From an optimization exercise on the open Yosys and OpenROAD flow, aimed at small area, a short achievable clock period and few clock cycles; shortcuts taken in it are not production practice. In this exercise RTL edits were held to simulation tests only and were not proved equivalent to the original. Not every run is shown, and edits may drop behaviour that the tests do not exercise.

Figure 1. Port wiring (run 1).
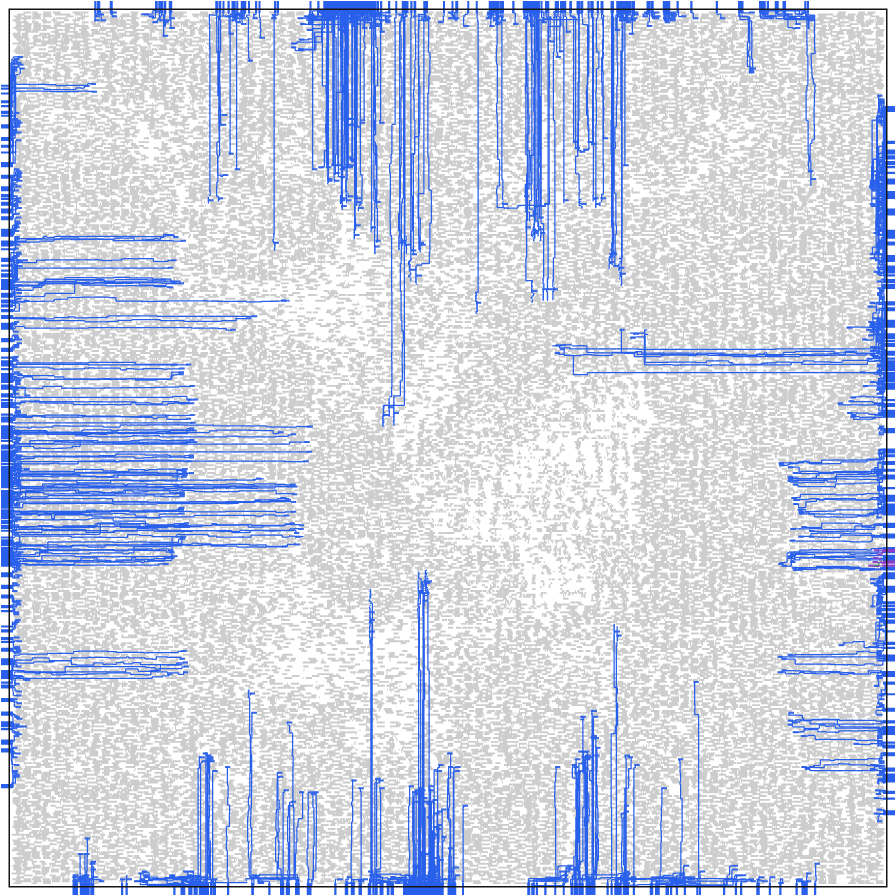
Figure 2. Clock nets (run 1).
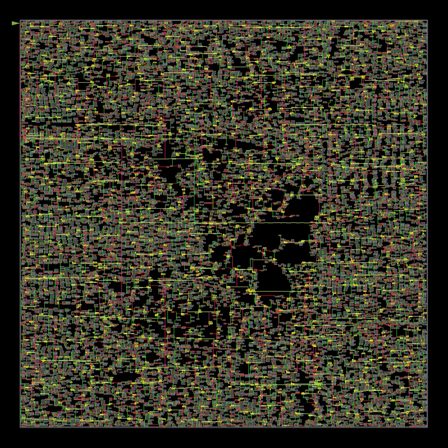
Figure 3. Signal wires on met2 (run 1).
Bar = 200 um.
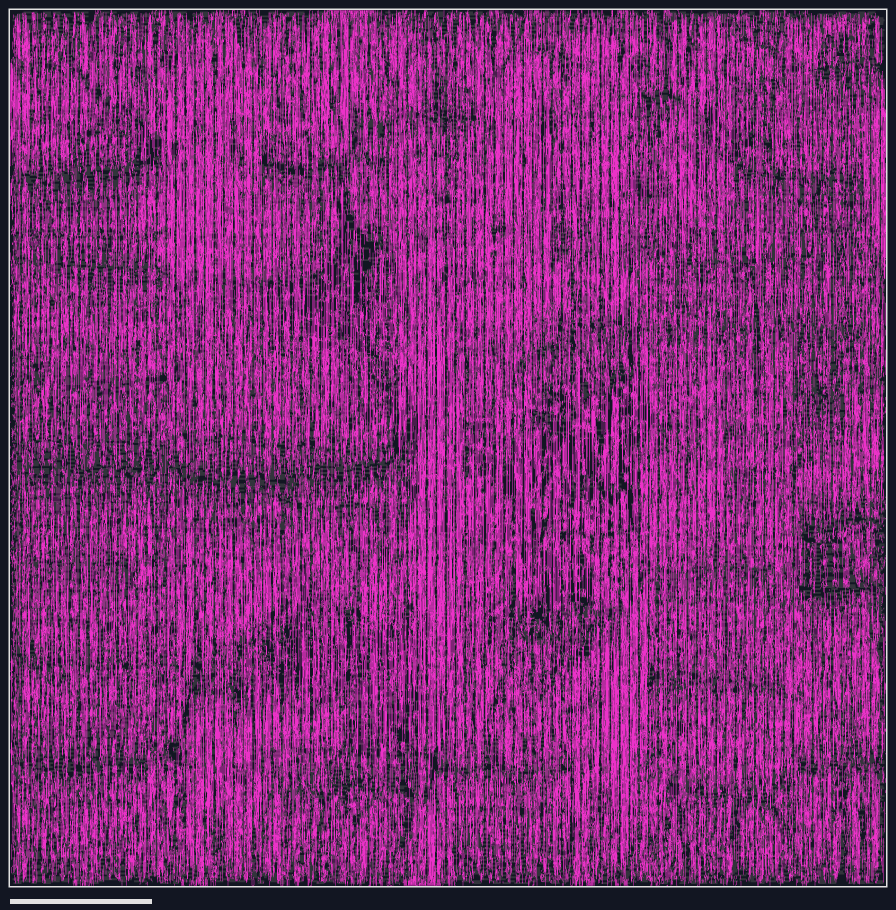
--- flow/design.v: outline only ---
// module associative_memory: 287 lines
// module am_pn_a: 2463 lines
// module am_pn_b: 303 lines
// module am_pn_c: 66 lines
// module am_pu_a: 1816 lines
// module am_pu_b: 713 lines
// module am_pu_c: 96 lines
// module am_fa: 4 lines
module associative_memory
(
	input Clk_CI, Reset_RI,
	input ValidIn_SI, ReadyIn_SI,
	output ReadyOut_SO, ValidOut_SO,
	input [2-1:0] ModeIn_SI,
	input [5-1:0] LabelIn_DI,
	input [0:1000-1] HypervectorIn_DI,
	output [5-1:0] LabelOut_DO,
	output [10-1:0] DistanceOut_DO
);
  // ...
==> flow/flow/run.sh <==
#!/bin/bash
# Layout flow: the standard flow (standard.sh, all steps from synthesis to
# the final layout, with flow/config.mk's settings), changed in two ways:
#  - timing repair aims for 9.25 ns of setup slack on the 13.5 ns clock, so that
#    the repair steps keep working on paths longer than 4.25 ns;
#  - every port gets a sky130_fd_sc_hd__buf_2 buffer.
# The clock period, the constraints and everything else are the standard flow's.
# make's output goes to run_standard.log; each ORFS step logs under orfs/logs/.
set -euo pipefail
bash standard.sh SETUP_SLACK_MARGIN=9.25 "BUFFER_PORTS_ARGS=-buffer_cell sky130_fd_sc_hd__buf_2" finish > run_standard.log 2>&1
==> flow/standard.sh <==
#!/bin/bash
# synth_recipe.tcl (not shown) runs the flow's synth.tcl, then flattens the netlist and writes it again
# the make line also repeats each setting of config.mk as NAME=value (left out here)
make -C /OpenROAD-flow-scripts/flow DESIGN_CONFIG=/design/flow/config.mk WORK_HOME=/design/flow/orfs CLKGATE_MAP_FILE= SYNTH_SCRIPT=/design/flow/synth_recipe.tcl "${@:-finish}"
==> flow/config.mk <==
export PLATFORM = sky130hd
export DESIGN_NAME = associative_memory
export DESIGN_NICKNAME = associative_memory
export VERILOG_FILES = /design/flow/design.v
export SDC_FILE = /design/flow/constraint.sdc
export NUM_CORES = 8
export LEC_CHECK = 0
export CAP_MARGIN = 40
export CORE_MARGIN = 2
export CORE_UTILIZATION = 55
export CTS_CLUSTER_DIAMETER = 80
export CTS_CLUSTER_SIZE = 24
export SLEW_MARGIN = 40
export SYNTH_HIERARCHICAL = 1
export TNS_END_PERCENT = 100
==> flow/constraint.sdc <==
create_clock -name core_clock -period 13.5 [get_ports {Clk_CI}]
set_input_delay 2.7000 -clock core_clock [delete_from_list [all_inputs] [get_ports {Clk_CI}]]
set_output_delay 2.7000 -clock core_clock [all_outputs]
set_load 0.01 [all_outputs]
==> results.py, run 1 <==
metrics = {
    "final_layout": {
        "inverters": 712,
        "multi_input_cells": 30569,
        "num_antenna_cells": 769,
        "final_cell_mix": "13793 x fa_1, 13706 x nand2_1, 13235 x edfxtp_1",
        "layout.nonclk_buf_share_pct": 1.07,
        "regArea_um2": 474000,
        "seqAreaFraction_pct": 53.1,
        "filler_cell_count": 113033,
        "stdcell_area_um2": 894000,
        "multi_input_area_share_pct": 39.4,
        "multiInputGateArea_um2": 352000,
        "largest_reg_flops": 13000,
        "stdcell_count": 72027,
        "clk_share_pct": 3.19,
        "drive_gt1_share_pct": 7.50,
    },
    "yosys": {
        "seq_area_frac_synth_pct": 57.1,
        "muxShareOfSynthArea_pct": 0.122,
        "synthAdderAreaFrac_pct": 34.3,
        "syn_area_um2": 829000,
        "synth_area_leaders": "edfxtp_1 48%, fa_1 34%, dfxtp_1 9.2%",
        "synth-xor-area-share_pct": 0.202,
        "synthTopCellsByCount": "13921 x fa_1, 13707 x nand2_1, 13235 x edfxtp_1",
        "synth-edff-count": 13235,
        "postSynthCellCount": 48560,
        "synthFlopType": "edfxtp_1",
        "netlist.top_cell.by_area": "edfxtp_1",
        "synthDistinctLibCells": 83,
        "yosysTopAreaCellShare_pct": 48.0,
        "synthSimpleGateAreaFrac_pct": 6.74,
    },
    "timing": {
        "layout_min_cycle_time_ns": 4.44,
        "timing.final.max_slew_violations": 0,
        "fin_skew_ns": 0.0777,
        "setup_viol": 0,
        "finalHoldViolCount": 0,
        "finalCritPeriodShare_pct": 32.9,
        "rsz0062_at_grt": "true",
        "max_freq_mhz": 225,
        "worst_hold_slack_ns": 0.418,
        "slew_headroom_pct": 28.6,
    },
    "critical_path": {
        "cp.depth": 1,
        "arrival_ns": 1.74,
        "cp_slowest_cell": "dfxtp_2",
        "path_class": "reg2out",
        "reg2reg_slack_ns": 9.12,
        "cp-end-kind": "output port",
    },
    "grt": {
        "use_met2_pct": 54.9,
        "grt_max_degree": 170,
        "grt.met3_usage_pct": 12.3,
        "track_usage_pct": 38.1,
        "grt_use_met1_pct": 52.0,
        "grt_overflow": 0,
        "antenna_found_initial": 387,
    },
    "placed_design": {
        "dp_slack_ns": 7.48,
        "placed_cell_area_um2": 862000,
        "hpwl_um": 2390000,
        "gp_congestion": 1.13,
    },
    "cts": {
        "cts_buffer_depth": 5,
        "clockRootBuffer": "clkbuf_16",
        "cts_tree": "done",
        "post_cts_resized": 603,
        "clock-sinks": 17031,
        "htree_levels": 6,
        "cts_buffers": 872,
        "cts.clk_slew.worst_paths_ns": 0.10,
    },
    "die": {
        "die_area_um2": 1520000,
        "die_h_um": 1230,
        "rows": 451,
        "ios": 1028,
        "taps": 19932,
        "die_x_um": 1230,
        "start_util_pct": 55.1,
        "core_um2": 1510000,
    },
    "routing": {
        "route.met2.wl_um": 1250000,
        "drt_iter0_drc": 58685,
        "top_layer_used": "met5",
        "drtAntennaViolNets": 0,
        "wl_met3_um": 335000,
    },
    "min_path": {
        "hold_path.class": "reg2reg",
        "holdPathStages": 0,
    },
    "run": {
        "cap_violations": 0,
    },
    "status": {
        "status": "no timing/DRC/antenna violations",
    },
}
Testbench counts for the RTL of run 1, summed over its fixed seeds: cycles 1,112.
Back to the opening pictures, Figure 1:
- green: `ReadyOut_SO` (bits 1; direction output; edge right; end cells 1; wire 13.8 um)
- purple: `LabelOut_DO` (bits 5; direction output; edge right; end cells 5; wire 62.4 um)
- blue: `HypervectorIn_DI` (bits 1000; direction input; edge 285 left, 244 top, 243 right, 228 bottom; end cells 1000; wire 108 mm)

Back to the opening pictures, Figure 2:
Seq cells: 17031
Layout clock buffers: 1385

Back to the opening pictures, Figure 3:
- wire length on this layer: 1250 mm
- main direction: vertical
- nets with wire on the layer: 61143
- longest straight run: 348 um
- share of all routed wire: 44%

Figure 4. Placement by cell class (run 1).
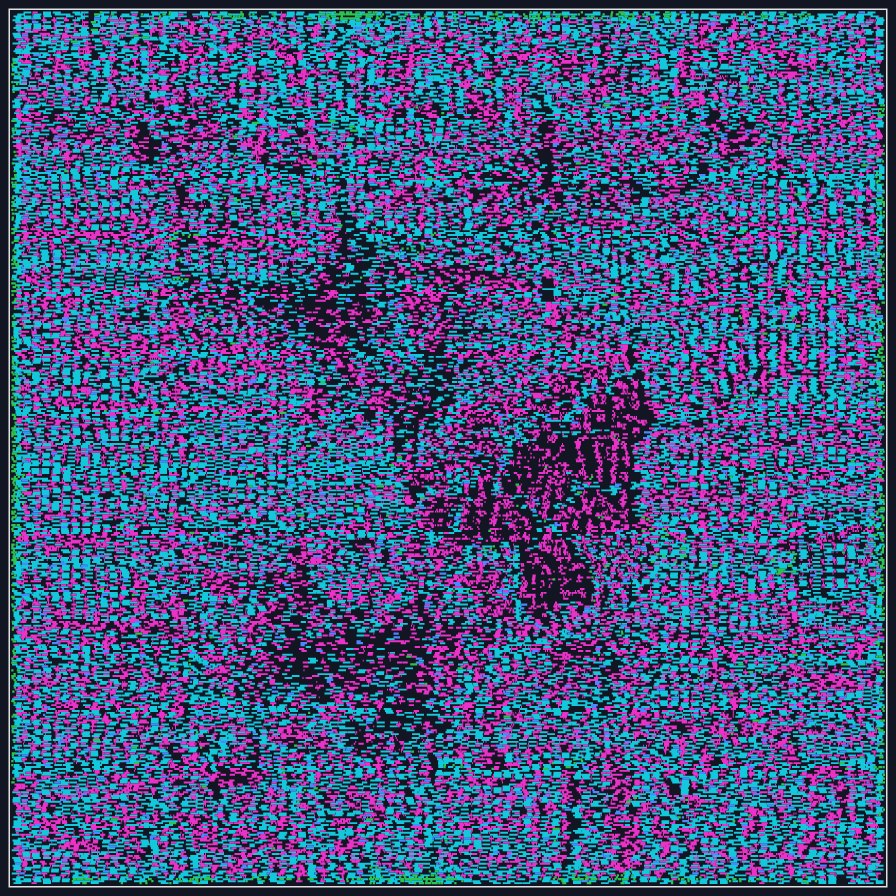

==> run 2: changes to the inputs <==
==> flow/flow/run.sh (replaced) <==
#!/bin/bash
# Layout flow: the standard flow (standard.sh, all steps from synthesis to
# the final layout, with flow/config.mk's settings), changed in two ways:
#  - timing repair aims for 9.4 ns of setup slack on the 13.5 ns clock, so that
#    the repair steps keep working on paths longer than 4.1 ns;
#  - every port gets a sky130_fd_sc_hd__buf_2 buffer.
# The clock period, the constraints and everything else are the standard flow's.
# make's output goes to run_standard.log; each ORFS step logs under orfs/logs/.
set -euo pipefail
bash standard.sh SETUP_SLACK_MARGIN=9.4 "BUFFER_PORTS_ARGS=-buffer_cell sky130_fd_sc_hd__buf_2" finish > run_standard.log 2>&1
Figure 5. Placement by cell class (run 2).
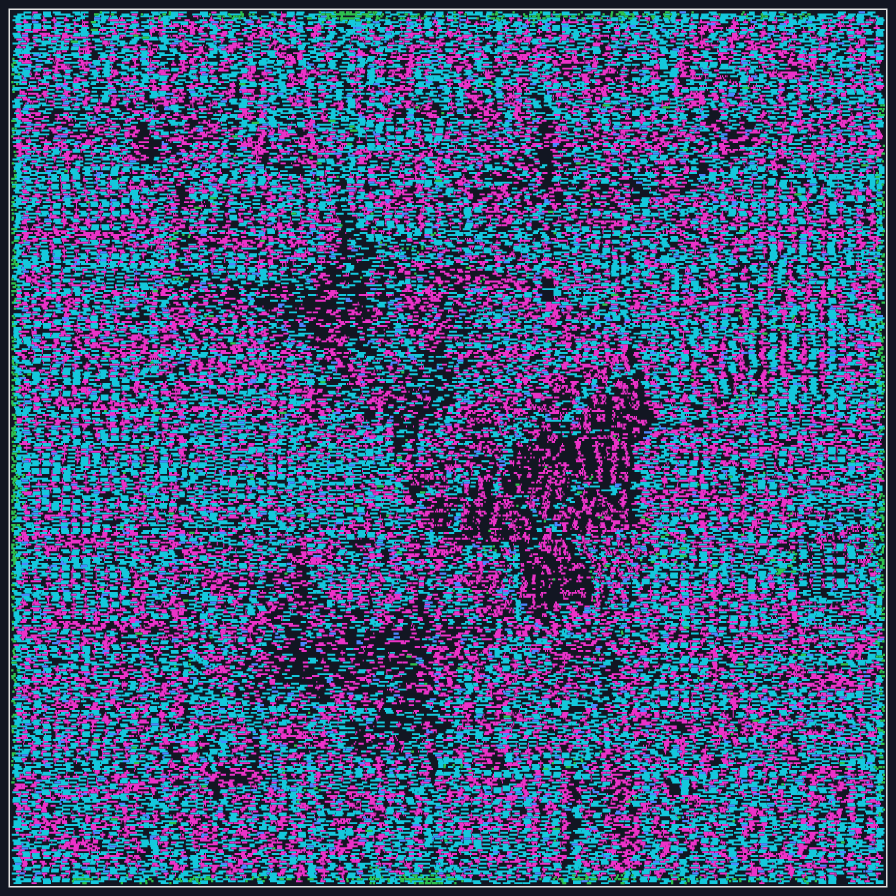
- magenta: combinational and other logic (cells 31281; share of their area 41%)
- green: remaining buffers and delay cells (cells 1363; share of their area 1.1%)
- blue: clock drivers and dummy loads (cells 1653; share of their area 3.3%)
- cyan: sequential cells (cells 17031; share of their area 55%)

Figure 6. Signal wires on met2 (run 2).
Bar = 200 um.
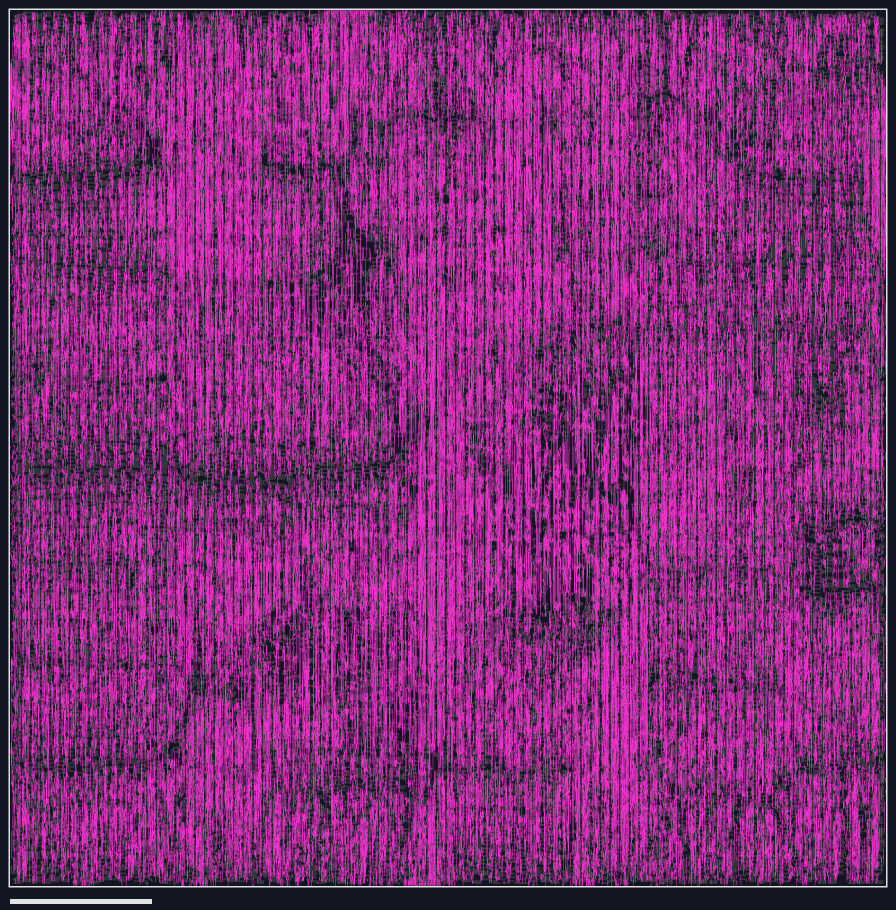
- nets with wire on the layer: 61151
- longest straight run: 330 um
- wire length on this layer: 1240 mm
- share of all routed wire: 44%

==> run 2 against run 1 <==
  * First-iteration DRC count about the same
  * Via count about the same
  * Core utilization increased by 0.069 points
  * Still clean on timing, DRC and antenna
  * Area after synthesis unchanged
==> results.py, run 2 <==
metrics = {
    "die": {
        "die_h_um": 1230,
        "core_um2": 1510000,
        "die_area_um2": 1520000,
        "die_x_um": 1230,
        "rows": 451,
        "start_util_pct": 55.1,
        "taps": 19932,
    },
    "yosys": {
        "synth-edff-count": 13235,
        "postSynthCellCount": 48560,
        "muxShareOfSynthArea_pct": 0.122,
        "synth-xor-area-share_pct": 0.202,
        "synthAdderAreaFrac_pct": 34.3,
        "netlist.top_cell.by_area": "edfxtp_1",
        "synth_area_leaders": "edfxtp_1 48%, fa_1 34%, dfxtp_1 9.2%",
        "synthTopCellsByCount": "13921 x fa_1, 13707 x nand2_1, 13235 x edfxtp_1",
        "synthSimpleGateAreaFrac_pct": 6.74,
        "synthDistinctLibCells": 83,
    },
    "routing": {
        "wl_met3_um": 333000,
        "route.met2.wl_um": 1240000,
        "drt_iter0_drc": 58709,
        "drtAntennaViolNets": 0,
    },
    "cts": {
        "cts_buffer_depth": 5,
        "cts.clk_slew.worst_paths_ns": 0.10,
        "clockRootBuffer": "clkbuf_16",
        "cts_buffers": 872,
        "post_cts_resized": 923,
        "cts_tree": "done",
    },
    "placed_design": {
        "placed_cell_area_um2": 862000,
        "hpwl_um": 2390000,
        "dp_slack_ns": 7.48,
        "gp_congestion": 1.13,
    },
    "final_layout": {
        "seqAreaFraction_pct": 53.0,
        "inverters": 712,
        "num_antenna_cells": 848,
        "layout.nonclk_buf_share_pct": 1.08,
        "multiInputGateArea_um2": 352000,
        "regArea_um2": 475000,
        "largest_reg_flops": 13000,
        "clkbuf_count": 1385,
        "multi_input_area_share_pct": 39.4,
        "drive_gt1_share_pct": 7.97,
        "n_sequential_cell": 17031,
        "filler_cell_count": 112914,
    },
    "timing": {
        "slew_headroom_pct": 20.9,
        "finalHoldViolCount": 0,
        "timing.final.max_slew_violations": 0,
        "max_freq_mhz": 225,
        "finalCritPeriodShare_pct": 32.9,
        "worst_hold_slack_ns": 0.410,
        "rsz0062_at_grt": "true",
    },
    "min_path": {
        "hold_path.class": "reg2reg",
        "holdPathStages": 0,
    },
    "status": {
        "status": "no timing/DRC/antenna violations",
    },
    "grt": {
        "use_met2_pct": 54.9,
        "grt_max_degree": 170,
        "track_usage_pct": 38.1,
        "grt.met3_usage_pct": 12.5,
    },
    "critical_path": {
        "path_class": "reg2out",
        "arrival_ns": 1.75,
        "reg2reg_slack_ns": 9.22,
    },
    "run": {
        "cap_violations": 0,
    },
}
Figure 7. Pin placement (run 2).
Pins as bars across the die edge, other pins in gray.
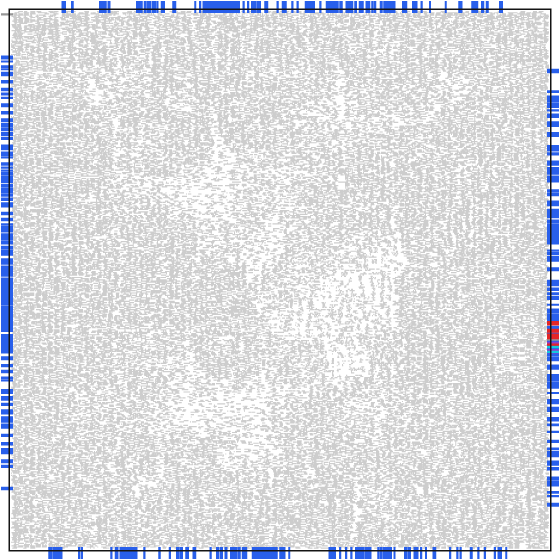
- green: `ReadyOut_SO` (pins 1; direction output; edge right)
- red: `DistanceOut_DO` (pins 10; direction output; edge right)
- blue: `HypervectorIn_DI` (pins 1000; direction input; edge 285 left, 244 top, 243 right, 228 bottom)
- cyan: `ModeIn_SI` (pins 2; direction input; edge right)
- purple: `LabelOut_DO` (pins 5; direction output; edge right)
- all pins by edge: 286 left, 270 right, 244 top, 228 bottom

Figure 8. Clock nets (run 2).
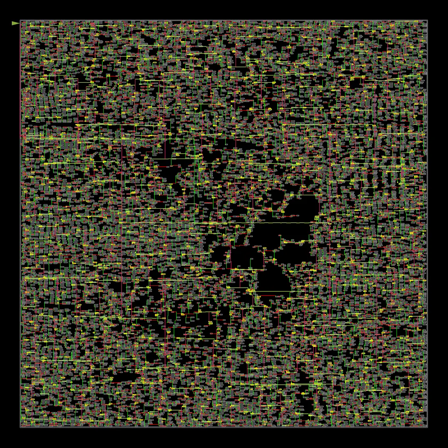

==> run 3: changes to the inputs <==
--- a/flow/config.mk
+++ b/flow/config.mk
@@ -14,2 +14,2 @@
 export SYNTH_HIERARCHICAL = 1
-export TNS_END_PERCENT = 100
+export TNS_END_PERCENT = 30
Figure 9. Clock nets (run 3).
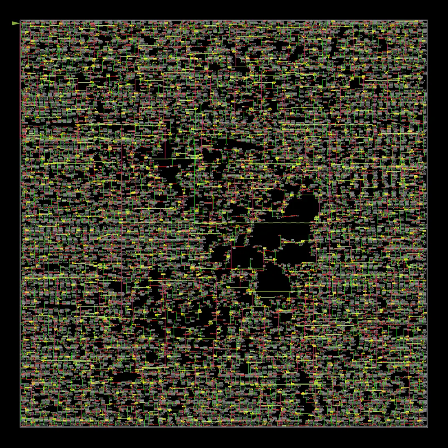
number of buffers created by CTS: 872
Worst Skew: 0.0766 ns
clock net sink count: 17031
Clock Latency Late Sink: 1.35 ns

Figure 10. Signal wires on met2 (run 3).
Bar = 200 um.
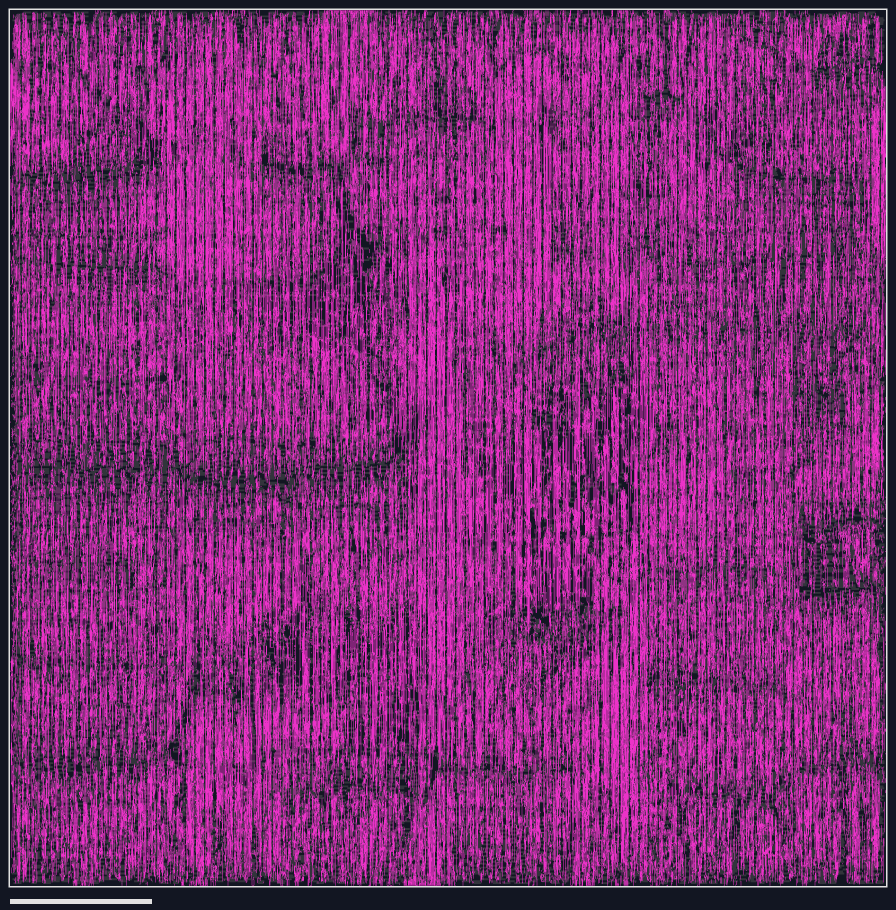
- nets with wire on the layer: 61164
- wire length on this layer: 1250 mm
- main direction: vertical
- longest straight run: 348 um
- share of all routed wire: 44%

Figure 11. Pin placement (run 3).
Pins as bars across the die edge, other pins in gray.
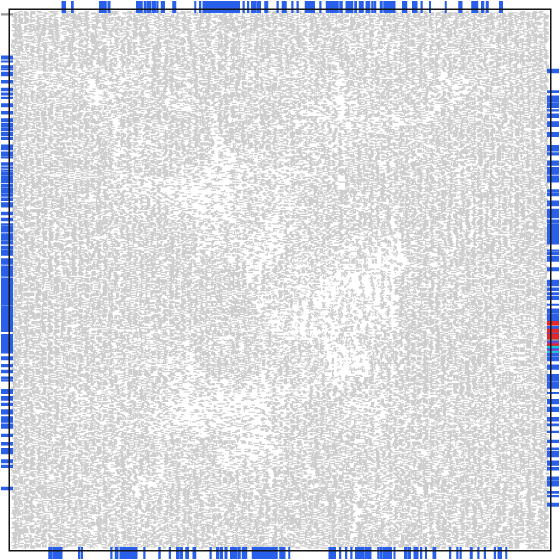
chip height: 1230 um
IO Port Bufs: 1027

==> run 3 against run 2 <==
  * Core utilization about the same
  * Register-to-register slack worse by 0.10 ns
  * Synthesized cell count unchanged
  * Via count is essentially flat
  * Sequential share of layout area about the same
  * Critical endpoint unchanged
==> results.py, run 3 <==
metrics = {
    "status": {
        "status": "no timing/DRC/antenna violations",
    },
    "yosys": {
        "yosysWarnings": 27,
        "synth-compound-area-share_pct": 1.07,
        "muxShareOfSynthArea_pct": 0.122,
        "synthSimpleGateAreaFrac_pct": 6.74,
        "synth_area_leaders": "edfxtp_1 48%, fa_1 34%, dfxtp_1 9.2%",
        "synthFlopType": "edfxtp_1",
        "seq_area_frac_synth_pct": 57.1,
        "postSynthCellCount": 48560,
        "yosysTopAreaCellShare_pct": 48.0,
        "synth_async_sr_flop_share_pct": 0,
        "synthDistinctLibCells": 83,
        "yosysMostFrequentCell": "fa_1",
        "synth-edff-count": 13235,
        "synth-xor-area-share_pct": 0.202,
        "synth-seq-cells": 17031,
        "syn_area_um2": 829000,
        "synthAdderAreaFrac_pct": 34.3,
        "syn_nets": 63942,
        "netlist.top_cell.by_area": "edfxtp_1",
        "syn_avg_cell_area_um2": 17.1,
        "synthTopCellsByCount": "13921 x fa_1, 13707 x nand2_1, 13235 x edfxtp_1",
    },
    "timing": {
        "rsz0062_at_grt": "true",
        "timing.final.max_slew_violations": 0,
        "worstMarginPinSlew_ns": 1.12,
        "finalCritPeriodShare_pct": 32.9,
        "finalHoldViolCount": 0,
        "max_freq_mhz": 225,
        "slew_headroom_pct": 25.4,
        "setup_slack_ns": 9.06,
        "worst_hold_slack_ns": 0.423,
        "setup_viol": 0,
        "layout_min_cycle_time_ns": 4.44,
    },
    "final_layout": {
        "largest_reg_flops": 13000,
        "inverters": 712,
        "regArea_um2": 475000,
        "multiInputGateArea_um2": 352000,
        "layout.nonclk_buf_share_pct": 1.07,
        "nNonClkBuffers": 1362,
        "stdcell_count": 72090,
        "dominant_cells": "flip-flops and latches",
        "num_antenna_cells": 831,
        "multi_input_area_share_pct": 39.4,
        "clk_share_pct": 3.19,
        "n_sequential_cell": 17031,
        "area_growth_pct": 7.96,
        "final_cell_mix": "13735 x fa_1, 13706 x nand2_1, 13235 x edfxtp_1",
        "post-route-util_pct": 59.4,
        "filler_cell_count": 113042,
        "seqAreaFraction_pct": 53.1,
        "stdcell_area_um2": 895000,
        "clkbuf_count": 1385,
        "drive_gt1_share_pct": 7.79,
        "multi_input_cells": 30569,
    },
    "critical_path": {
        "cp_slowest_cell": "dfxtp_2",
        "crit_path_start_kind": "register",
        "worst-path-buf-inv": 1,
        "cp-end-kind": "output port",
        "crit_fanout": 1,
        "cp.required_ns": 10.80,
        "path_cells": "buf_6",
        "arrival_ns": 1.74,
        "path_class": "reg2out",
        "reg2reg_slack_ns": 9.12,
        "cp.depth": 1,
        "cp_top_family": "flip-flops",
    },
    "routing": {
        "wl_um": 2850000,
        "drc": 0,
        "vias": 428789,
        "vias_per_cell": 5.95,
        "wl_met3_um": 332000,
        "drt_iter0_drc": 58530,
        "firstDrtPassIters": 10,
        "route.met2.wl_um": 1250000,
        "wl_per_cell_um": 39.5,
        "drtAntennaViolNets": 0,
        "met1Wirelength_um": 1070000,
        "top_layer_used": "met5",
    },
    "grt": {
        "grt_max_degree": 170,
        "grt_pass1_vias": 449002,
        "grt_use_met1_pct": 52.1,
        "grt_overflow": 0,
        "grt.busiest_layer": "met2",
        "grt_pass1_wl_um": 3810000,
        "antenna_found_initial": 384,
        "use_met2_pct": 55.0,
        "track_usage_pct": 38.1,
        "grt.met3_usage_pct": 12.1,
    },
    "placed_design": {
        "gp_congestion": 1.13,
        "dp_slack_ns": 7.48,
        "placed_cell_area_um2": 862000,
        "hpwl_um": 2390000,
    },
    "die": {
        "core_um2": 1510000,
        "start_util_pct": 55.1,
        "ios": 1028,
        "rows": 451,
        "taps": 19932,
        "die_x_um": 1230,
        "die_area_um2": 1520000,
    },
    "cts": {
        "post_cts_buffers": 7,
        "clockRootBuffer": "clkbuf_16",
        "htree_levels": 6,
        "cts_hold_buffers": 0,
        "post_cts_resized": 662,
        "cts.clk_slew.worst_paths_ns": 0.10,
        "cts_tree": "done",
        "cts_buffer_depth": 5,
    },
    "run": {
        "cap_violations": 0,
    },
    "min_path": {
        "holdPathStages": 0,
        "hold_path.class": "reg2reg",
    },
}
Figure 12. Placement by cell class (run 3).
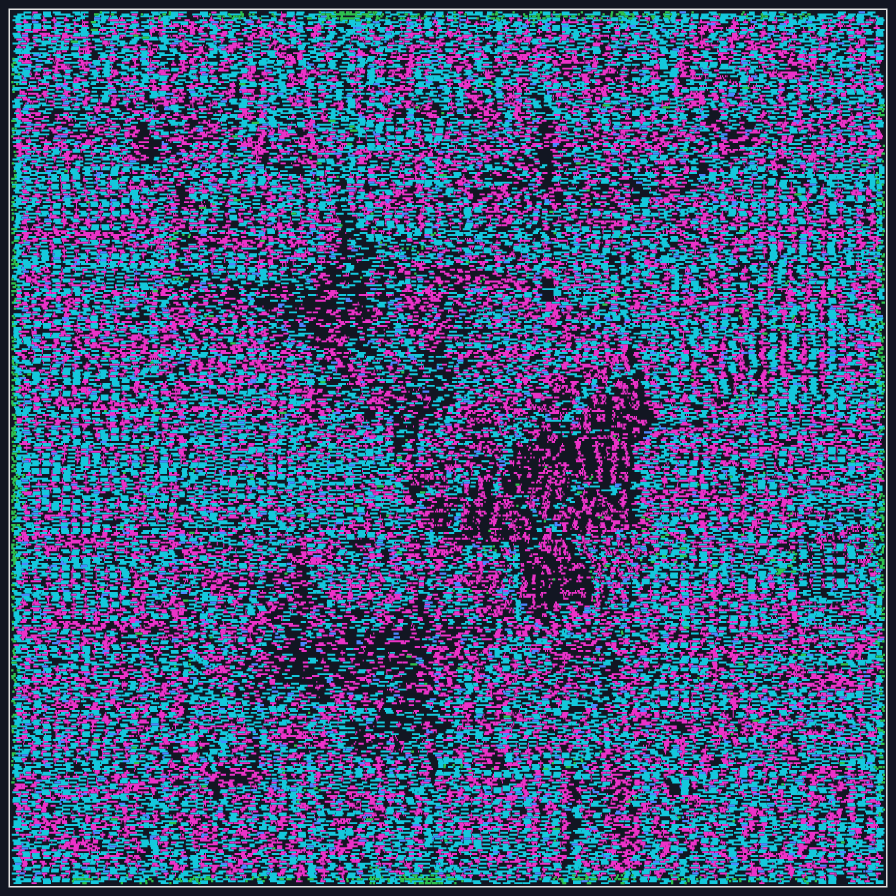

==> run 4: changes to the inputs <==
--- a/flow/config.mk
+++ b/flow/config.mk
@@ -7,3 +7,3 @@
 export LEC_CHECK = 0
-export CAP_MARGIN = 40
+export CAP_MARGIN = 20
 export CORE_MARGIN = 2
@@ -12,4 +12,4 @@
 export CTS_CLUSTER_SIZE = 24
-export SLEW_MARGIN = 40
+export SLEW_MARGIN = 20
 export SYNTH_HIERARCHICAL = 1
-export TNS_END_PERCENT = 30
+export TNS_END_PERCENT = 100
Figure 13. Placement by cell class (run 4).
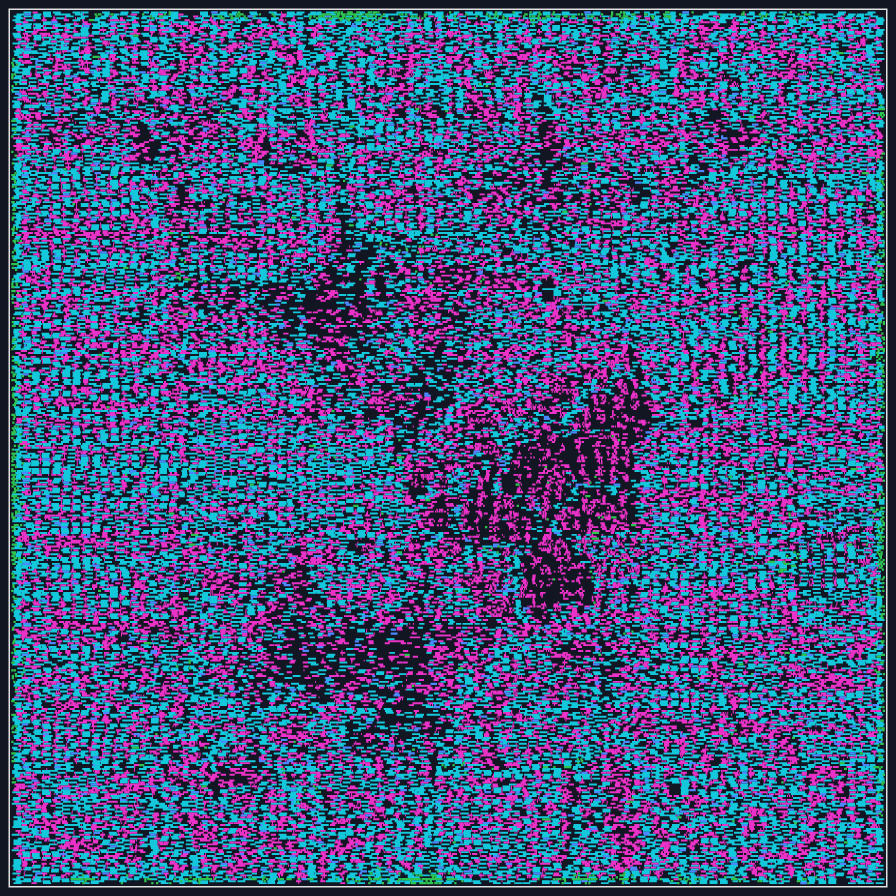
- blue: clock drivers and dummy loads (cells 1636; share of their area 3.2%)
- green: remaining buffers and delay cells (cells 1323; share of their area 0.99%)
- cyan: sequential cells (cells 17031; share of their area 55%)
- magenta: combinational and other logic (cells 31281; share of their area 41%)

Figure 14. Signal wires on met2 (run 4).
Bar = 200 um.
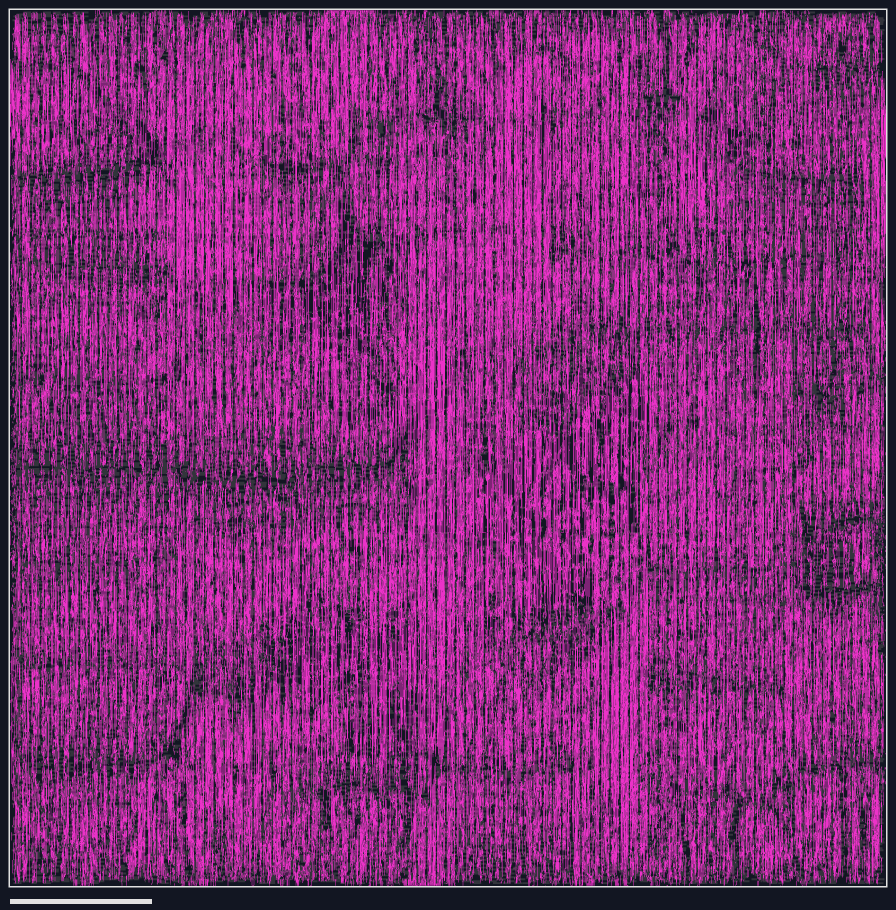
DRT Wirelength: 2850000 um
grt met2 use: 55.0%
vias post-DR: 428895

Figure 15. Port wiring (run 4).
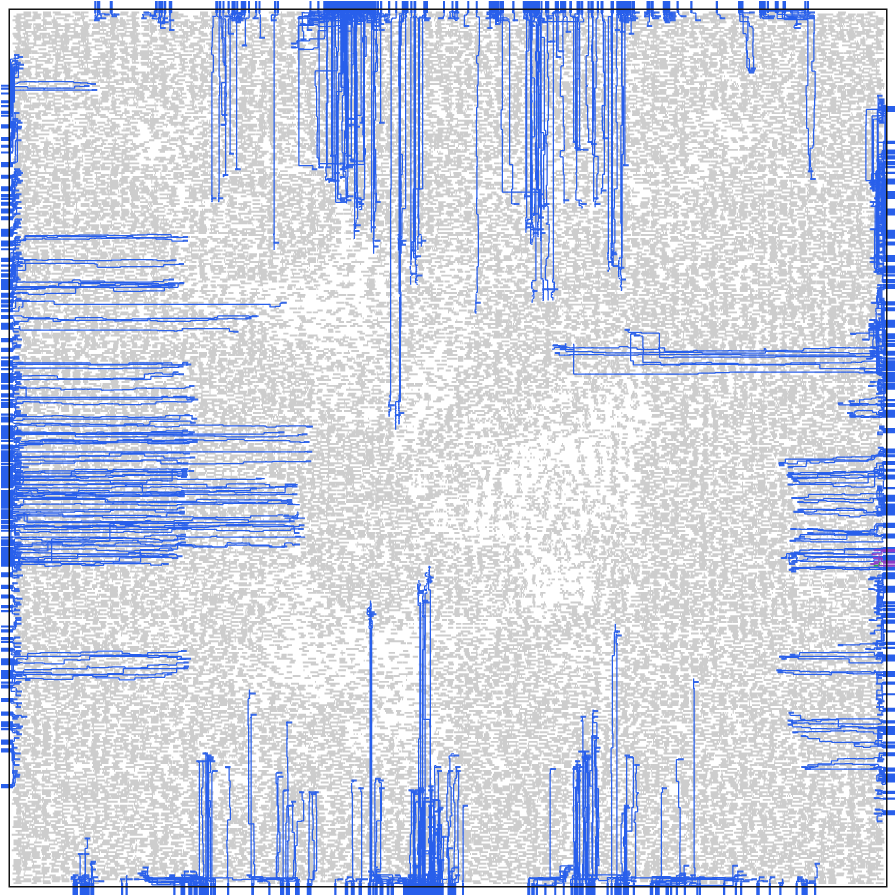
- purple: `LabelOut_DO` (bits 5; direction output; edge right; end cells 5; wire 80.9 um)
- blue: `HypervectorIn_DI` (bits 1000; direction input; edge 285 left, 244 top, 243 right, 228 bottom; end cells 1000; wire 108 mm)
- green: `ReadyOut_SO` (bits 1; direction output; edge right; end cells 1; wire 13.8 um)

==> run 4 against run 3 <==
  * Non-clock buffer count fell by 39
  * Critical endpoint unchanged
  * Synthesized cell count did not move
  * Final area down 0.14%
  * Maximum frequency grew 0.21%
  * Core utilization decreased by 0.083 points
==> results.py, run 4 <==
metrics = {
    "min_path": {
        "hold_path.class": "reg2reg",
        "holdPathStages": 0,
    },
    "critical_path": {
        "reg2reg_slack_ns": 9.21,
        "arrival_ns": 1.73,
        "crit_path_start_kind": "register",
        "cp-end-kind": "output port",
        "cp_slowest_cell": "dfxtp_2",
        "path_cells": "buf_6",
        "worst-path-buf-inv": 1,
        "cp.required_ns": 10.80,
        "path_class": "reg2out",
        "crit_fanout": 1,
        "max_stage_delay_ns": 0.34,
        "cp.depth": 1,
        "cp_top_family": "flip-flops",
        "reg2regPathDepth": 5,
    },
    "run": {
        "cap_violations": 0,
    },
    "placed_design": {
        "gp_congestion": 1.13,
        "hpwl_um": 2390000,
        "dpl.cell_count": 69541,
        "dp_slack_ns": 7.49,
        "placed_cell_area_um2": 860000,
        "port_buffers": 1027,
    },
    "final_layout": {
        "regArea_um2": 475000,
        "seqAreaFraction_pct": 53.1,
        "final_cell_mix": "13707 x nand2_1, 13661 x fa_1, 13235 x edfxtp_1",
        "inverters": 712,
        "stdcell_count": 72021,
        "stdcell_area_um2": 894000,
        "largest_reg_flops": 13000,
        "filler_cell_count": 113027,
        "dominant_cells": "flip-flops and latches",
        "nNetsFinal": 65889,
        "multi_input_area_share_pct": 39.4,
        "post-route-util_pct": 59.4,
        "clkbuf_count": 1349,
        "num_antenna_cells": 818,
        "n_sequential_cell": 17031,
        "drive_gt1_share_pct": 7.82,
        "multi_input_cells": 30569,
        "area_growth_pct": 7.81,
        "final_common_cell": "nand2_1",
        "multiInputGateArea_um2": 352000,
        "layout.nonclk_buf_share_pct": 0.964,
        "nNonClkBuffers": 1323,
        "clk_share_pct": 3.13,
    },
    "timing": {
        "layout_min_cycle_time_ns": 4.43,
        "worstMarginPinSlew_ns": 1.30,
        "setup_viol": 0,
        "setup_slack_ns": 9.07,
        "fin_skew_ns": 0.0833,
        "finalCritPeriodShare_pct": 32.8,
        "setup_tns_ns": 0,
        "rsz0062_at_grt": "true",
        "max_freq_mhz": 226,
        "timing.final.max_slew_violations": 0,
        "worst_hold_slack_ns": 0.399,
        "slew_headroom_pct": 13.1,
        "finalHoldViolCount": 0,
    },
    "yosys": {
        "seq_area_frac_synth_pct": 57.1,
        "synthDistinctLibCells": 83,
        "yosysTopAreaCellShare_pct": 48.0,
        "synthAdderAreaFrac_pct": 34.3,
        "synth_area_leaders": "edfxtp_1 48%, fa_1 34%, dfxtp_1 9.2%",
        "synth_top_family_by_area": "adder cells",
        "synth-edff-count": 13235,
        "syn_avg_cell_area_um2": 17.1,
        "synthSimpleGateAreaFrac_pct": 6.74,
        "syn_area_um2": 829000,
        "syn_nets": 63942,
        "synthFlopType": "edfxtp_1",
        "yosysWarnings": 27,
        "synthTopCellsByCount": "13921 x fa_1, 13707 x nand2_1, 13235 x edfxtp_1",
        "synth-xor-area-share_pct": 0.202,
        "postSynthCellCount": 48560,
        "synth-compound-area-share_pct": 1.07,
        "netlist.top_cell.by_area": "edfxtp_1",
        "synth_async_sr_flop_share_pct": 0,
        "muxShareOfSynthArea_pct": 0.122,
        "yosysMostFrequentCell": "fa_1",
        "synth-seq-cells": 17031,
    },
    "die": {
        "start_util_pct": 55.1,
        "die_area_um2": 1520000,
        "taps": 19932,
        "rows": 451,
        "ios": 1028,
        "core_um2": 1510000,
        "die_h_um": 1230,
        "die_x_um": 1230,
    },
    "cts": {
        "htree_levels": 6,
        "cts_hold_buffers": 0,
        "cts_tree": "done",
        "post_cts_resized": 1090,
        "post_cts_buffers": 9,
        "clockRootBuffer": "clkbuf_16",
        "clock-sinks": 17031,
        "cts.clk_slew.worst_paths_ns": 0.11,
        "cts_buffer_depth": 5,
        "cts_buffers": 870,
        "clock_latency_ns": 1.33,
    },
    "routing": {
        "drtAntennaViolNets": 0,
        "firstDrtPassIters": 8,
        "drc": 0,
        "top_layer_used": "met5",
        "met1Wirelength_um": 1070000,
        "wl_per_cell_um": 39.5,
        "wl_met3_um": 336000,
        "drt_iter0_drc": 58360,
        "vias_per_cell": 5.96,
        "route.met2.wl_um": 1250000,
    },
    "grt": {
        "antenna_found_initial": 384,
        "grt_max_degree": 213,
        "grt_pass1_wl_um": 3810000,
        "grt_use_met1_pct": 52.0,
        "grt.busiest_layer": "met2",
        "track_usage_pct": 38.1,
        "grt.met3_usage_pct": 12.4,
        "grt_overflow": 0,
        "grt_pass1_vias": 449376,
    },
    "status": {
        "status": "no timing/DRC/antenna violations",
    },
}
Figure 16. Pin placement (run 4).
Pins as bars across the die edge, other pins in gray.
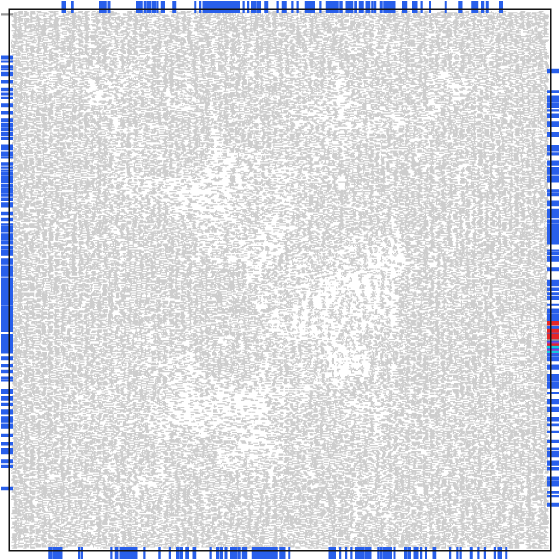

==> run 5: changes to the inputs <==
--- a/flow/config.mk
+++ b/flow/config.mk
@@ -9,3 +9,3 @@
 export CORE_MARGIN = 2
-export CORE_UTILIZATION = 55
+export CORE_UTILIZATION = 60
 export CTS_CLUSTER_DIAMETER = 80
Figure 17. Pin placement (run 5).
Pins as bars across the die edge, other pins in gray.
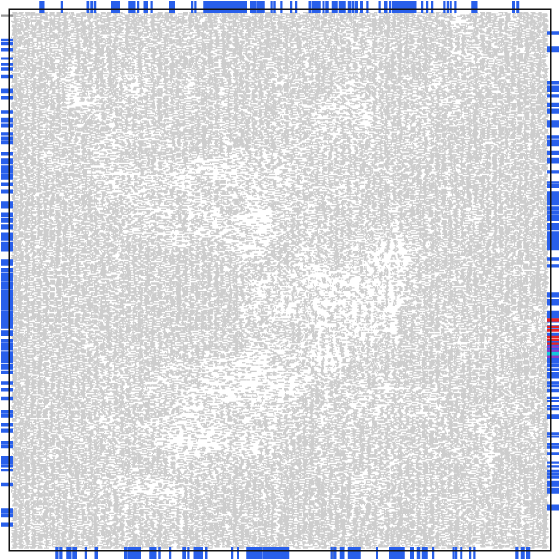
- green: `ReadyOut_SO` (pins 1; direction output; edge right)
- cyan: `ModeIn_SI` (pins 2; direction input; edge right)
- red: `DistanceOut_DO` (pins 10; direction output; edge right)
- blue: `HypervectorIn_DI` (pins 1000; direction input; edge 273 left, 254 top, 238 bottom, 235 right)
- purple: `LabelOut_DO` (pins 5; direction output; edge right)
- all pins by edge: 274 left, 261 right, 254 top, 239 bottom

Figure 18. Signal wires on met2 (run 5).
Bar = 200 um.
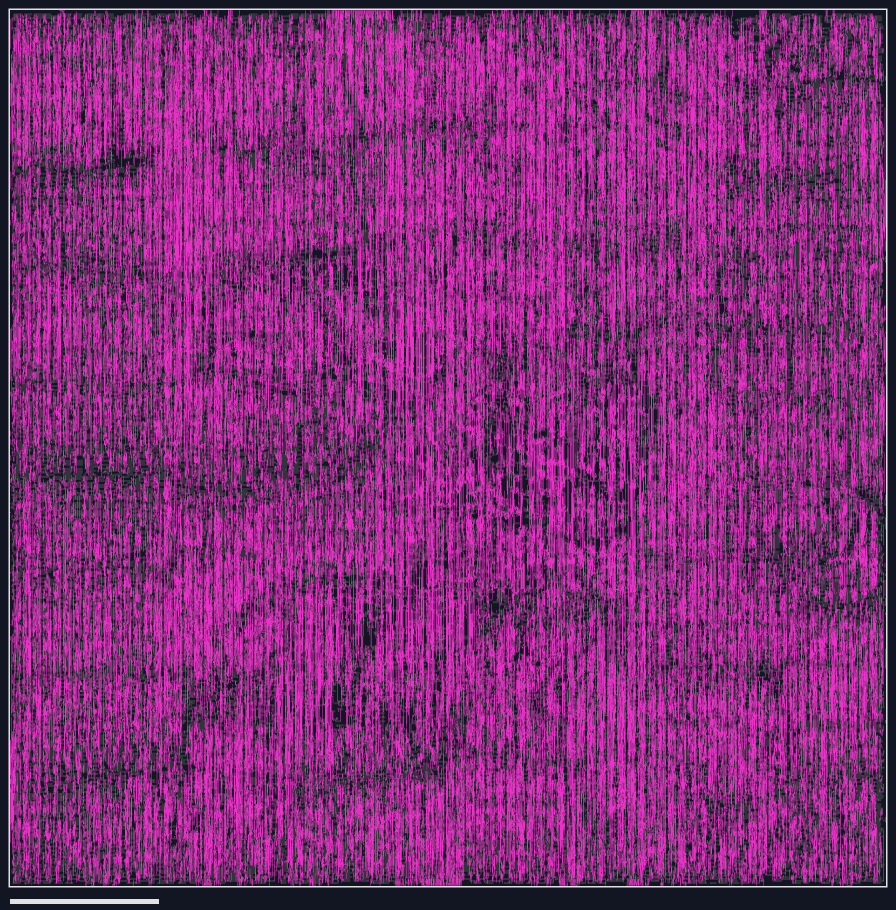
DRT Wirelength: 2760000 um
grt met2 use: 57.2%

==> run 5 against run 4 <==
  * Still clean on timing, DRC and antenna
  * Core utilization increased by 5.4 points
  * Non-clock buffer count increased by 79
  * Critical path depth unchanged
  * Sequential cell count unchanged
  * First-iteration DRC count increased by 5.2%
  * Routed wire length decreased by 3.0%
  * Area after synthesis unchanged
  * Final area decreased by 0.23%
  * Maximum frequency decreased by 0.30%
  * Largest cell class unchanged
==> results.py, run 5 <==
metrics = {
    "final_layout": {
        "clk_share_pct": 3.10,
        "final_cell_mix": "13751 x fa_1, 13706 x nand2_1, 13235 x edfxtp_1",
        "final_common_cell": "fa_1",
        "largest_reg_flops": 13000,
        "dominant_cells": "flip-flops and latches",
        "layout.nonclk_buf_share_pct": 1.09,
        "filler_cell_count": 96262,
        "nNetsFinal": 65956,
        "drive_gt1_share_pct": 7.55,
        "stdcell_area_um2": 891000,
        "n_sequential_cell": 17031,
        "multiInputGateArea_um2": 352000,
        "multi_input_cells": 30569,
        "nNonClkBuffers": 1402,
        "num_antenna_cells": 628,
        "area_growth_pct": 7.55,
        "seqAreaFraction_pct": 53.2,
        "inverters": 712,
    },
    "critical_path": {
        "path_cells": "buf_6",
        "max_stage_delay_ns": 0.33,
        "cp-end-kind": "output port",
        "reg2regPathDepth": 5,
        "cp.required_ns": 10.80,
        "cp.depth": 1,
        "cp_slowest_cell": "dfxtp_2",
        "path_class": "reg2out",
        "arrival_ns": 1.74,
        "reg2reg_slack_ns": 9.20,
        "cp_top_family": "flip-flops",
        "crit_fanout": 1,
    },
    "yosys": {
        "muxShareOfSynthArea_pct": 0.122,
        "syn_nets": 63942,
        "synthSimpleGateAreaFrac_pct": 6.74,
        "yosysTopAreaCellShare_pct": 48.0,
        "synth-seq-cells": 17031,
        "synth-compound-area-share_pct": 1.07,
        "synthTopCellsByCount": "13921 x fa_1, 13707 x nand2_1, 13235 x edfxtp_1",
        "synthFlopType": "edfxtp_1",
        "seq_area_frac_synth_pct": 57.1,
        "postSynthCellCount": 48560,
        "yosysMostFrequentCell": "fa_1",
        "netlist.top_cell.by_area": "edfxtp_1",
        "syn_area_um2": 829000,
        "synth-edff-count": 13235,
        "synth_top_family_by_area": "adder cells",
        "synthDistinctLibCells": 83,
        "syn_avg_cell_area_um2": 17.1,
        "yosysWarnings": 27,
        "synthAdderAreaFrac_pct": 34.3,
        "synth_async_sr_flop_share_pct": 0,
    },
    "cts": {
        "clockRootBuffer": "clkbuf_16",
        "htree_levels": 6,
        "cts_tree": "done",
        "cts_hold_buffers": 0,
        "post_cts_buffers": 15,
        "cts_buffer_depth": 5,
        "clock_latency_ns": 1.35,
        "cts.clk_slew.worst_paths_ns": 0.10,
        "clock-sinks": 17031,
    },
    "timing": {
        "worst_hold_slack_ns": 0.412,
        "timing.final.max_slew_violations": 0,
        "max_freq_mhz": 225,
        "layout_min_cycle_time_ns": 4.44,
        "slew_headroom_pct": 14.3,
        "setup_tns_ns": 0,
        "worstMarginPinSlew_ns": 1.28,
        "setup_viol": 0,
        "finalHoldViolCount": 0,
    },
    "routing": {
        "drtAntennaViolNets": 0,
        "wl_met3_um": 371000,
        "top_layer_used": "met5",
        "wl_per_cell_um": 39.2,
        "route.met2.wl_um": 1190000,
        "vias_per_cell": 6.11,
        "drc": 0,
        "firstDrtPassIters": 9,
        "met1Wirelength_um": 986000,
        "vias": 429900,
    },
    "placed_design": {
        "hpwl_um": 2300000,
        "placed_cell_area_um2": 859000,
        "port_buffers": 1027,
        "dpl.cell_count": 68062,
        "dp_slack_ns": 8.03,
    },
    "grt": {
        "grt.busiest_layer": "met2",
        "grt_use_met1_pct": 54.4,
        "grt_max_degree": 228,
        "grt.met3_usage_pct": 15.1,
        "track_usage_pct": 40.4,
        "grt_pass1_vias": 449290,
    },
    "die": {
        "start_util_pct": 60.2,
        "ios": 1028,
        "die_area_um2": 1390000,
        "core_um2": 1380000,
        "rows": 431,
        "die_h_um": 1180,
    },
    "min_path": {
        "holdPathStages": 0,
    },
    "run": {
        "cap_violations": 0,
    },
    "status": {
        "status": "no timing/DRC/antenna violations",
    },
}
Figure 19. Clock nets (run 5).
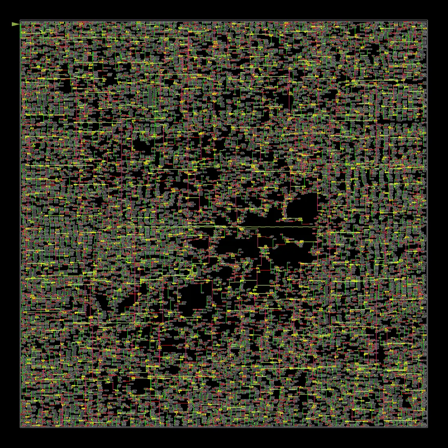
Worst Skew: 0.0928 ns
Layout clock buffers: 1373
number of buffers created by CTS: 858

Figure 20. Port wiring (run 5).
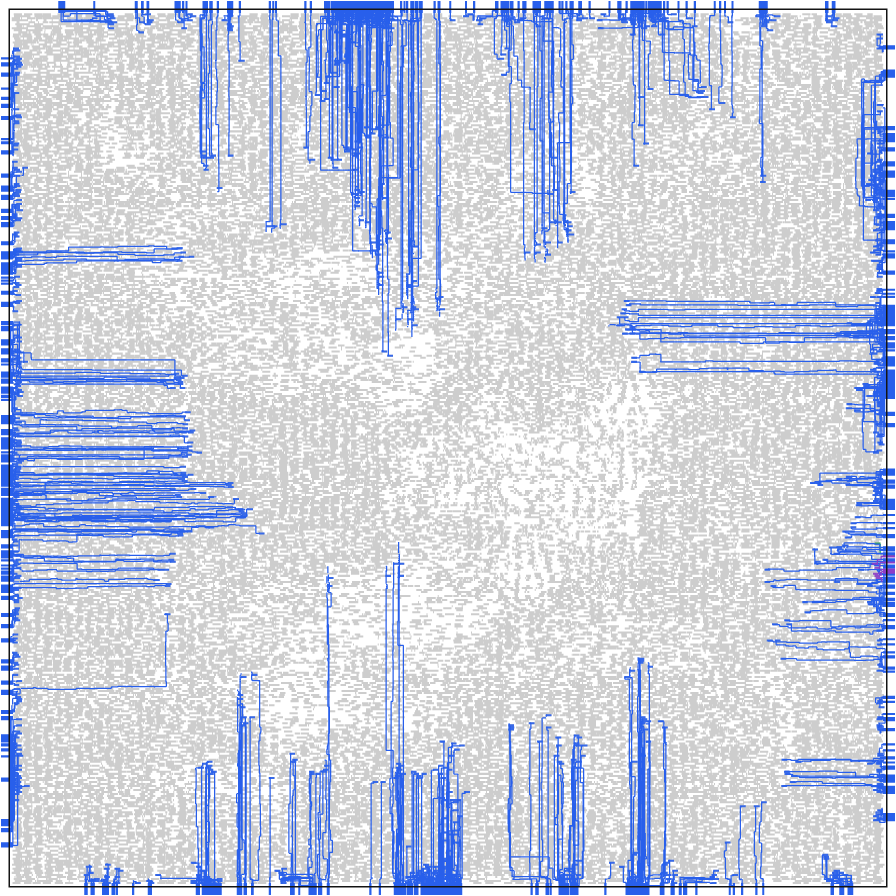

==> run 6: changes to the inputs <==
--- a/flow/config.mk
+++ b/flow/config.mk
@@ -9,5 +9,6 @@
 export CORE_MARGIN = 2
-export CORE_UTILIZATION = 60
+export CORE_UTILIZATION = 55
 export CTS_CLUSTER_DIAMETER = 80
 export CTS_CLUSTER_SIZE = 24
+export PLACE_DENSITY = 0.66
 export SLEW_MARGIN = 20
Figure 21. Port wiring (run 6).
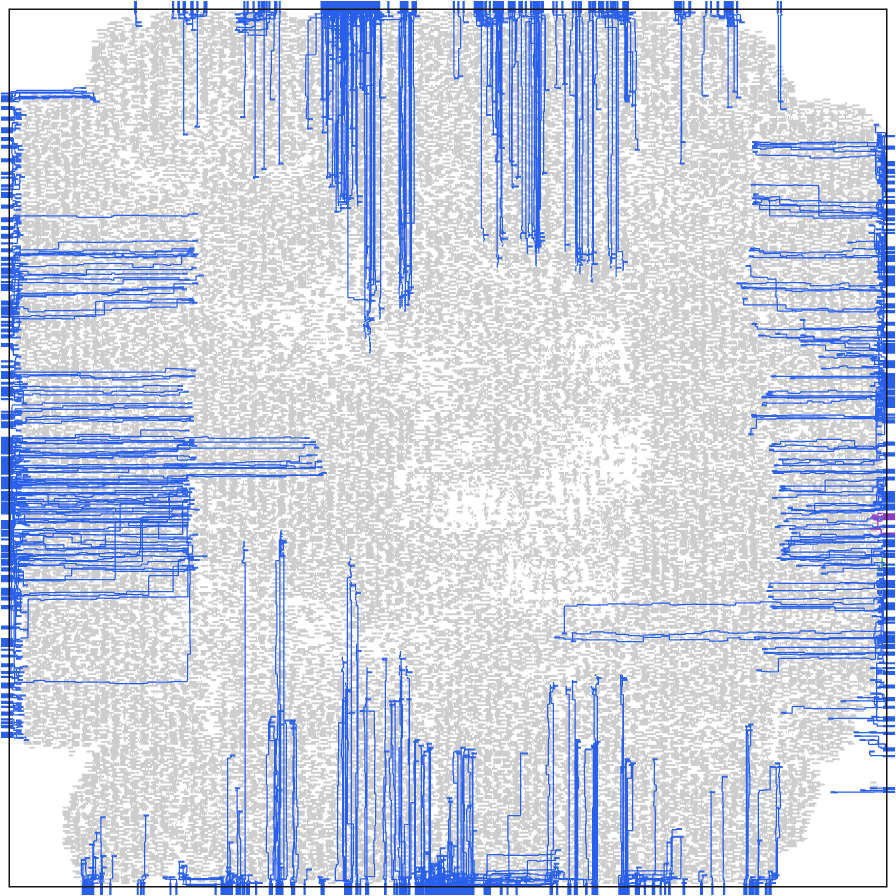
- purple: `LabelOut_DO` (bits 5; direction output; edge right; end cells 5; wire 87.9 um)
- green: `ReadyOut_SO` (bits 1; direction output; edge right; end cells 1; wire 21.1 um)
- blue: `HypervectorIn_DI` (bits 1000; direction input; edge 282 left, 245 bottom, 243 top, 230 right; end cells 1000; wire 119 mm)

Figure 22. Signal wires on met2 (run 6).
Bar = 200 um.
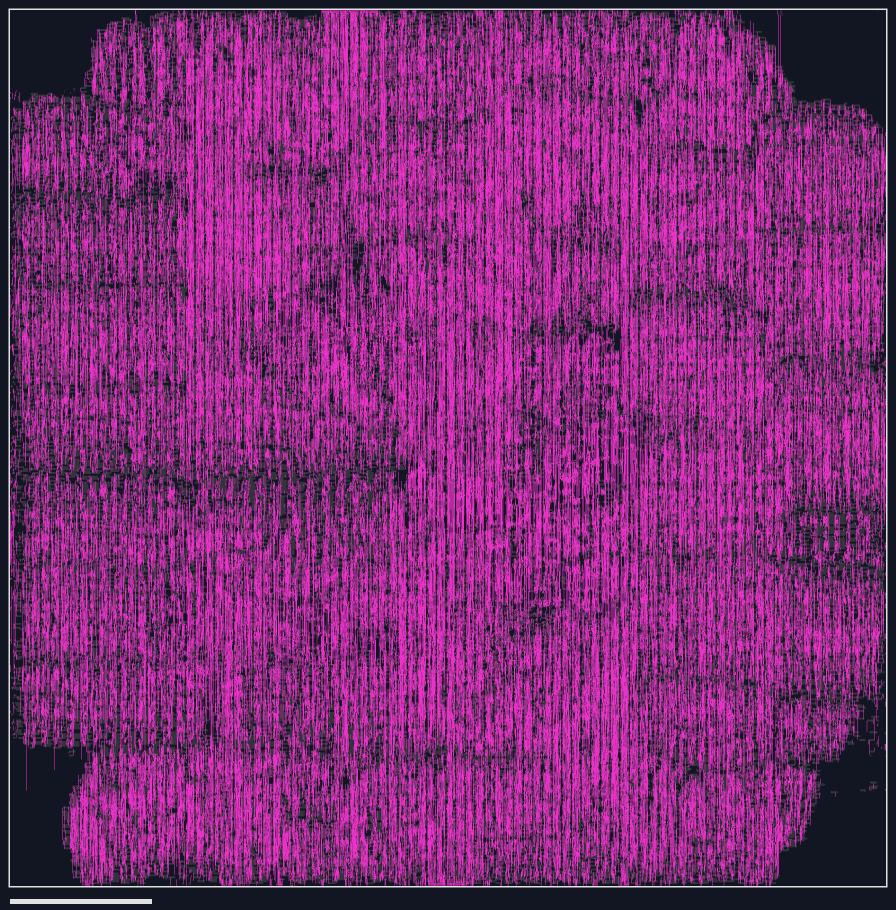
DRT Wirelength: 2790000 um
vias post-DR: 429438
grt met2 use: 53.2%

==> run 6 against run 5 <==
  * Highest routed layer unchanged
  * Still clean
  * Critical path depth unchanged
  * Register-to-register slack better by 0.02 ns
  * Area after synthesis unchanged
  * Global-route usage down 3.3 points
==> results.py, run 6 <==
metrics = {
    "status": {
        "status": "no timing/DRC/antenna violations",
    },
    "die": {
        "start_util_pct": 55.1,
        "core_um2": 1510000,
        "die_x_um": 1230,
        "taps": 19932,
        "ios": 1028,
        "die_area_um2": 1520000,
    },
    "placed_design": {
        "port_buffers": 1027,
        "hpwl_um": 2320000,
        "gp_congestion": 1.12,
        "placed_cell_area_um2": 860000,
    },
    "grt": {
        "grt.met3_usage_pct": 12.7,
        "grt_pass1_wl_um": 3730000,
        "grt_overflow": 0,
        "grt_max_degree": 230,
    },
    "yosys": {
        "synth-edff-count": 13235,
        "synthFlopType": "edfxtp_1",
        "syn_nets": 63942,
        "yosysTopAreaCellShare_pct": 48.0,
        "synth_area_leaders": "edfxtp_1 48%, fa_1 34%, dfxtp_1 9.2%",
        "synth-seq-cells": 17031,
        "syn_avg_cell_area_um2": 17.1,
        "yosysWarnings": 27,
        "postSynthCellCount": 48560,
        "seq_area_frac_synth_pct": 57.1,
        "synth_async_sr_flop_share_pct": 0,
        "netlist.top_cell.by_area": "edfxtp_1",
        "synthDistinctLibCells": 83,
    },
    "final_layout": {
        "clk_share_pct": 3.09,
        "regArea_um2": 475000,
        "inverters": 712,
        "nNetsFinal": 65848,
        "clkbuf_count": 1360,
        "multiInputGateArea_um2": 352000,
        "multi_input_area_share_pct": 39.4,
        "layout.nonclk_buf_share_pct": 0.971,
        "n_sequential_cell": 17031,
        "dominant_cells": "flip-flops and latches",
        "largest_reg_flops": 13000,
        "final_cell_mix": "13719 x fa_1, 13705 x nand2_1, 13235 x edfxtp_1",
        "filler_cell_count": 112243,
        "drive_gt1_share_pct": 7.61,
        "area_growth_pct": 7.76,
        "multi_input_cells": 30570,
        "final_common_cell": "fa_1",
    },
    "critical_path": {
        "worst-path-buf-inv": 1,
        "path_cells": "buf_6",
        "cp_top_family": "flip-flops",
        "cp.required_ns": 10.80,
        "max_stage_delay_ns": 0.34,
        "reg2reg_slack_ns": 9.22,
        "cp_slowest_cell": "dfxtp_2",
        "path_class": "reg2out",
    },
    "timing": {
        "slew_headroom_pct": 17.2,
        "layout_min_cycle_time_ns": 4.43,
        "worst_hold_slack_ns": 0.382,
        "finalCritPeriodShare_pct": 32.8,
        "max_freq_mhz": 226,
        "rsz0062_at_grt": "true",
        "timing.final.max_slew_violations": 0,
        "setup_slack_ns": 9.07,
    },
    "routing": {
        "route.met2.wl_um": 1210000,
        "drc": 0,
        "vias_per_cell": 5.96,
        "firstDrtPassIters": 12,
        "wl_met3_um": 347000,
        "drt_iter0_drc": 62469,
    },
    "cts": {
        "cts_hold_buffers": 0,
        "clock_latency_ns": 1.35,
        "post_cts_resized": 962,
        "htree_levels": 6,
        "cts_tree": "done",
    },
}
Figure 23. Placement by cell class (run 6).
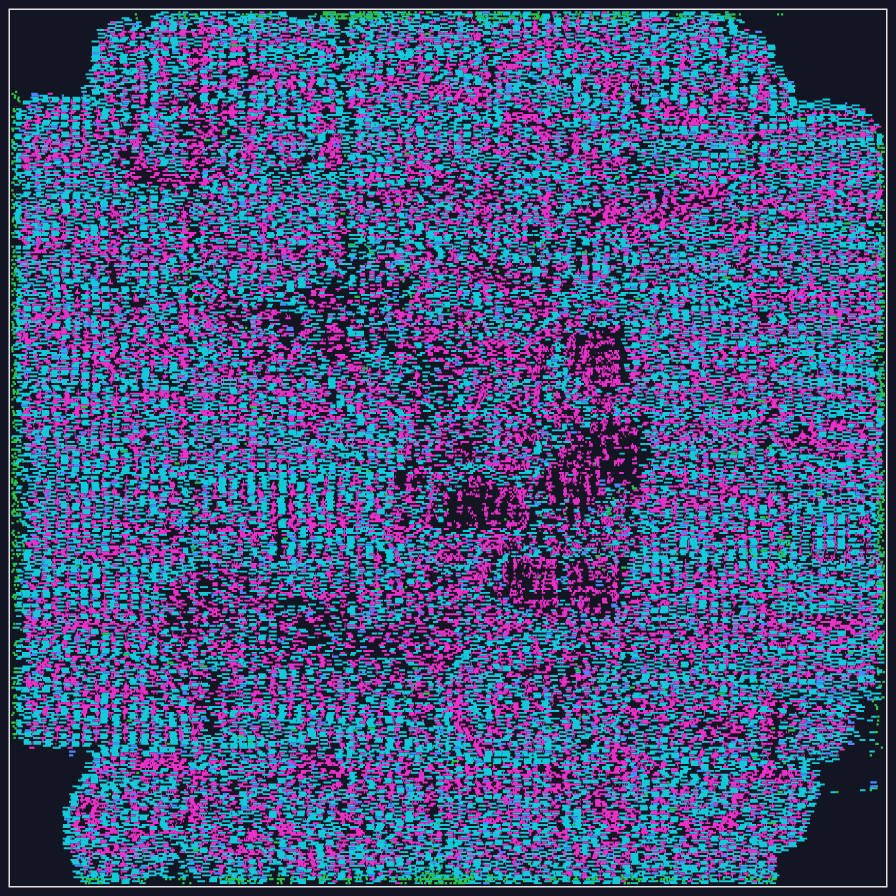
Seq/total area: 53.2%
FP Rows: 451
Core Util, Final: 59.3%

Figure 24. Clock nets (run 6).
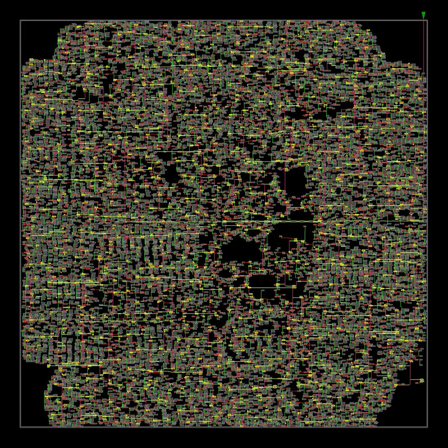

==> run 7: changes to the inputs <==
--- a/flow/config.mk
+++ b/flow/config.mk
@@ -7,3 +7,3 @@
 export LEC_CHECK = 0
-export CAP_MARGIN = 20
+export CAP_MARGIN = 10
 export CORE_MARGIN = 2
@@ -12,4 +12,3 @@
 export CTS_CLUSTER_SIZE = 24
-export PLACE_DENSITY = 0.66
-export SLEW_MARGIN = 20
+export SLEW_MARGIN = 10
 export SYNTH_HIERARCHICAL = 1
Figure 25. Clock nets (run 7).
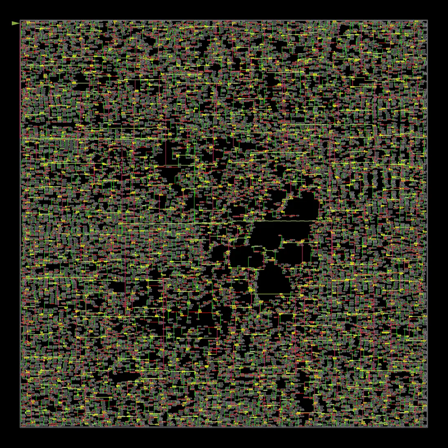
Worst Skew: 0.0694 ns
Layout clock buffers: 1359
Clock Latency Late Sink: 1.33 ns
number of buffers created by CTS: 874

Figure 26. Port wiring (run 7).
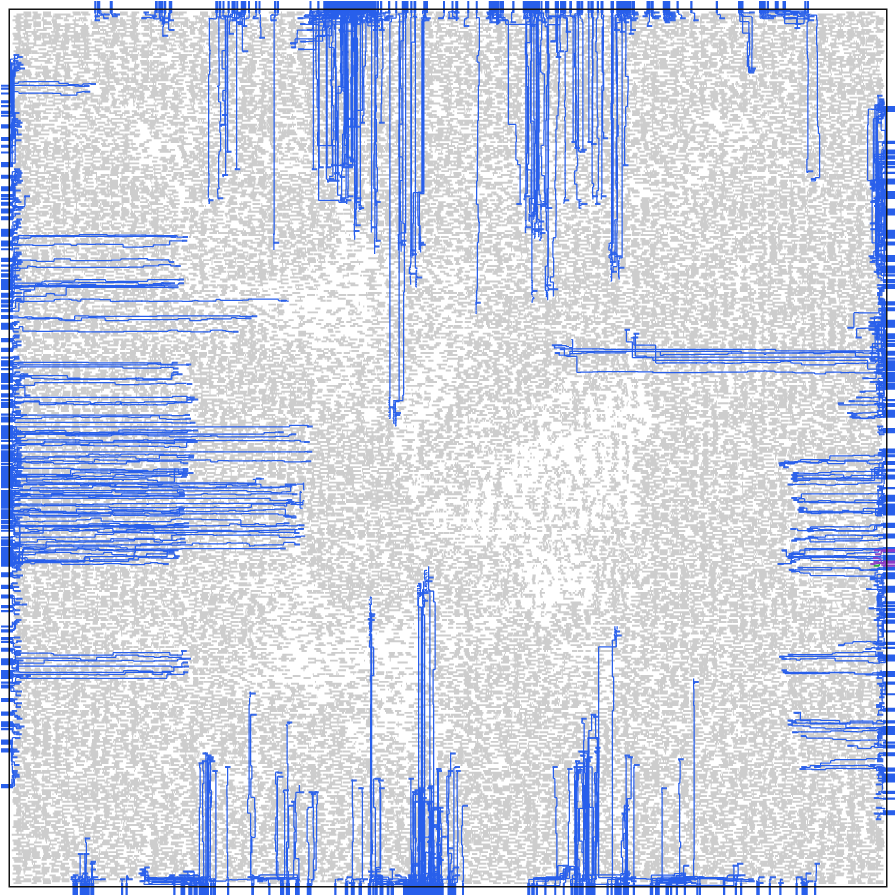
- purple: `LabelOut_DO` (bits 5; direction output; edge right; end cells 5; wire 69.9 um)
- blue: `HypervectorIn_DI` (bits 1000; direction input; edge 285 left, 244 top, 243 right, 228 bottom; end cells 1000; wire 108 mm)
- green: `ReadyOut_SO` (bits 1; direction output; edge right; end cells 1; wire 13.8 um)

==> run 7 against run 6 <==
  * Still clean on timing, DRC and antenna
  * Non-clock buffer count up 23
  * Final cell count about the same
  * Sequential share of layout area about the same
  * Clock skew down 0.058 ns
  * First-iteration DRC count down 6.5%
  * Critical path type unchanged
==> results.py, run 7 <==
metrics = {
    "status": {
        "status": "no timing/DRC/antenna violations",
    },
    "routing": {
        "firstDrtPassIters": 9,
        "top_layer_used": "met5",
        "met1Wirelength_um": 1070000,
        "vias_per_cell": 5.94,
        "drtAntennaViolNets": 0,
        "wl_met3_um": 333000,
        "wl_per_cell_um": 39.5,
        "drc": 0,
        "vias": 428033,
        "wl_um": 2840000,
        "drt_iter0_drc": 58385,
        "route.met2.wl_um": 1240000,
    },
    "yosys": {
        "postSynthCellCount": 48560,
        "synthSimpleGateAreaFrac_pct": 6.74,
        "synth_async_sr_flop_share_pct": 0,
        "synth-seq-cells": 17031,
        "syn_avg_cell_area_um2": 17.1,
        "synth_top_family_by_area": "adder cells",
        "syn_area_um2": 829000,
        "synthAdderAreaFrac_pct": 34.3,
        "synth-xor-area-share_pct": 0.202,
        "yosysTopAreaCellShare_pct": 48.0,
        "yosysWarnings": 27,
        "syn_nets": 63942,
        "netlist.top_cell.by_area": "edfxtp_1",
        "synth_area_leaders": "edfxtp_1 48%, fa_1 34%, dfxtp_1 9.2%",
        "muxShareOfSynthArea_pct": 0.122,
        "synthDistinctLibCells": 83,
        "synth-compound-area-share_pct": 1.07,
        "synthFlopType": "edfxtp_1",
        "synth-edff-count": 13235,
        "synthTopCellsByCount": "13921 x fa_1, 13707 x nand2_1, 13235 x edfxtp_1",
        "seq_area_frac_synth_pct": 57.1,
        "yosysMostFrequentCell": "fa_1",
    },
    "critical_path": {
        "cp.depth": 1,
        "arrival_ns": 1.73,
        "crit_fanout": 1,
        "worst-path-buf-inv": 1,
        "path_class": "reg2out",
        "cp.required_ns": 10.80,
        "crit_path_start_kind": "register",
        "reg2reg_slack_ns": 9.22,
        "cp-end-kind": "output port",
        "max_stage_delay_ns": 0.33,
        "path_cells": "buf_2",
        "cp_slowest_cell": "dfxtp_1",
        "cp_top_family": "flip-flops",
        "reg2regPathDepth": 5,
    },
    "final_layout": {
        "inverters": 712,
        "multiInputGateArea_um2": 352000,
        "regArea_um2": 475000,
        "nNetsFinal": 65885,
        "dominant_cells": "flip-flops and latches",
        "post-route-util_pct": 59.4,
        "largest_reg_flops": 13000,
        "nNonClkBuffers": 1315,
        "num_antenna_cells": 803,
        "seqAreaFraction_pct": 53.1,
        "multi_input_area_share_pct": 39.4,
        "drive_gt1_share_pct": 7.80,
        "filler_cell_count": 112911,
        "stdcell_area_um2": 894000,
        "final_common_cell": "nand2_1",
        "n_sequential_cell": 17031,
        "layout.nonclk_buf_share_pct": 0.936,
        "clk_share_pct": 3.20,
        "stdcell_count": 72017,
        "area_growth_pct": 7.84,
        "final_cell_mix": "13706 x nand2_1, 13699 x fa_1, 13235 x edfxtp_1",
        "multi_input_cells": 30569,
    },
    "timing": {
        "worst_hold_slack_ns": 0.415,
        "setup_viol": 0,
        "max_freq_mhz": 226,
        "setup_tns_ns": 0,
        "slew_headroom_pct": 10.1,
        "finalHoldViolCount": 0,
        "rsz0062_at_grt": "true",
        "finalCritPeriodShare_pct": 32.8,
        "setup_slack_ns": 9.07,
        "layout_min_cycle_time_ns": 4.43,
        "worstMarginPinSlew_ns": 1.35,
        "timing.final.max_slew_violations": 0,
    },
    "min_path": {
        "hold_path.class": "reg2reg",
        "holdPathStages": 0,
    },
    "cts": {
        "cts_tree": "done",
        "clock-sinks": 17031,
        "clockRootBuffer": "clkbuf_16",
        "post_cts_resized": 1087,
        "cts_hold_buffers": 0,
        "cts.clk_slew.worst_paths_ns": 0.09,
        "htree_levels": 6,
        "post_cts_buffers": 9,
        "cts_buffer_depth": 5,
    },
    "grt": {
        "antenna_found_initial": 376,
        "grt_overflow": 0,
        "grt.busiest_layer": "met2",
        "grt_pass1_vias": 449490,
        "grt_max_degree": 213,
        "grt.met3_usage_pct": 12.3,
        "use_met2_pct": 54.6,
        "grt_use_met1_pct": 51.9,
        "track_usage_pct": 38.0,
        "grt_pass1_wl_um": 3800000,
    },
    "die": {
        "core_um2": 1510000,
        "die_x_um": 1230,
        "rows": 451,
        "die_h_um": 1230,
        "die_area_um2": 1520000,
        "ios": 1028,
        "start_util_pct": 55.1,
        "taps": 19932,
    },
    "placed_design": {
        "hpwl_um": 2380000,
        "gp_congestion": 1.13,
        "placed_cell_area_um2": 860000,
        "dpl.cell_count": 69540,
        "port_buffers": 1027,
        "dp_slack_ns": 7.48,
    },
    "run": {
        "cap_violations": 0,
    },
}
Figure 27. Pin placement (run 7).
Pins as bars across the die edge, other pins in gray.
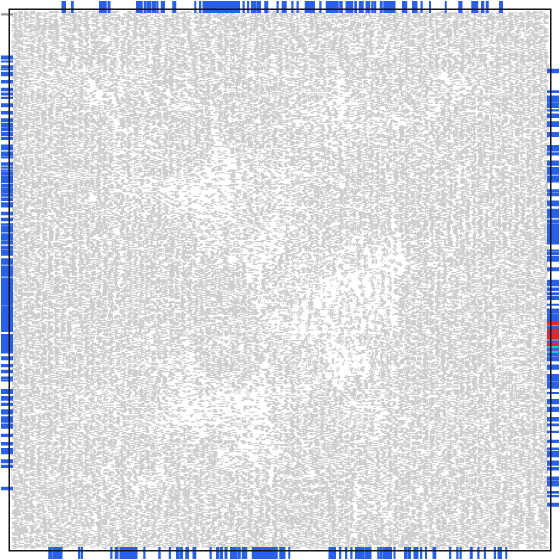
- cyan: `ModeIn_SI` (pins 2; direction input; edge right)
- green: `ReadyOut_SO` (pins 1; direction output; edge right)
- purple: `LabelOut_DO` (pins 5; direction output; edge right)
- red: `DistanceOut_DO` (pins 10; direction output; edge right)
- blue: `HypervectorIn_DI` (pins 1000; direction input; edge 285 left, 244 top, 243 right, 228 bottom)
- all pins by edge: 286 left, 270 right, 244 top, 228 bottom

Figure 28. Placement by cell class (run 7).
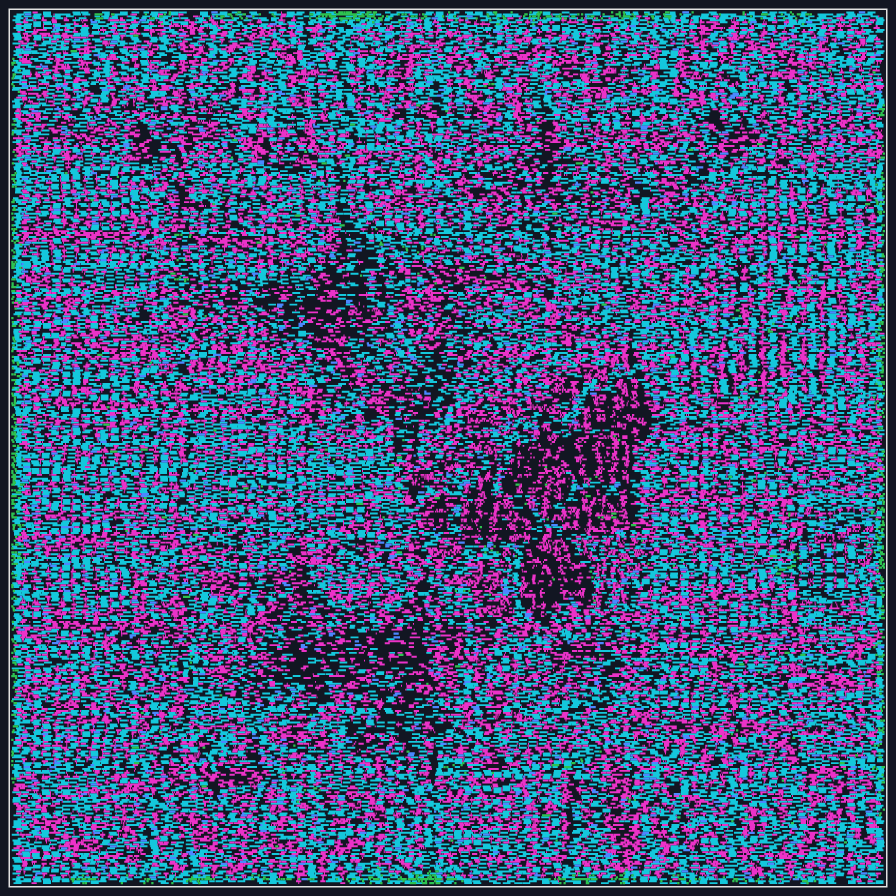

==> run 8: changes to the inputs <==
--- a/flow/flow/run.sh
+++ b/flow/flow/run.sh
@@ -5,3 +5,3 @@
 #    the repair steps keep working on paths longer than 4.1 ns;
-#  - every port gets a sky130_fd_sc_hd__buf_2 buffer.
+#  - every port gets a sky130_fd_sc_hd__buf_1 buffer.
 # The clock period, the constraints and everything else are the standard flow's.
@@ -9,2 +9,2 @@
 set -euo pipefail
-bash standard.sh SETUP_SLACK_MARGIN=9.4 "BUFFER_PORTS_ARGS=-buffer_cell sky130_fd_sc_hd__buf_2" finish > run_standard.log 2>&1
+bash standard.sh SETUP_SLACK_MARGIN=9.4 "BUFFER_PORTS_ARGS=-buffer_cell sky130_fd_sc_hd__buf_1" finish > run_standard.log 2>&1
--- a/flow/config.mk
+++ b/flow/config.mk
@@ -7,3 +7,3 @@
 export LEC_CHECK = 0
-export CAP_MARGIN = 10
+export CAP_MARGIN = 20
 export CORE_MARGIN = 2
@@ -12,3 +12,3 @@
 export CTS_CLUSTER_SIZE = 24
-export SLEW_MARGIN = 10
+export SLEW_MARGIN = 20
 export SYNTH_HIERARCHICAL = 1
Figure 29. Placement by cell class (run 8).
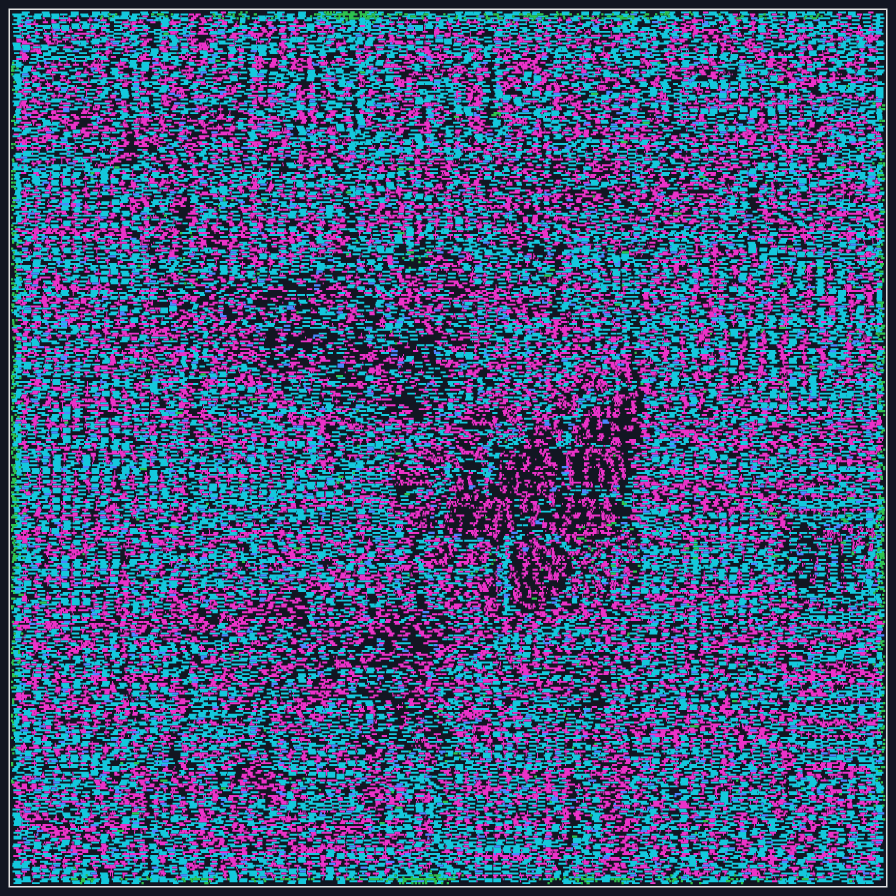
- cyan: sequential cells (cells 17031; share of their area 55%)
- green: remaining buffers and delay cells (cells 1299; share of their area 0.85%)
- blue: clock drivers and dummy loads (cells 1645; share of their area 3.3%)
- magenta: combinational and other logic (cells 31283; share of their area 41%)

Figure 30. Clock nets (run 8).
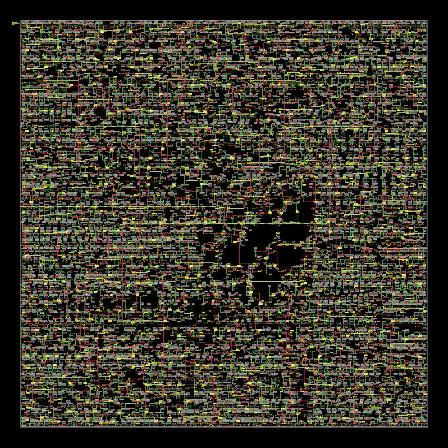
Layout clock buffers: 1357
Worst Skew: 0.0749 ns
number of buffers created by CTS: 876

==> run 8 against run 7 <==
  * Now fails the layout checks on antenna rules
  * Largest cell class unchanged
  * Setup slack worse by 0.012 ns
  * Area after synthesis did not move
  * Maximum frequency down 0.27%
  * Non-clock buffer count down 16
  * Clock skew rose by 0.0055 ns
  * Die area unchanged
  * Clock-buffer cell count down 2
  * Via count down 0.41%
  * Global-route usage fell by 0.20 points
  * Core utilization hardly changed
==> results.py, run 8 <==
metrics = {
    "status": {
        "status": "complete, but fails checks",
        "failed_checks": "antenna rules",
    },
    "die": {
        "die_h_um": 1230,
        "core_um2": 1510000,
        "taps": 19932,
        "rows": 451,
        "die_area_um2": 1520000,
        "ios": 1028,
        "die_x_um": 1230,
        "start_util_pct": 55.1,
    },
    "critical_path": {
        "cp.required_ns": 10.80,
        "reg2reg_slack_ns": 9.21,
        "worst-path-buf-inv": 1,
        "path_class": "reg2out",
        "max_stage_delay_ns": 0.38,
        "arrival_ns": 1.75,
        "cp_top_family": "flip-flops",
        "cp.depth": 1,
        "crit_path_start_kind": "register",
        "cp_slowest_cell": "dfxtp_2",
        "path_cells": "buf_6",
        "crit_fanout": 1,
        "reg2regPathDepth": 5,
        "cp-end-kind": "output port",
    },
    "timing": {
        "max_freq_mhz": 225,
        "worst_hold_slack_ns": 0.425,
        "layout_min_cycle_time_ns": 4.45,
        "worstMarginPinSlew_ns": 1.45,
        "setup_tns_ns": 0,
        "setup_viol": 0,
        "timing.final.max_slew_violations": 0,
        "setup_slack_ns": 9.05,
        "slew_headroom_pct": 3.54,
        "rsz0062_at_grt": "true",
        "finalHoldViolCount": 0,
        "finalCritPeriodShare_pct": 32.9,
    },
    "final_layout": {
        "post-route-util_pct": 59.3,
        "num_antenna_cells": 940,
        "seqAreaFraction_pct": 53.2,
        "nNonClkBuffers": 1299,
        "final_common_cell": "nand2_1",
        "inverters": 712,
        "largest_reg_flops": 13000,
        "dominant_cells": "flip-flops and latches",
        "clk_share_pct": 3.18,
        "stdcell_area_um2": 893000,
        "nNetsFinal": 65873,
        "drive_gt1_share_pct": 5.92,
        "multi_input_area_share_pct": 39.5,
        "final_cell_mix": "13701 x nand2_1, 13665 x fa_1, 13235 x edfxtp_1",
        "stdcell_count": 72130,
        "multiInputGateArea_um2": 352000,
        "regArea_um2": 475000,
    },
    "grt": {
        "grt_max_degree": 213,
        "grt_pass1_wl_um": 3780000,
        "grt_use_met1_pct": 50.9,
        "grt_overflow": 0,
        "antenna_found_initial": 344,
        "grt.busiest_layer": "met2",
        "grt.met3_usage_pct": 12.7,
        "track_usage_pct": 37.8,
        "use_met2_pct": 55.4,
    },
    "yosys": {
        "synthFlopType": "edfxtp_1",
        "synth_top_family_by_area": "adder cells",
        "synth_area_leaders": "edfxtp_1 48%, fa_1 34%, dfxtp_1 9.2%",
        "syn_area_um2": 829000,
        "yosysWarnings": 27,
        "synthAdderAreaFrac_pct": 34.3,
        "synth-compound-area-share_pct": 1.07,
        "synth-xor-area-share_pct": 0.202,
        "muxShareOfSynthArea_pct": 0.122,
        "synth-seq-cells": 17031,
        "netlist.top_cell.by_area": "edfxtp_1",
        "synthDistinctLibCells": 83,
        "synth_async_sr_flop_share_pct": 0,
        "postSynthCellCount": 48560,
        "synthTopCellsByCount": "13921 x fa_1, 13707 x nand2_1, 13235 x edfxtp_1",
        "synth-edff-count": 13235,
        "syn_avg_cell_area_um2": 17.1,
        "synthSimpleGateAreaFrac_pct": 6.74,
        "seq_area_frac_synth_pct": 57.1,
        "yosysTopAreaCellShare_pct": 48.0,
        "syn_nets": 63942,
    },
    "routing": {
        "wl_per_cell_um": 39.3,
        "drc": 0,
        "wl_um": 2830000,
        "route.met2.wl_um": 1260000,
        "wl_met3_um": 331000,
        "drtAntennaViolNets": 1,
        "drt_iter0_drc": 58647,
        "met1Wirelength_um": 1050000,
        "vias_per_cell": 5.91,
        "vias": 426271,
    },
    "cts": {
        "cts_tree": "done",
        "cts_hold_buffers": 0,
        "clock_latency_ns": 1.33,
        "cts.clk_slew.worst_paths_ns": 0.10,
        "cts_buffer_depth": 5,
        "htree_levels": 6,
        "clock-sinks": 17031,
        "clockRootBuffer": "clkbuf_16",
        "post_cts_buffers": 16,
        "post_cts_resized": 1128,
    },
    "min_path": {
        "holdPathStages": 0,
        "hold_path.class": "reg2reg",
    },
    "placed_design": {
        "hpwl_um": 2370000,
        "placed_cell_area_um2": 859000,
        "port_buffers": 1027,
        "dp_slack_ns": 7.63,
        "dpl.cell_count": 69500,
        "gp_congestion": 1.13,
    },
}
Figure 31. Signal wires on met2 (run 8).
Bar = 200 um.
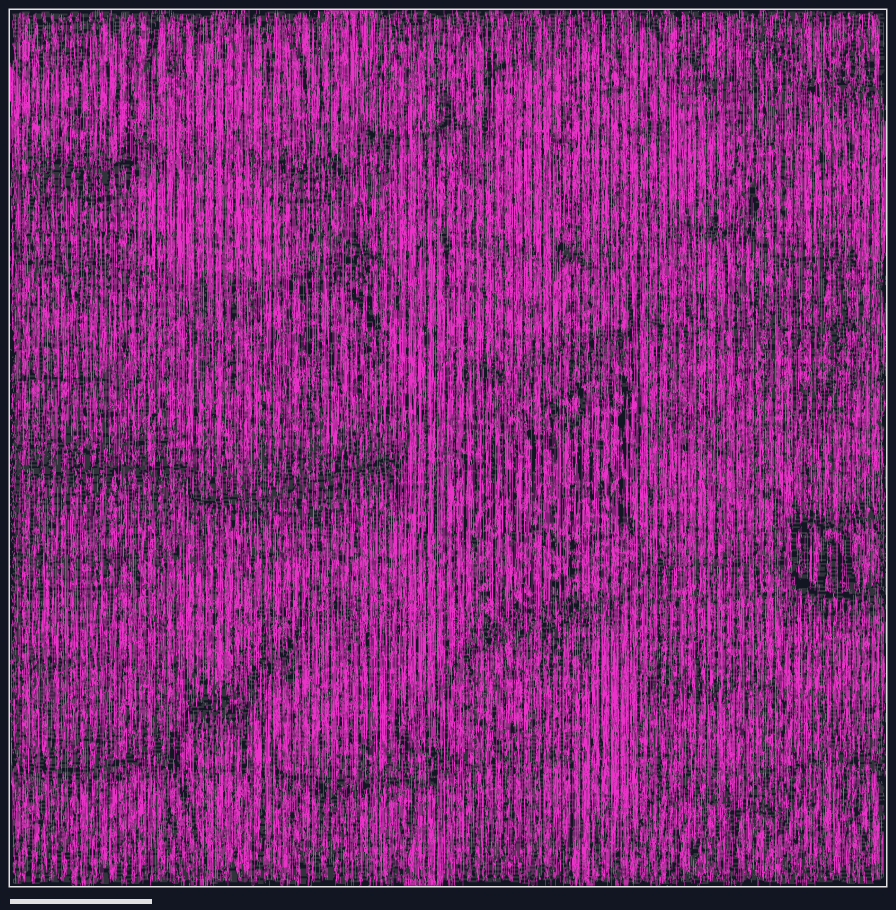
- main direction: vertical
- share of all routed wire: 44%
- nets with wire on the layer: 61086
- wire length on this layer: 1260 mm

Figure 32. Pin placement (run 8).
Pins as bars across the die edge, other pins in gray.
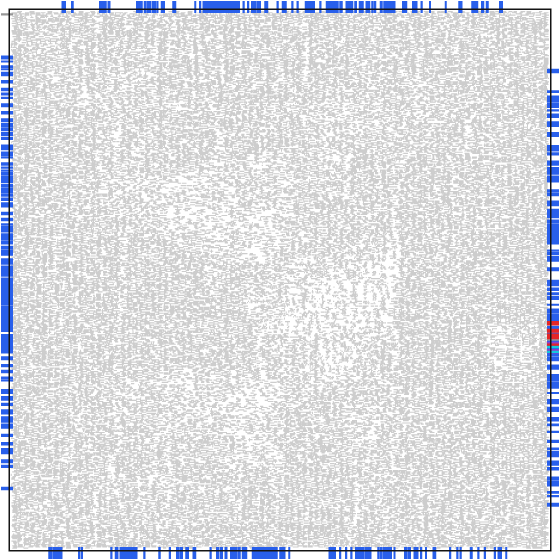

## Run 9: large edit since run 8, in outline
flow/design.v: 5748 -> 5795 lines; modules unchanged: 4
  associative_memory: edited, 287 -> 280 lines
  am_pn_a: edited, 2463 -> 2639 lines
  am_pn_b: edited, 303 -> 199 lines
  am_pn_c: edited, 66 -> 48 lines
==> module am_pn_c as of run 9 <==
module am_pn_c (input [19:0] mi, input [9:0] pe, output [11:0] cnt);
  wire s12_981;
  wire c12_981;
  wire s12_982;
  wire c12_982;
  wire s12_983;
  wire c12_983;
  wire s12_984;
  wire c12_984;
  wire s12_985;
  wire c12_985;
  wire s12_986;
  wire c12_986;
  wire s12_987;
  wire c12_987;
  wire s13_988;
  wire c13_988;
  wire s13_989;
  wire c13_989;
  wire s13_990;
  wire c13_990;
  wire s13_991;
  wire c13_991;
  wire s13_992;
  wire c13_992;
  wire s13_993;
  wire c13_993;
  wire s14_994;
  wire c14_994;
  am_fa u981 (.a(pe[1]), .b(mi[0]), .c(mi[1]), .s(s12_981), .co(c12_981));
  am_fa u982 (.a(pe[4]), .b(mi[5]), .c(mi[4]), .s(s12_982), .co(c12_982));
  am_fa u983 (.a(pe[5]), .b(mi[8]), .c(mi[6]), .s(s12_983), .co(c12_983));
  am_fa u984 (.a(pe[6]), .b(mi[10]), .c(mi[11]), .s(s12_984), .co(c12_984));
  am_fa u985 (.a(pe[7]), .b(mi[12]), .c(mi[14]), .s(s12_985), .co(c12_985));
  am_fa u986 (.a(mi[15]), .b(mi[16]), .c(mi[13]), .s(s12_986), .co(c12_986));
  am_fa u987 (.a(pe[8]), .b(mi[17]), .c(mi[18]), .s(s12_987), .co(c12_987));
  am_fa u988 (.a(pe[2]), .b(c12_981), .c(mi[2]), .s(s13_988), .co(c13_988));
  am_fa u989 (.a(s12_983), .b(c12_982), .c(mi[7]), .s(s13_989), .co(c13_989));
  am_fa u990 (.a(c12_983), .b(s12_984), .c(mi[9]), .s(s13_990), .co(c13_990));
  am_fa u991 (.a(s12_985), .b(c12_984), .c(s12_986), .s(s13_991), .co(c13_991));
  am_fa u992 (.a(c12_985), .b(s12_987), .c(c12_986), .s(s13_992), .co(c13_992));
  am_fa u993 (.a(pe[9]), .b(c12_987), .c(mi[19]), .s(s13_993), .co(c13_993));
  am_fa u994 (.a(pe[3]), .b(c13_988), .c(mi[3]), .s(s14_994), .co(c14_994));
  wire [10:0] ra = {c13_993, s13_993, s13_992, c13_990, c13_989, s13_989, c14_994, s14_994, s13_988, s12_981, pe[0]};
  wire [10:0] rb = {1'b0, c13_992, c13_991, s13_991, s13_990, 1'b0, s12_982, 1'b0, 1'b1, 1'b0, 1'b0};
  wire [11:0] sum = ra + rb;
  assign cnt = sum[11:0];
endmodule
==> flow/flow/run.sh (replaced) <==
#!/bin/bash
# Layout flow: the standard flow (standard.sh, all steps from synthesis to
# the final layout, with flow/config.mk's settings), changed in two ways:
#  - timing repair aims for 9.5 ns of setup slack on the 13.5 ns clock, so that
#    the repair steps keep working on paths longer than 4 ns;
#  - every port gets a sky130_fd_sc_hd__buf_2 buffer.
# The clock period, the constraints and everything else are the standard flow's.
# make's output goes to run_standard.log; each ORFS step logs under orfs/logs/.
set -euo pipefail
bash standard.sh SETUP_SLACK_MARGIN=9.5 "BUFFER_PORTS_ARGS=-buffer_cell sky130_fd_sc_hd__buf_2" finish > run_standard.log 2>&1
--- a/flow/config.mk
+++ b/flow/config.mk
@@ -6,10 +6,10 @@
 export NUM_CORES = 8
 export LEC_CHECK = 0
-export CAP_MARGIN = 20
+export CAP_MARGIN = 40
 export CORE_MARGIN = 2
 export CORE_UTILIZATION = 55
 export CTS_CLUSTER_DIAMETER = 80
 export CTS_CLUSTER_SIZE = 24
-export SLEW_MARGIN = 20
+export SLEW_MARGIN = 40
 export SYNTH_HIERARCHICAL = 1
 export TNS_END_PERCENT = 100
Figure 33. Pin placement (run 9).
Pins as bars across the die edge, other pins in gray.
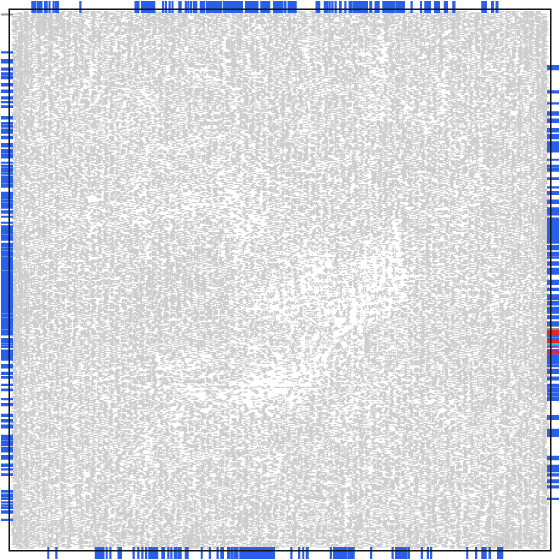
- red: `DistanceOut_DO` (pins 10; direction output; edge right)
- green: `ReadyOut_SO` (pins 1; direction output; edge right)
- purple: `LabelOut_DO` (pins 5; direction output; edge right)
- cyan: `ModeIn_SI` (pins 2; direction input; edge right)
- blue: `HypervectorIn_DI` (pins 1000; direction input; edge 285 left, 267 top, 226 bottom, 222 right)
- all pins by edge: 286 left, 267 top, 249 right, 226 bottom

Figure 34. Placement by cell class (run 9).
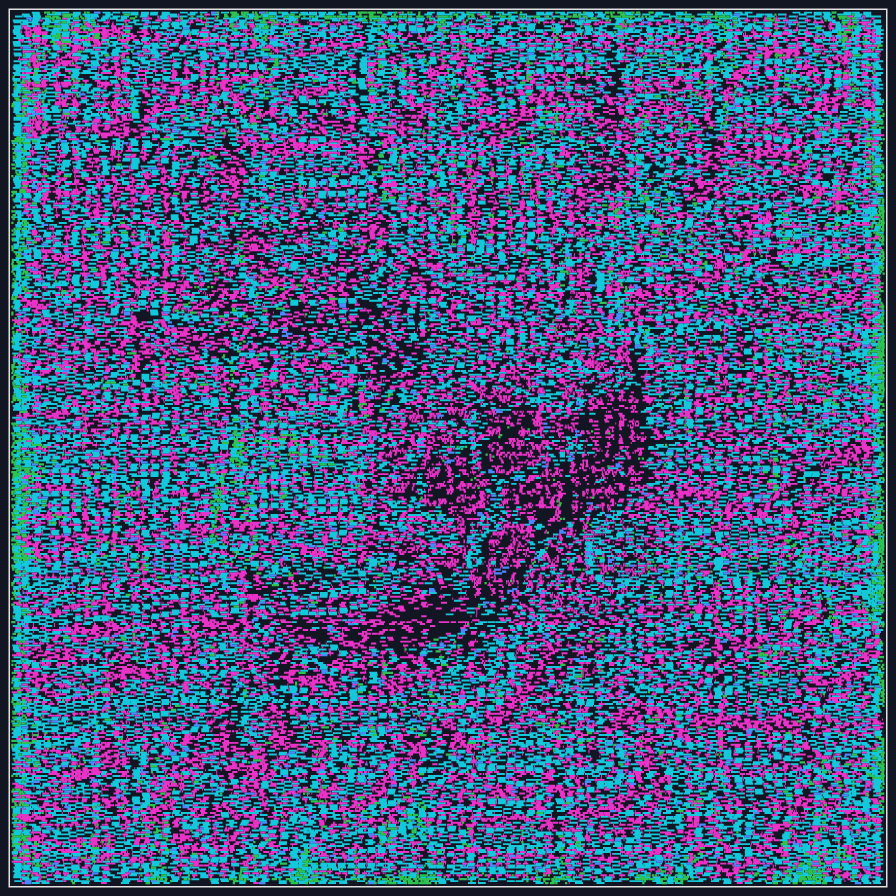
- green: remaining buffers and delay cells (cells 3844; share of their area 4.5%)
- blue: clock drivers and dummy loads (cells 1605; share of their area 3.1%)
- cyan: sequential cells (cells 16423; share of their area 51%)
- magenta: combinational and other logic (cells 31390; share of their area 41%)

==> run 9 against run 8 <==
  * Now clean on timing, DRC and antenna
  * Hold slack got worse by 0.10 ns
  * Synthesized cell count fell by 0.92%
  * Global-route usage is 1.8 points higher
  * Critical path type is now reg2reg
  * Setup slack got worse by 0.26 ns
  * Area after synthesis decreased by 1.3%
  * Maximum frequency down 5.6%
  * Core utilization increased by 3.3 points
  * Highest routed layer unchanged
  * Die area fell by 1.3%
==> results.py, run 9 <==
metrics = {
    "yosys": {
        "synth_top_family_by_area": "adder cells",
        "synthTopCellsByCount": "13921 x fa_1, 13667 x nand2_1, 13235 x edfxtp_1",
        "synthDistinctLibCells": 92,
        "postSynthCellCount": 48114,
        "synthSimpleGateAreaFrac_pct": 6.85,
        "muxShareOfSynthArea_pct": 0.127,
        "syn_nets": 63502,
        "synth-seq-cells": 16423,
        "yosysTopAreaCellShare_pct": 48.6,
        "yosysWarnings": 29,
        "syn_avg_cell_area_um2": 17.0,
        "synth-compound-area-share_pct": 1.15,
        "synth-edff-count": 13235,
        "seq_area_frac_synth_pct": 56.4,
        "synth_area_leaders": "edfxtp_1 49%, fa_1 34%, dfxtp_1 7.8%",
        "syn_area_um2": 818000,
        "synthFlopType": "edfxtp_1",
        "synth_async_sr_flop_share_pct": 0,
        "synth-xor-area-share_pct": 0.212,
        "netlist.top_cell.by_area": "edfxtp_1",
        "yosysMostFrequentCell": "fa_1",
        "synthAdderAreaFrac_pct": 34.8,
    },
    "routing": {
        "top_layer_used": "met5",
        "route.met2.wl_um": 1300000,
        "vias": 442335,
        "drc": 0,
        "met1Wirelength_um": 1080000,
        "vias_per_cell": 6.00,
        "firstDrtPassIters": 8,
        "wl_per_cell_um": 40.3,
        "drt_iter0_drc": 63111,
        "wl_met3_um": 366000,
        "drtAntennaViolNets": 0,
        "wl_um": 2970000,
    },
    "final_layout": {
        "filler_cell_count": 106623,
        "multi_input_area_share_pct": 39.6,
        "multiInputGateArea_um2": 368000,
        "n_sequential_cell": 16423,
        "clk_share_pct": 2.98,
        "drive_gt1_share_pct": 22.3,
        "num_antenna_cells": 684,
        "stdcell_count": 73746,
        "final_common_cell": "edfxtp_1",
        "largest_reg_flops": 13000,
        "stdcell_area_um2": 930000,
        "nNonClkBuffers": 3844,
        "clkbuf_count": 1311,
        "inverters": 725,
        "nNetsFinal": 67904,
        "area_growth_pct": 13.7,
        "regArea_um2": 465000,
        "layout.nonclk_buf_share_pct": 4.35,
        "dominant_cells": "flip-flops and latches",
        "seqAreaFraction_pct": 50.0,
        "final_cell_mix": "13235 x edfxtp_1, 13143 x nand2_1, 8987 x fa_1",
        "multi_input_cells": 30665,
        "post-route-util_pct": 62.6,
    },
    "grt": {
        "track_usage_pct": 39.6,
        "grt_max_degree": 181,
        "grt_use_met1_pct": 53.8,
        "grt_pass1_vias": 457080,
        "grt.busiest_layer": "met2",
        "grt_pass1_wl_um": 3890000,
        "grt.met3_usage_pct": 12.1,
        "use_met2_pct": 57.7,
        "grt_overflow": 0,
        "antenna_found_initial": 391,
    },
    "critical_path": {
        "max_stage_delay_ns": 0.91,
        "cp-end-kind": "register",
        "reg2reg_slack_ns": 8.79,
        "reg2regPathDepth": 10,
        "cp.depth": 10,
        "path_cells": "buf_6 > buf_6 > buf_6 > nand2_4 > fa_2 > fa_2 > fa_2 > fa_2 > fa_2 > fa_2",
        "crit_path_start_kind": "register",
        "cp_slowest_cell": "fa_2",
        "cp.required_ns": 14.71,
        "crit_top_cell": "fa_2",
        "worst-path-buf-inv": 3,
        "crit_fanout": 8,
        "path_class": "reg2reg",
        "arrival_ns": 5.92,
        "cp_top_family": "adder cells",
    },
    "placed_design": {
        "placed_cell_area_um2": 851000,
        "hpwl_um": 2380000,
        "dp_slack_ns": 7.90,
        "gp_congestion": 1.09,
        "dpl.cell_count": 68990,
        "port_buffers": 1027,
    },
    "die": {
        "rows": 448,
        "core_um2": 1490000,
        "ios": 1028,
        "die_h_um": 1220,
        "start_util_pct": 55.1,
        "die_area_um2": 1500000,
        "taps": 19800,
        "die_x_um": 1220,
    },
    "cts": {
        "cts_hold_buffers": 0,
        "post_cts_resized": 6783,
        "cts_tree": "done",
        "clock_latency_ns": 1.33,
        "cts_buffers": 857,
        "cts.clk_slew.worst_paths_ns": 0.10,
        "post_cts_buffers": 1701,
        "clock-sinks": 16423,
        "htree_levels": 6,
        "cts_buffer_depth": 5,
        "clockRootBuffer": "clkbuf_16",
    },
    "status": {
        "status": "no timing/DRC/antenna violations",
    },
    "timing": {
        "max_freq_mhz": 212,
        "finalHoldViolCount": 0,
        "fin_skew_ns": 0.0690,
        "rsz0062_at_grt": "true",
        "layout_min_cycle_time_ns": 4.71,
        "worstMarginPinSlew_ns": 1.04,
        "setup_viol": 0,
        "slew_headroom_pct": 30.3,
        "timing.final.max_slew_violations": 0,
        "setup_tns_ns": 0,
        "finalCritPeriodShare_pct": 34.9,
        "setup_slack_ns": 8.79,
        "worst_hold_slack_ns": 0.325,
    },
    "run": {
        "cap_violations": 0,
    },
    "min_path": {
        "hold_path.class": "reg2reg",
        "holdPathStages": 0,
    },
}
Testbench counts for the RTL of run 9, summed over its fixed seeds: cycles 1,112.
Figure 35. Signal wires on met2 (run 9).
Bar = 200 um.
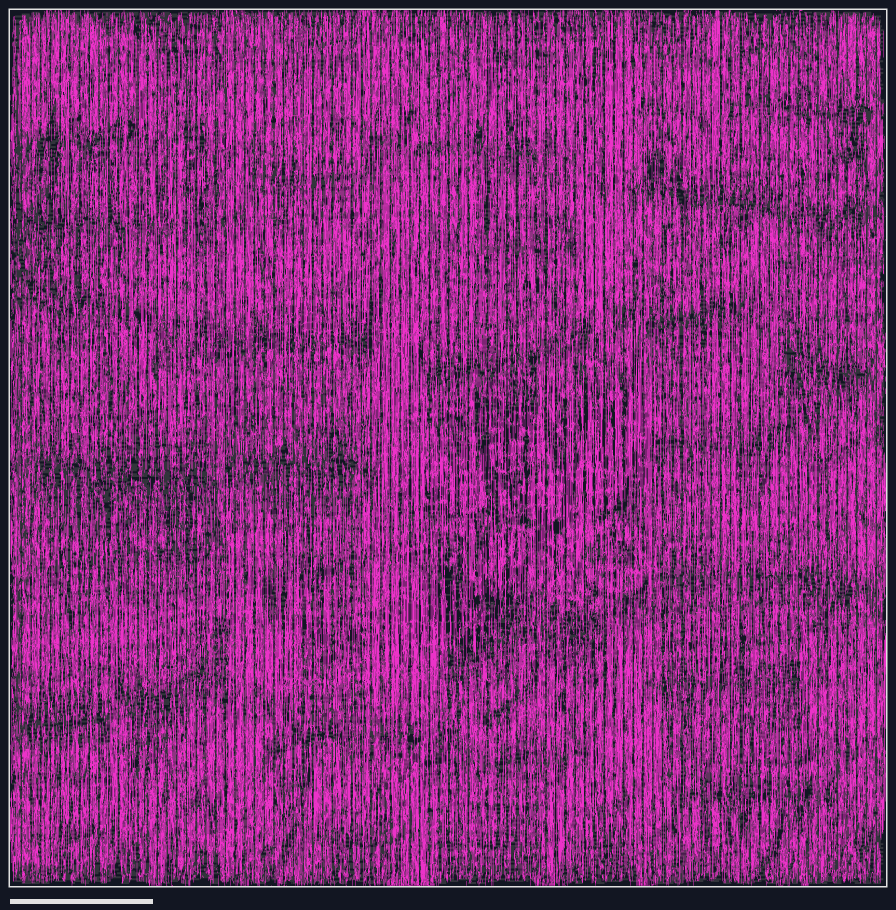
- wire length on this layer: 1300 mm
- longest straight run: 291 um
- share of all routed wire: 44%

==> separate check: timing with driven ports <==
How much do the figures lean on ideal ports? The routed layouts below were timed once more, with nothing changed but the port constraints.
Step 1, drivers: a clkbuf_16 drives Clk_CI and a buf_2 each remaining input, both assumed.
Step 2 adds t to the input delays and takes it off the output delays; t is the mean of the earliest and latest rising clock arrival at the registers after step 1. Input paths then give back, and output paths get back, about the clock's delay inside the block.
a / b / c = no drivers / after step 1 / after step 2; a / b = the first two.
run | t, ns | setup slack, ns | worst setup path at the end | slew at the worst register clock pin (ns) | pins driven straight from the clock port
run 1 | 1.498 | 9.057 / 8.866 / 8.442 | input to register | 0.11 / 0.11 | 1
run 2 | 1.502 | 9.053 / 8.861 / 8.461 | input to register | 0.11 / 0.11 | 1
run 3 | 1.500 | 9.059 / 8.868 / 8.450 | input to register | 0.11 / 0.11 | 1
run 4 | 1.484 | 9.068 / 8.875 / 8.354 | input to register | 0.11 / 0.11 | 1
run 5 | 1.503 | 9.055 / 8.857 / 8.253 | input to register | 0.11 / 0.11 | 1
run 6 | 1.505 | 9.072 / 8.863 / 8.265 | input to register | 0.11 / 0.11 | 1
run 7 | 1.494 | 9.066 / 8.874 / 8.362 | input to register | 0.11 / 0.11 | 1
run 8 | 1.486 | 9.054 / 8.859 / 8.076 | input to register | 0.11 / 0.11 | 1
run 9 | 1.490 | 8.791 / 8.676 / 8.281 | input to register | 0.11 / 0.11 | 1
The setup slack of run 8, which loses most, moves by -0.195 ns with the drivers and by -0.978 ns with both steps.
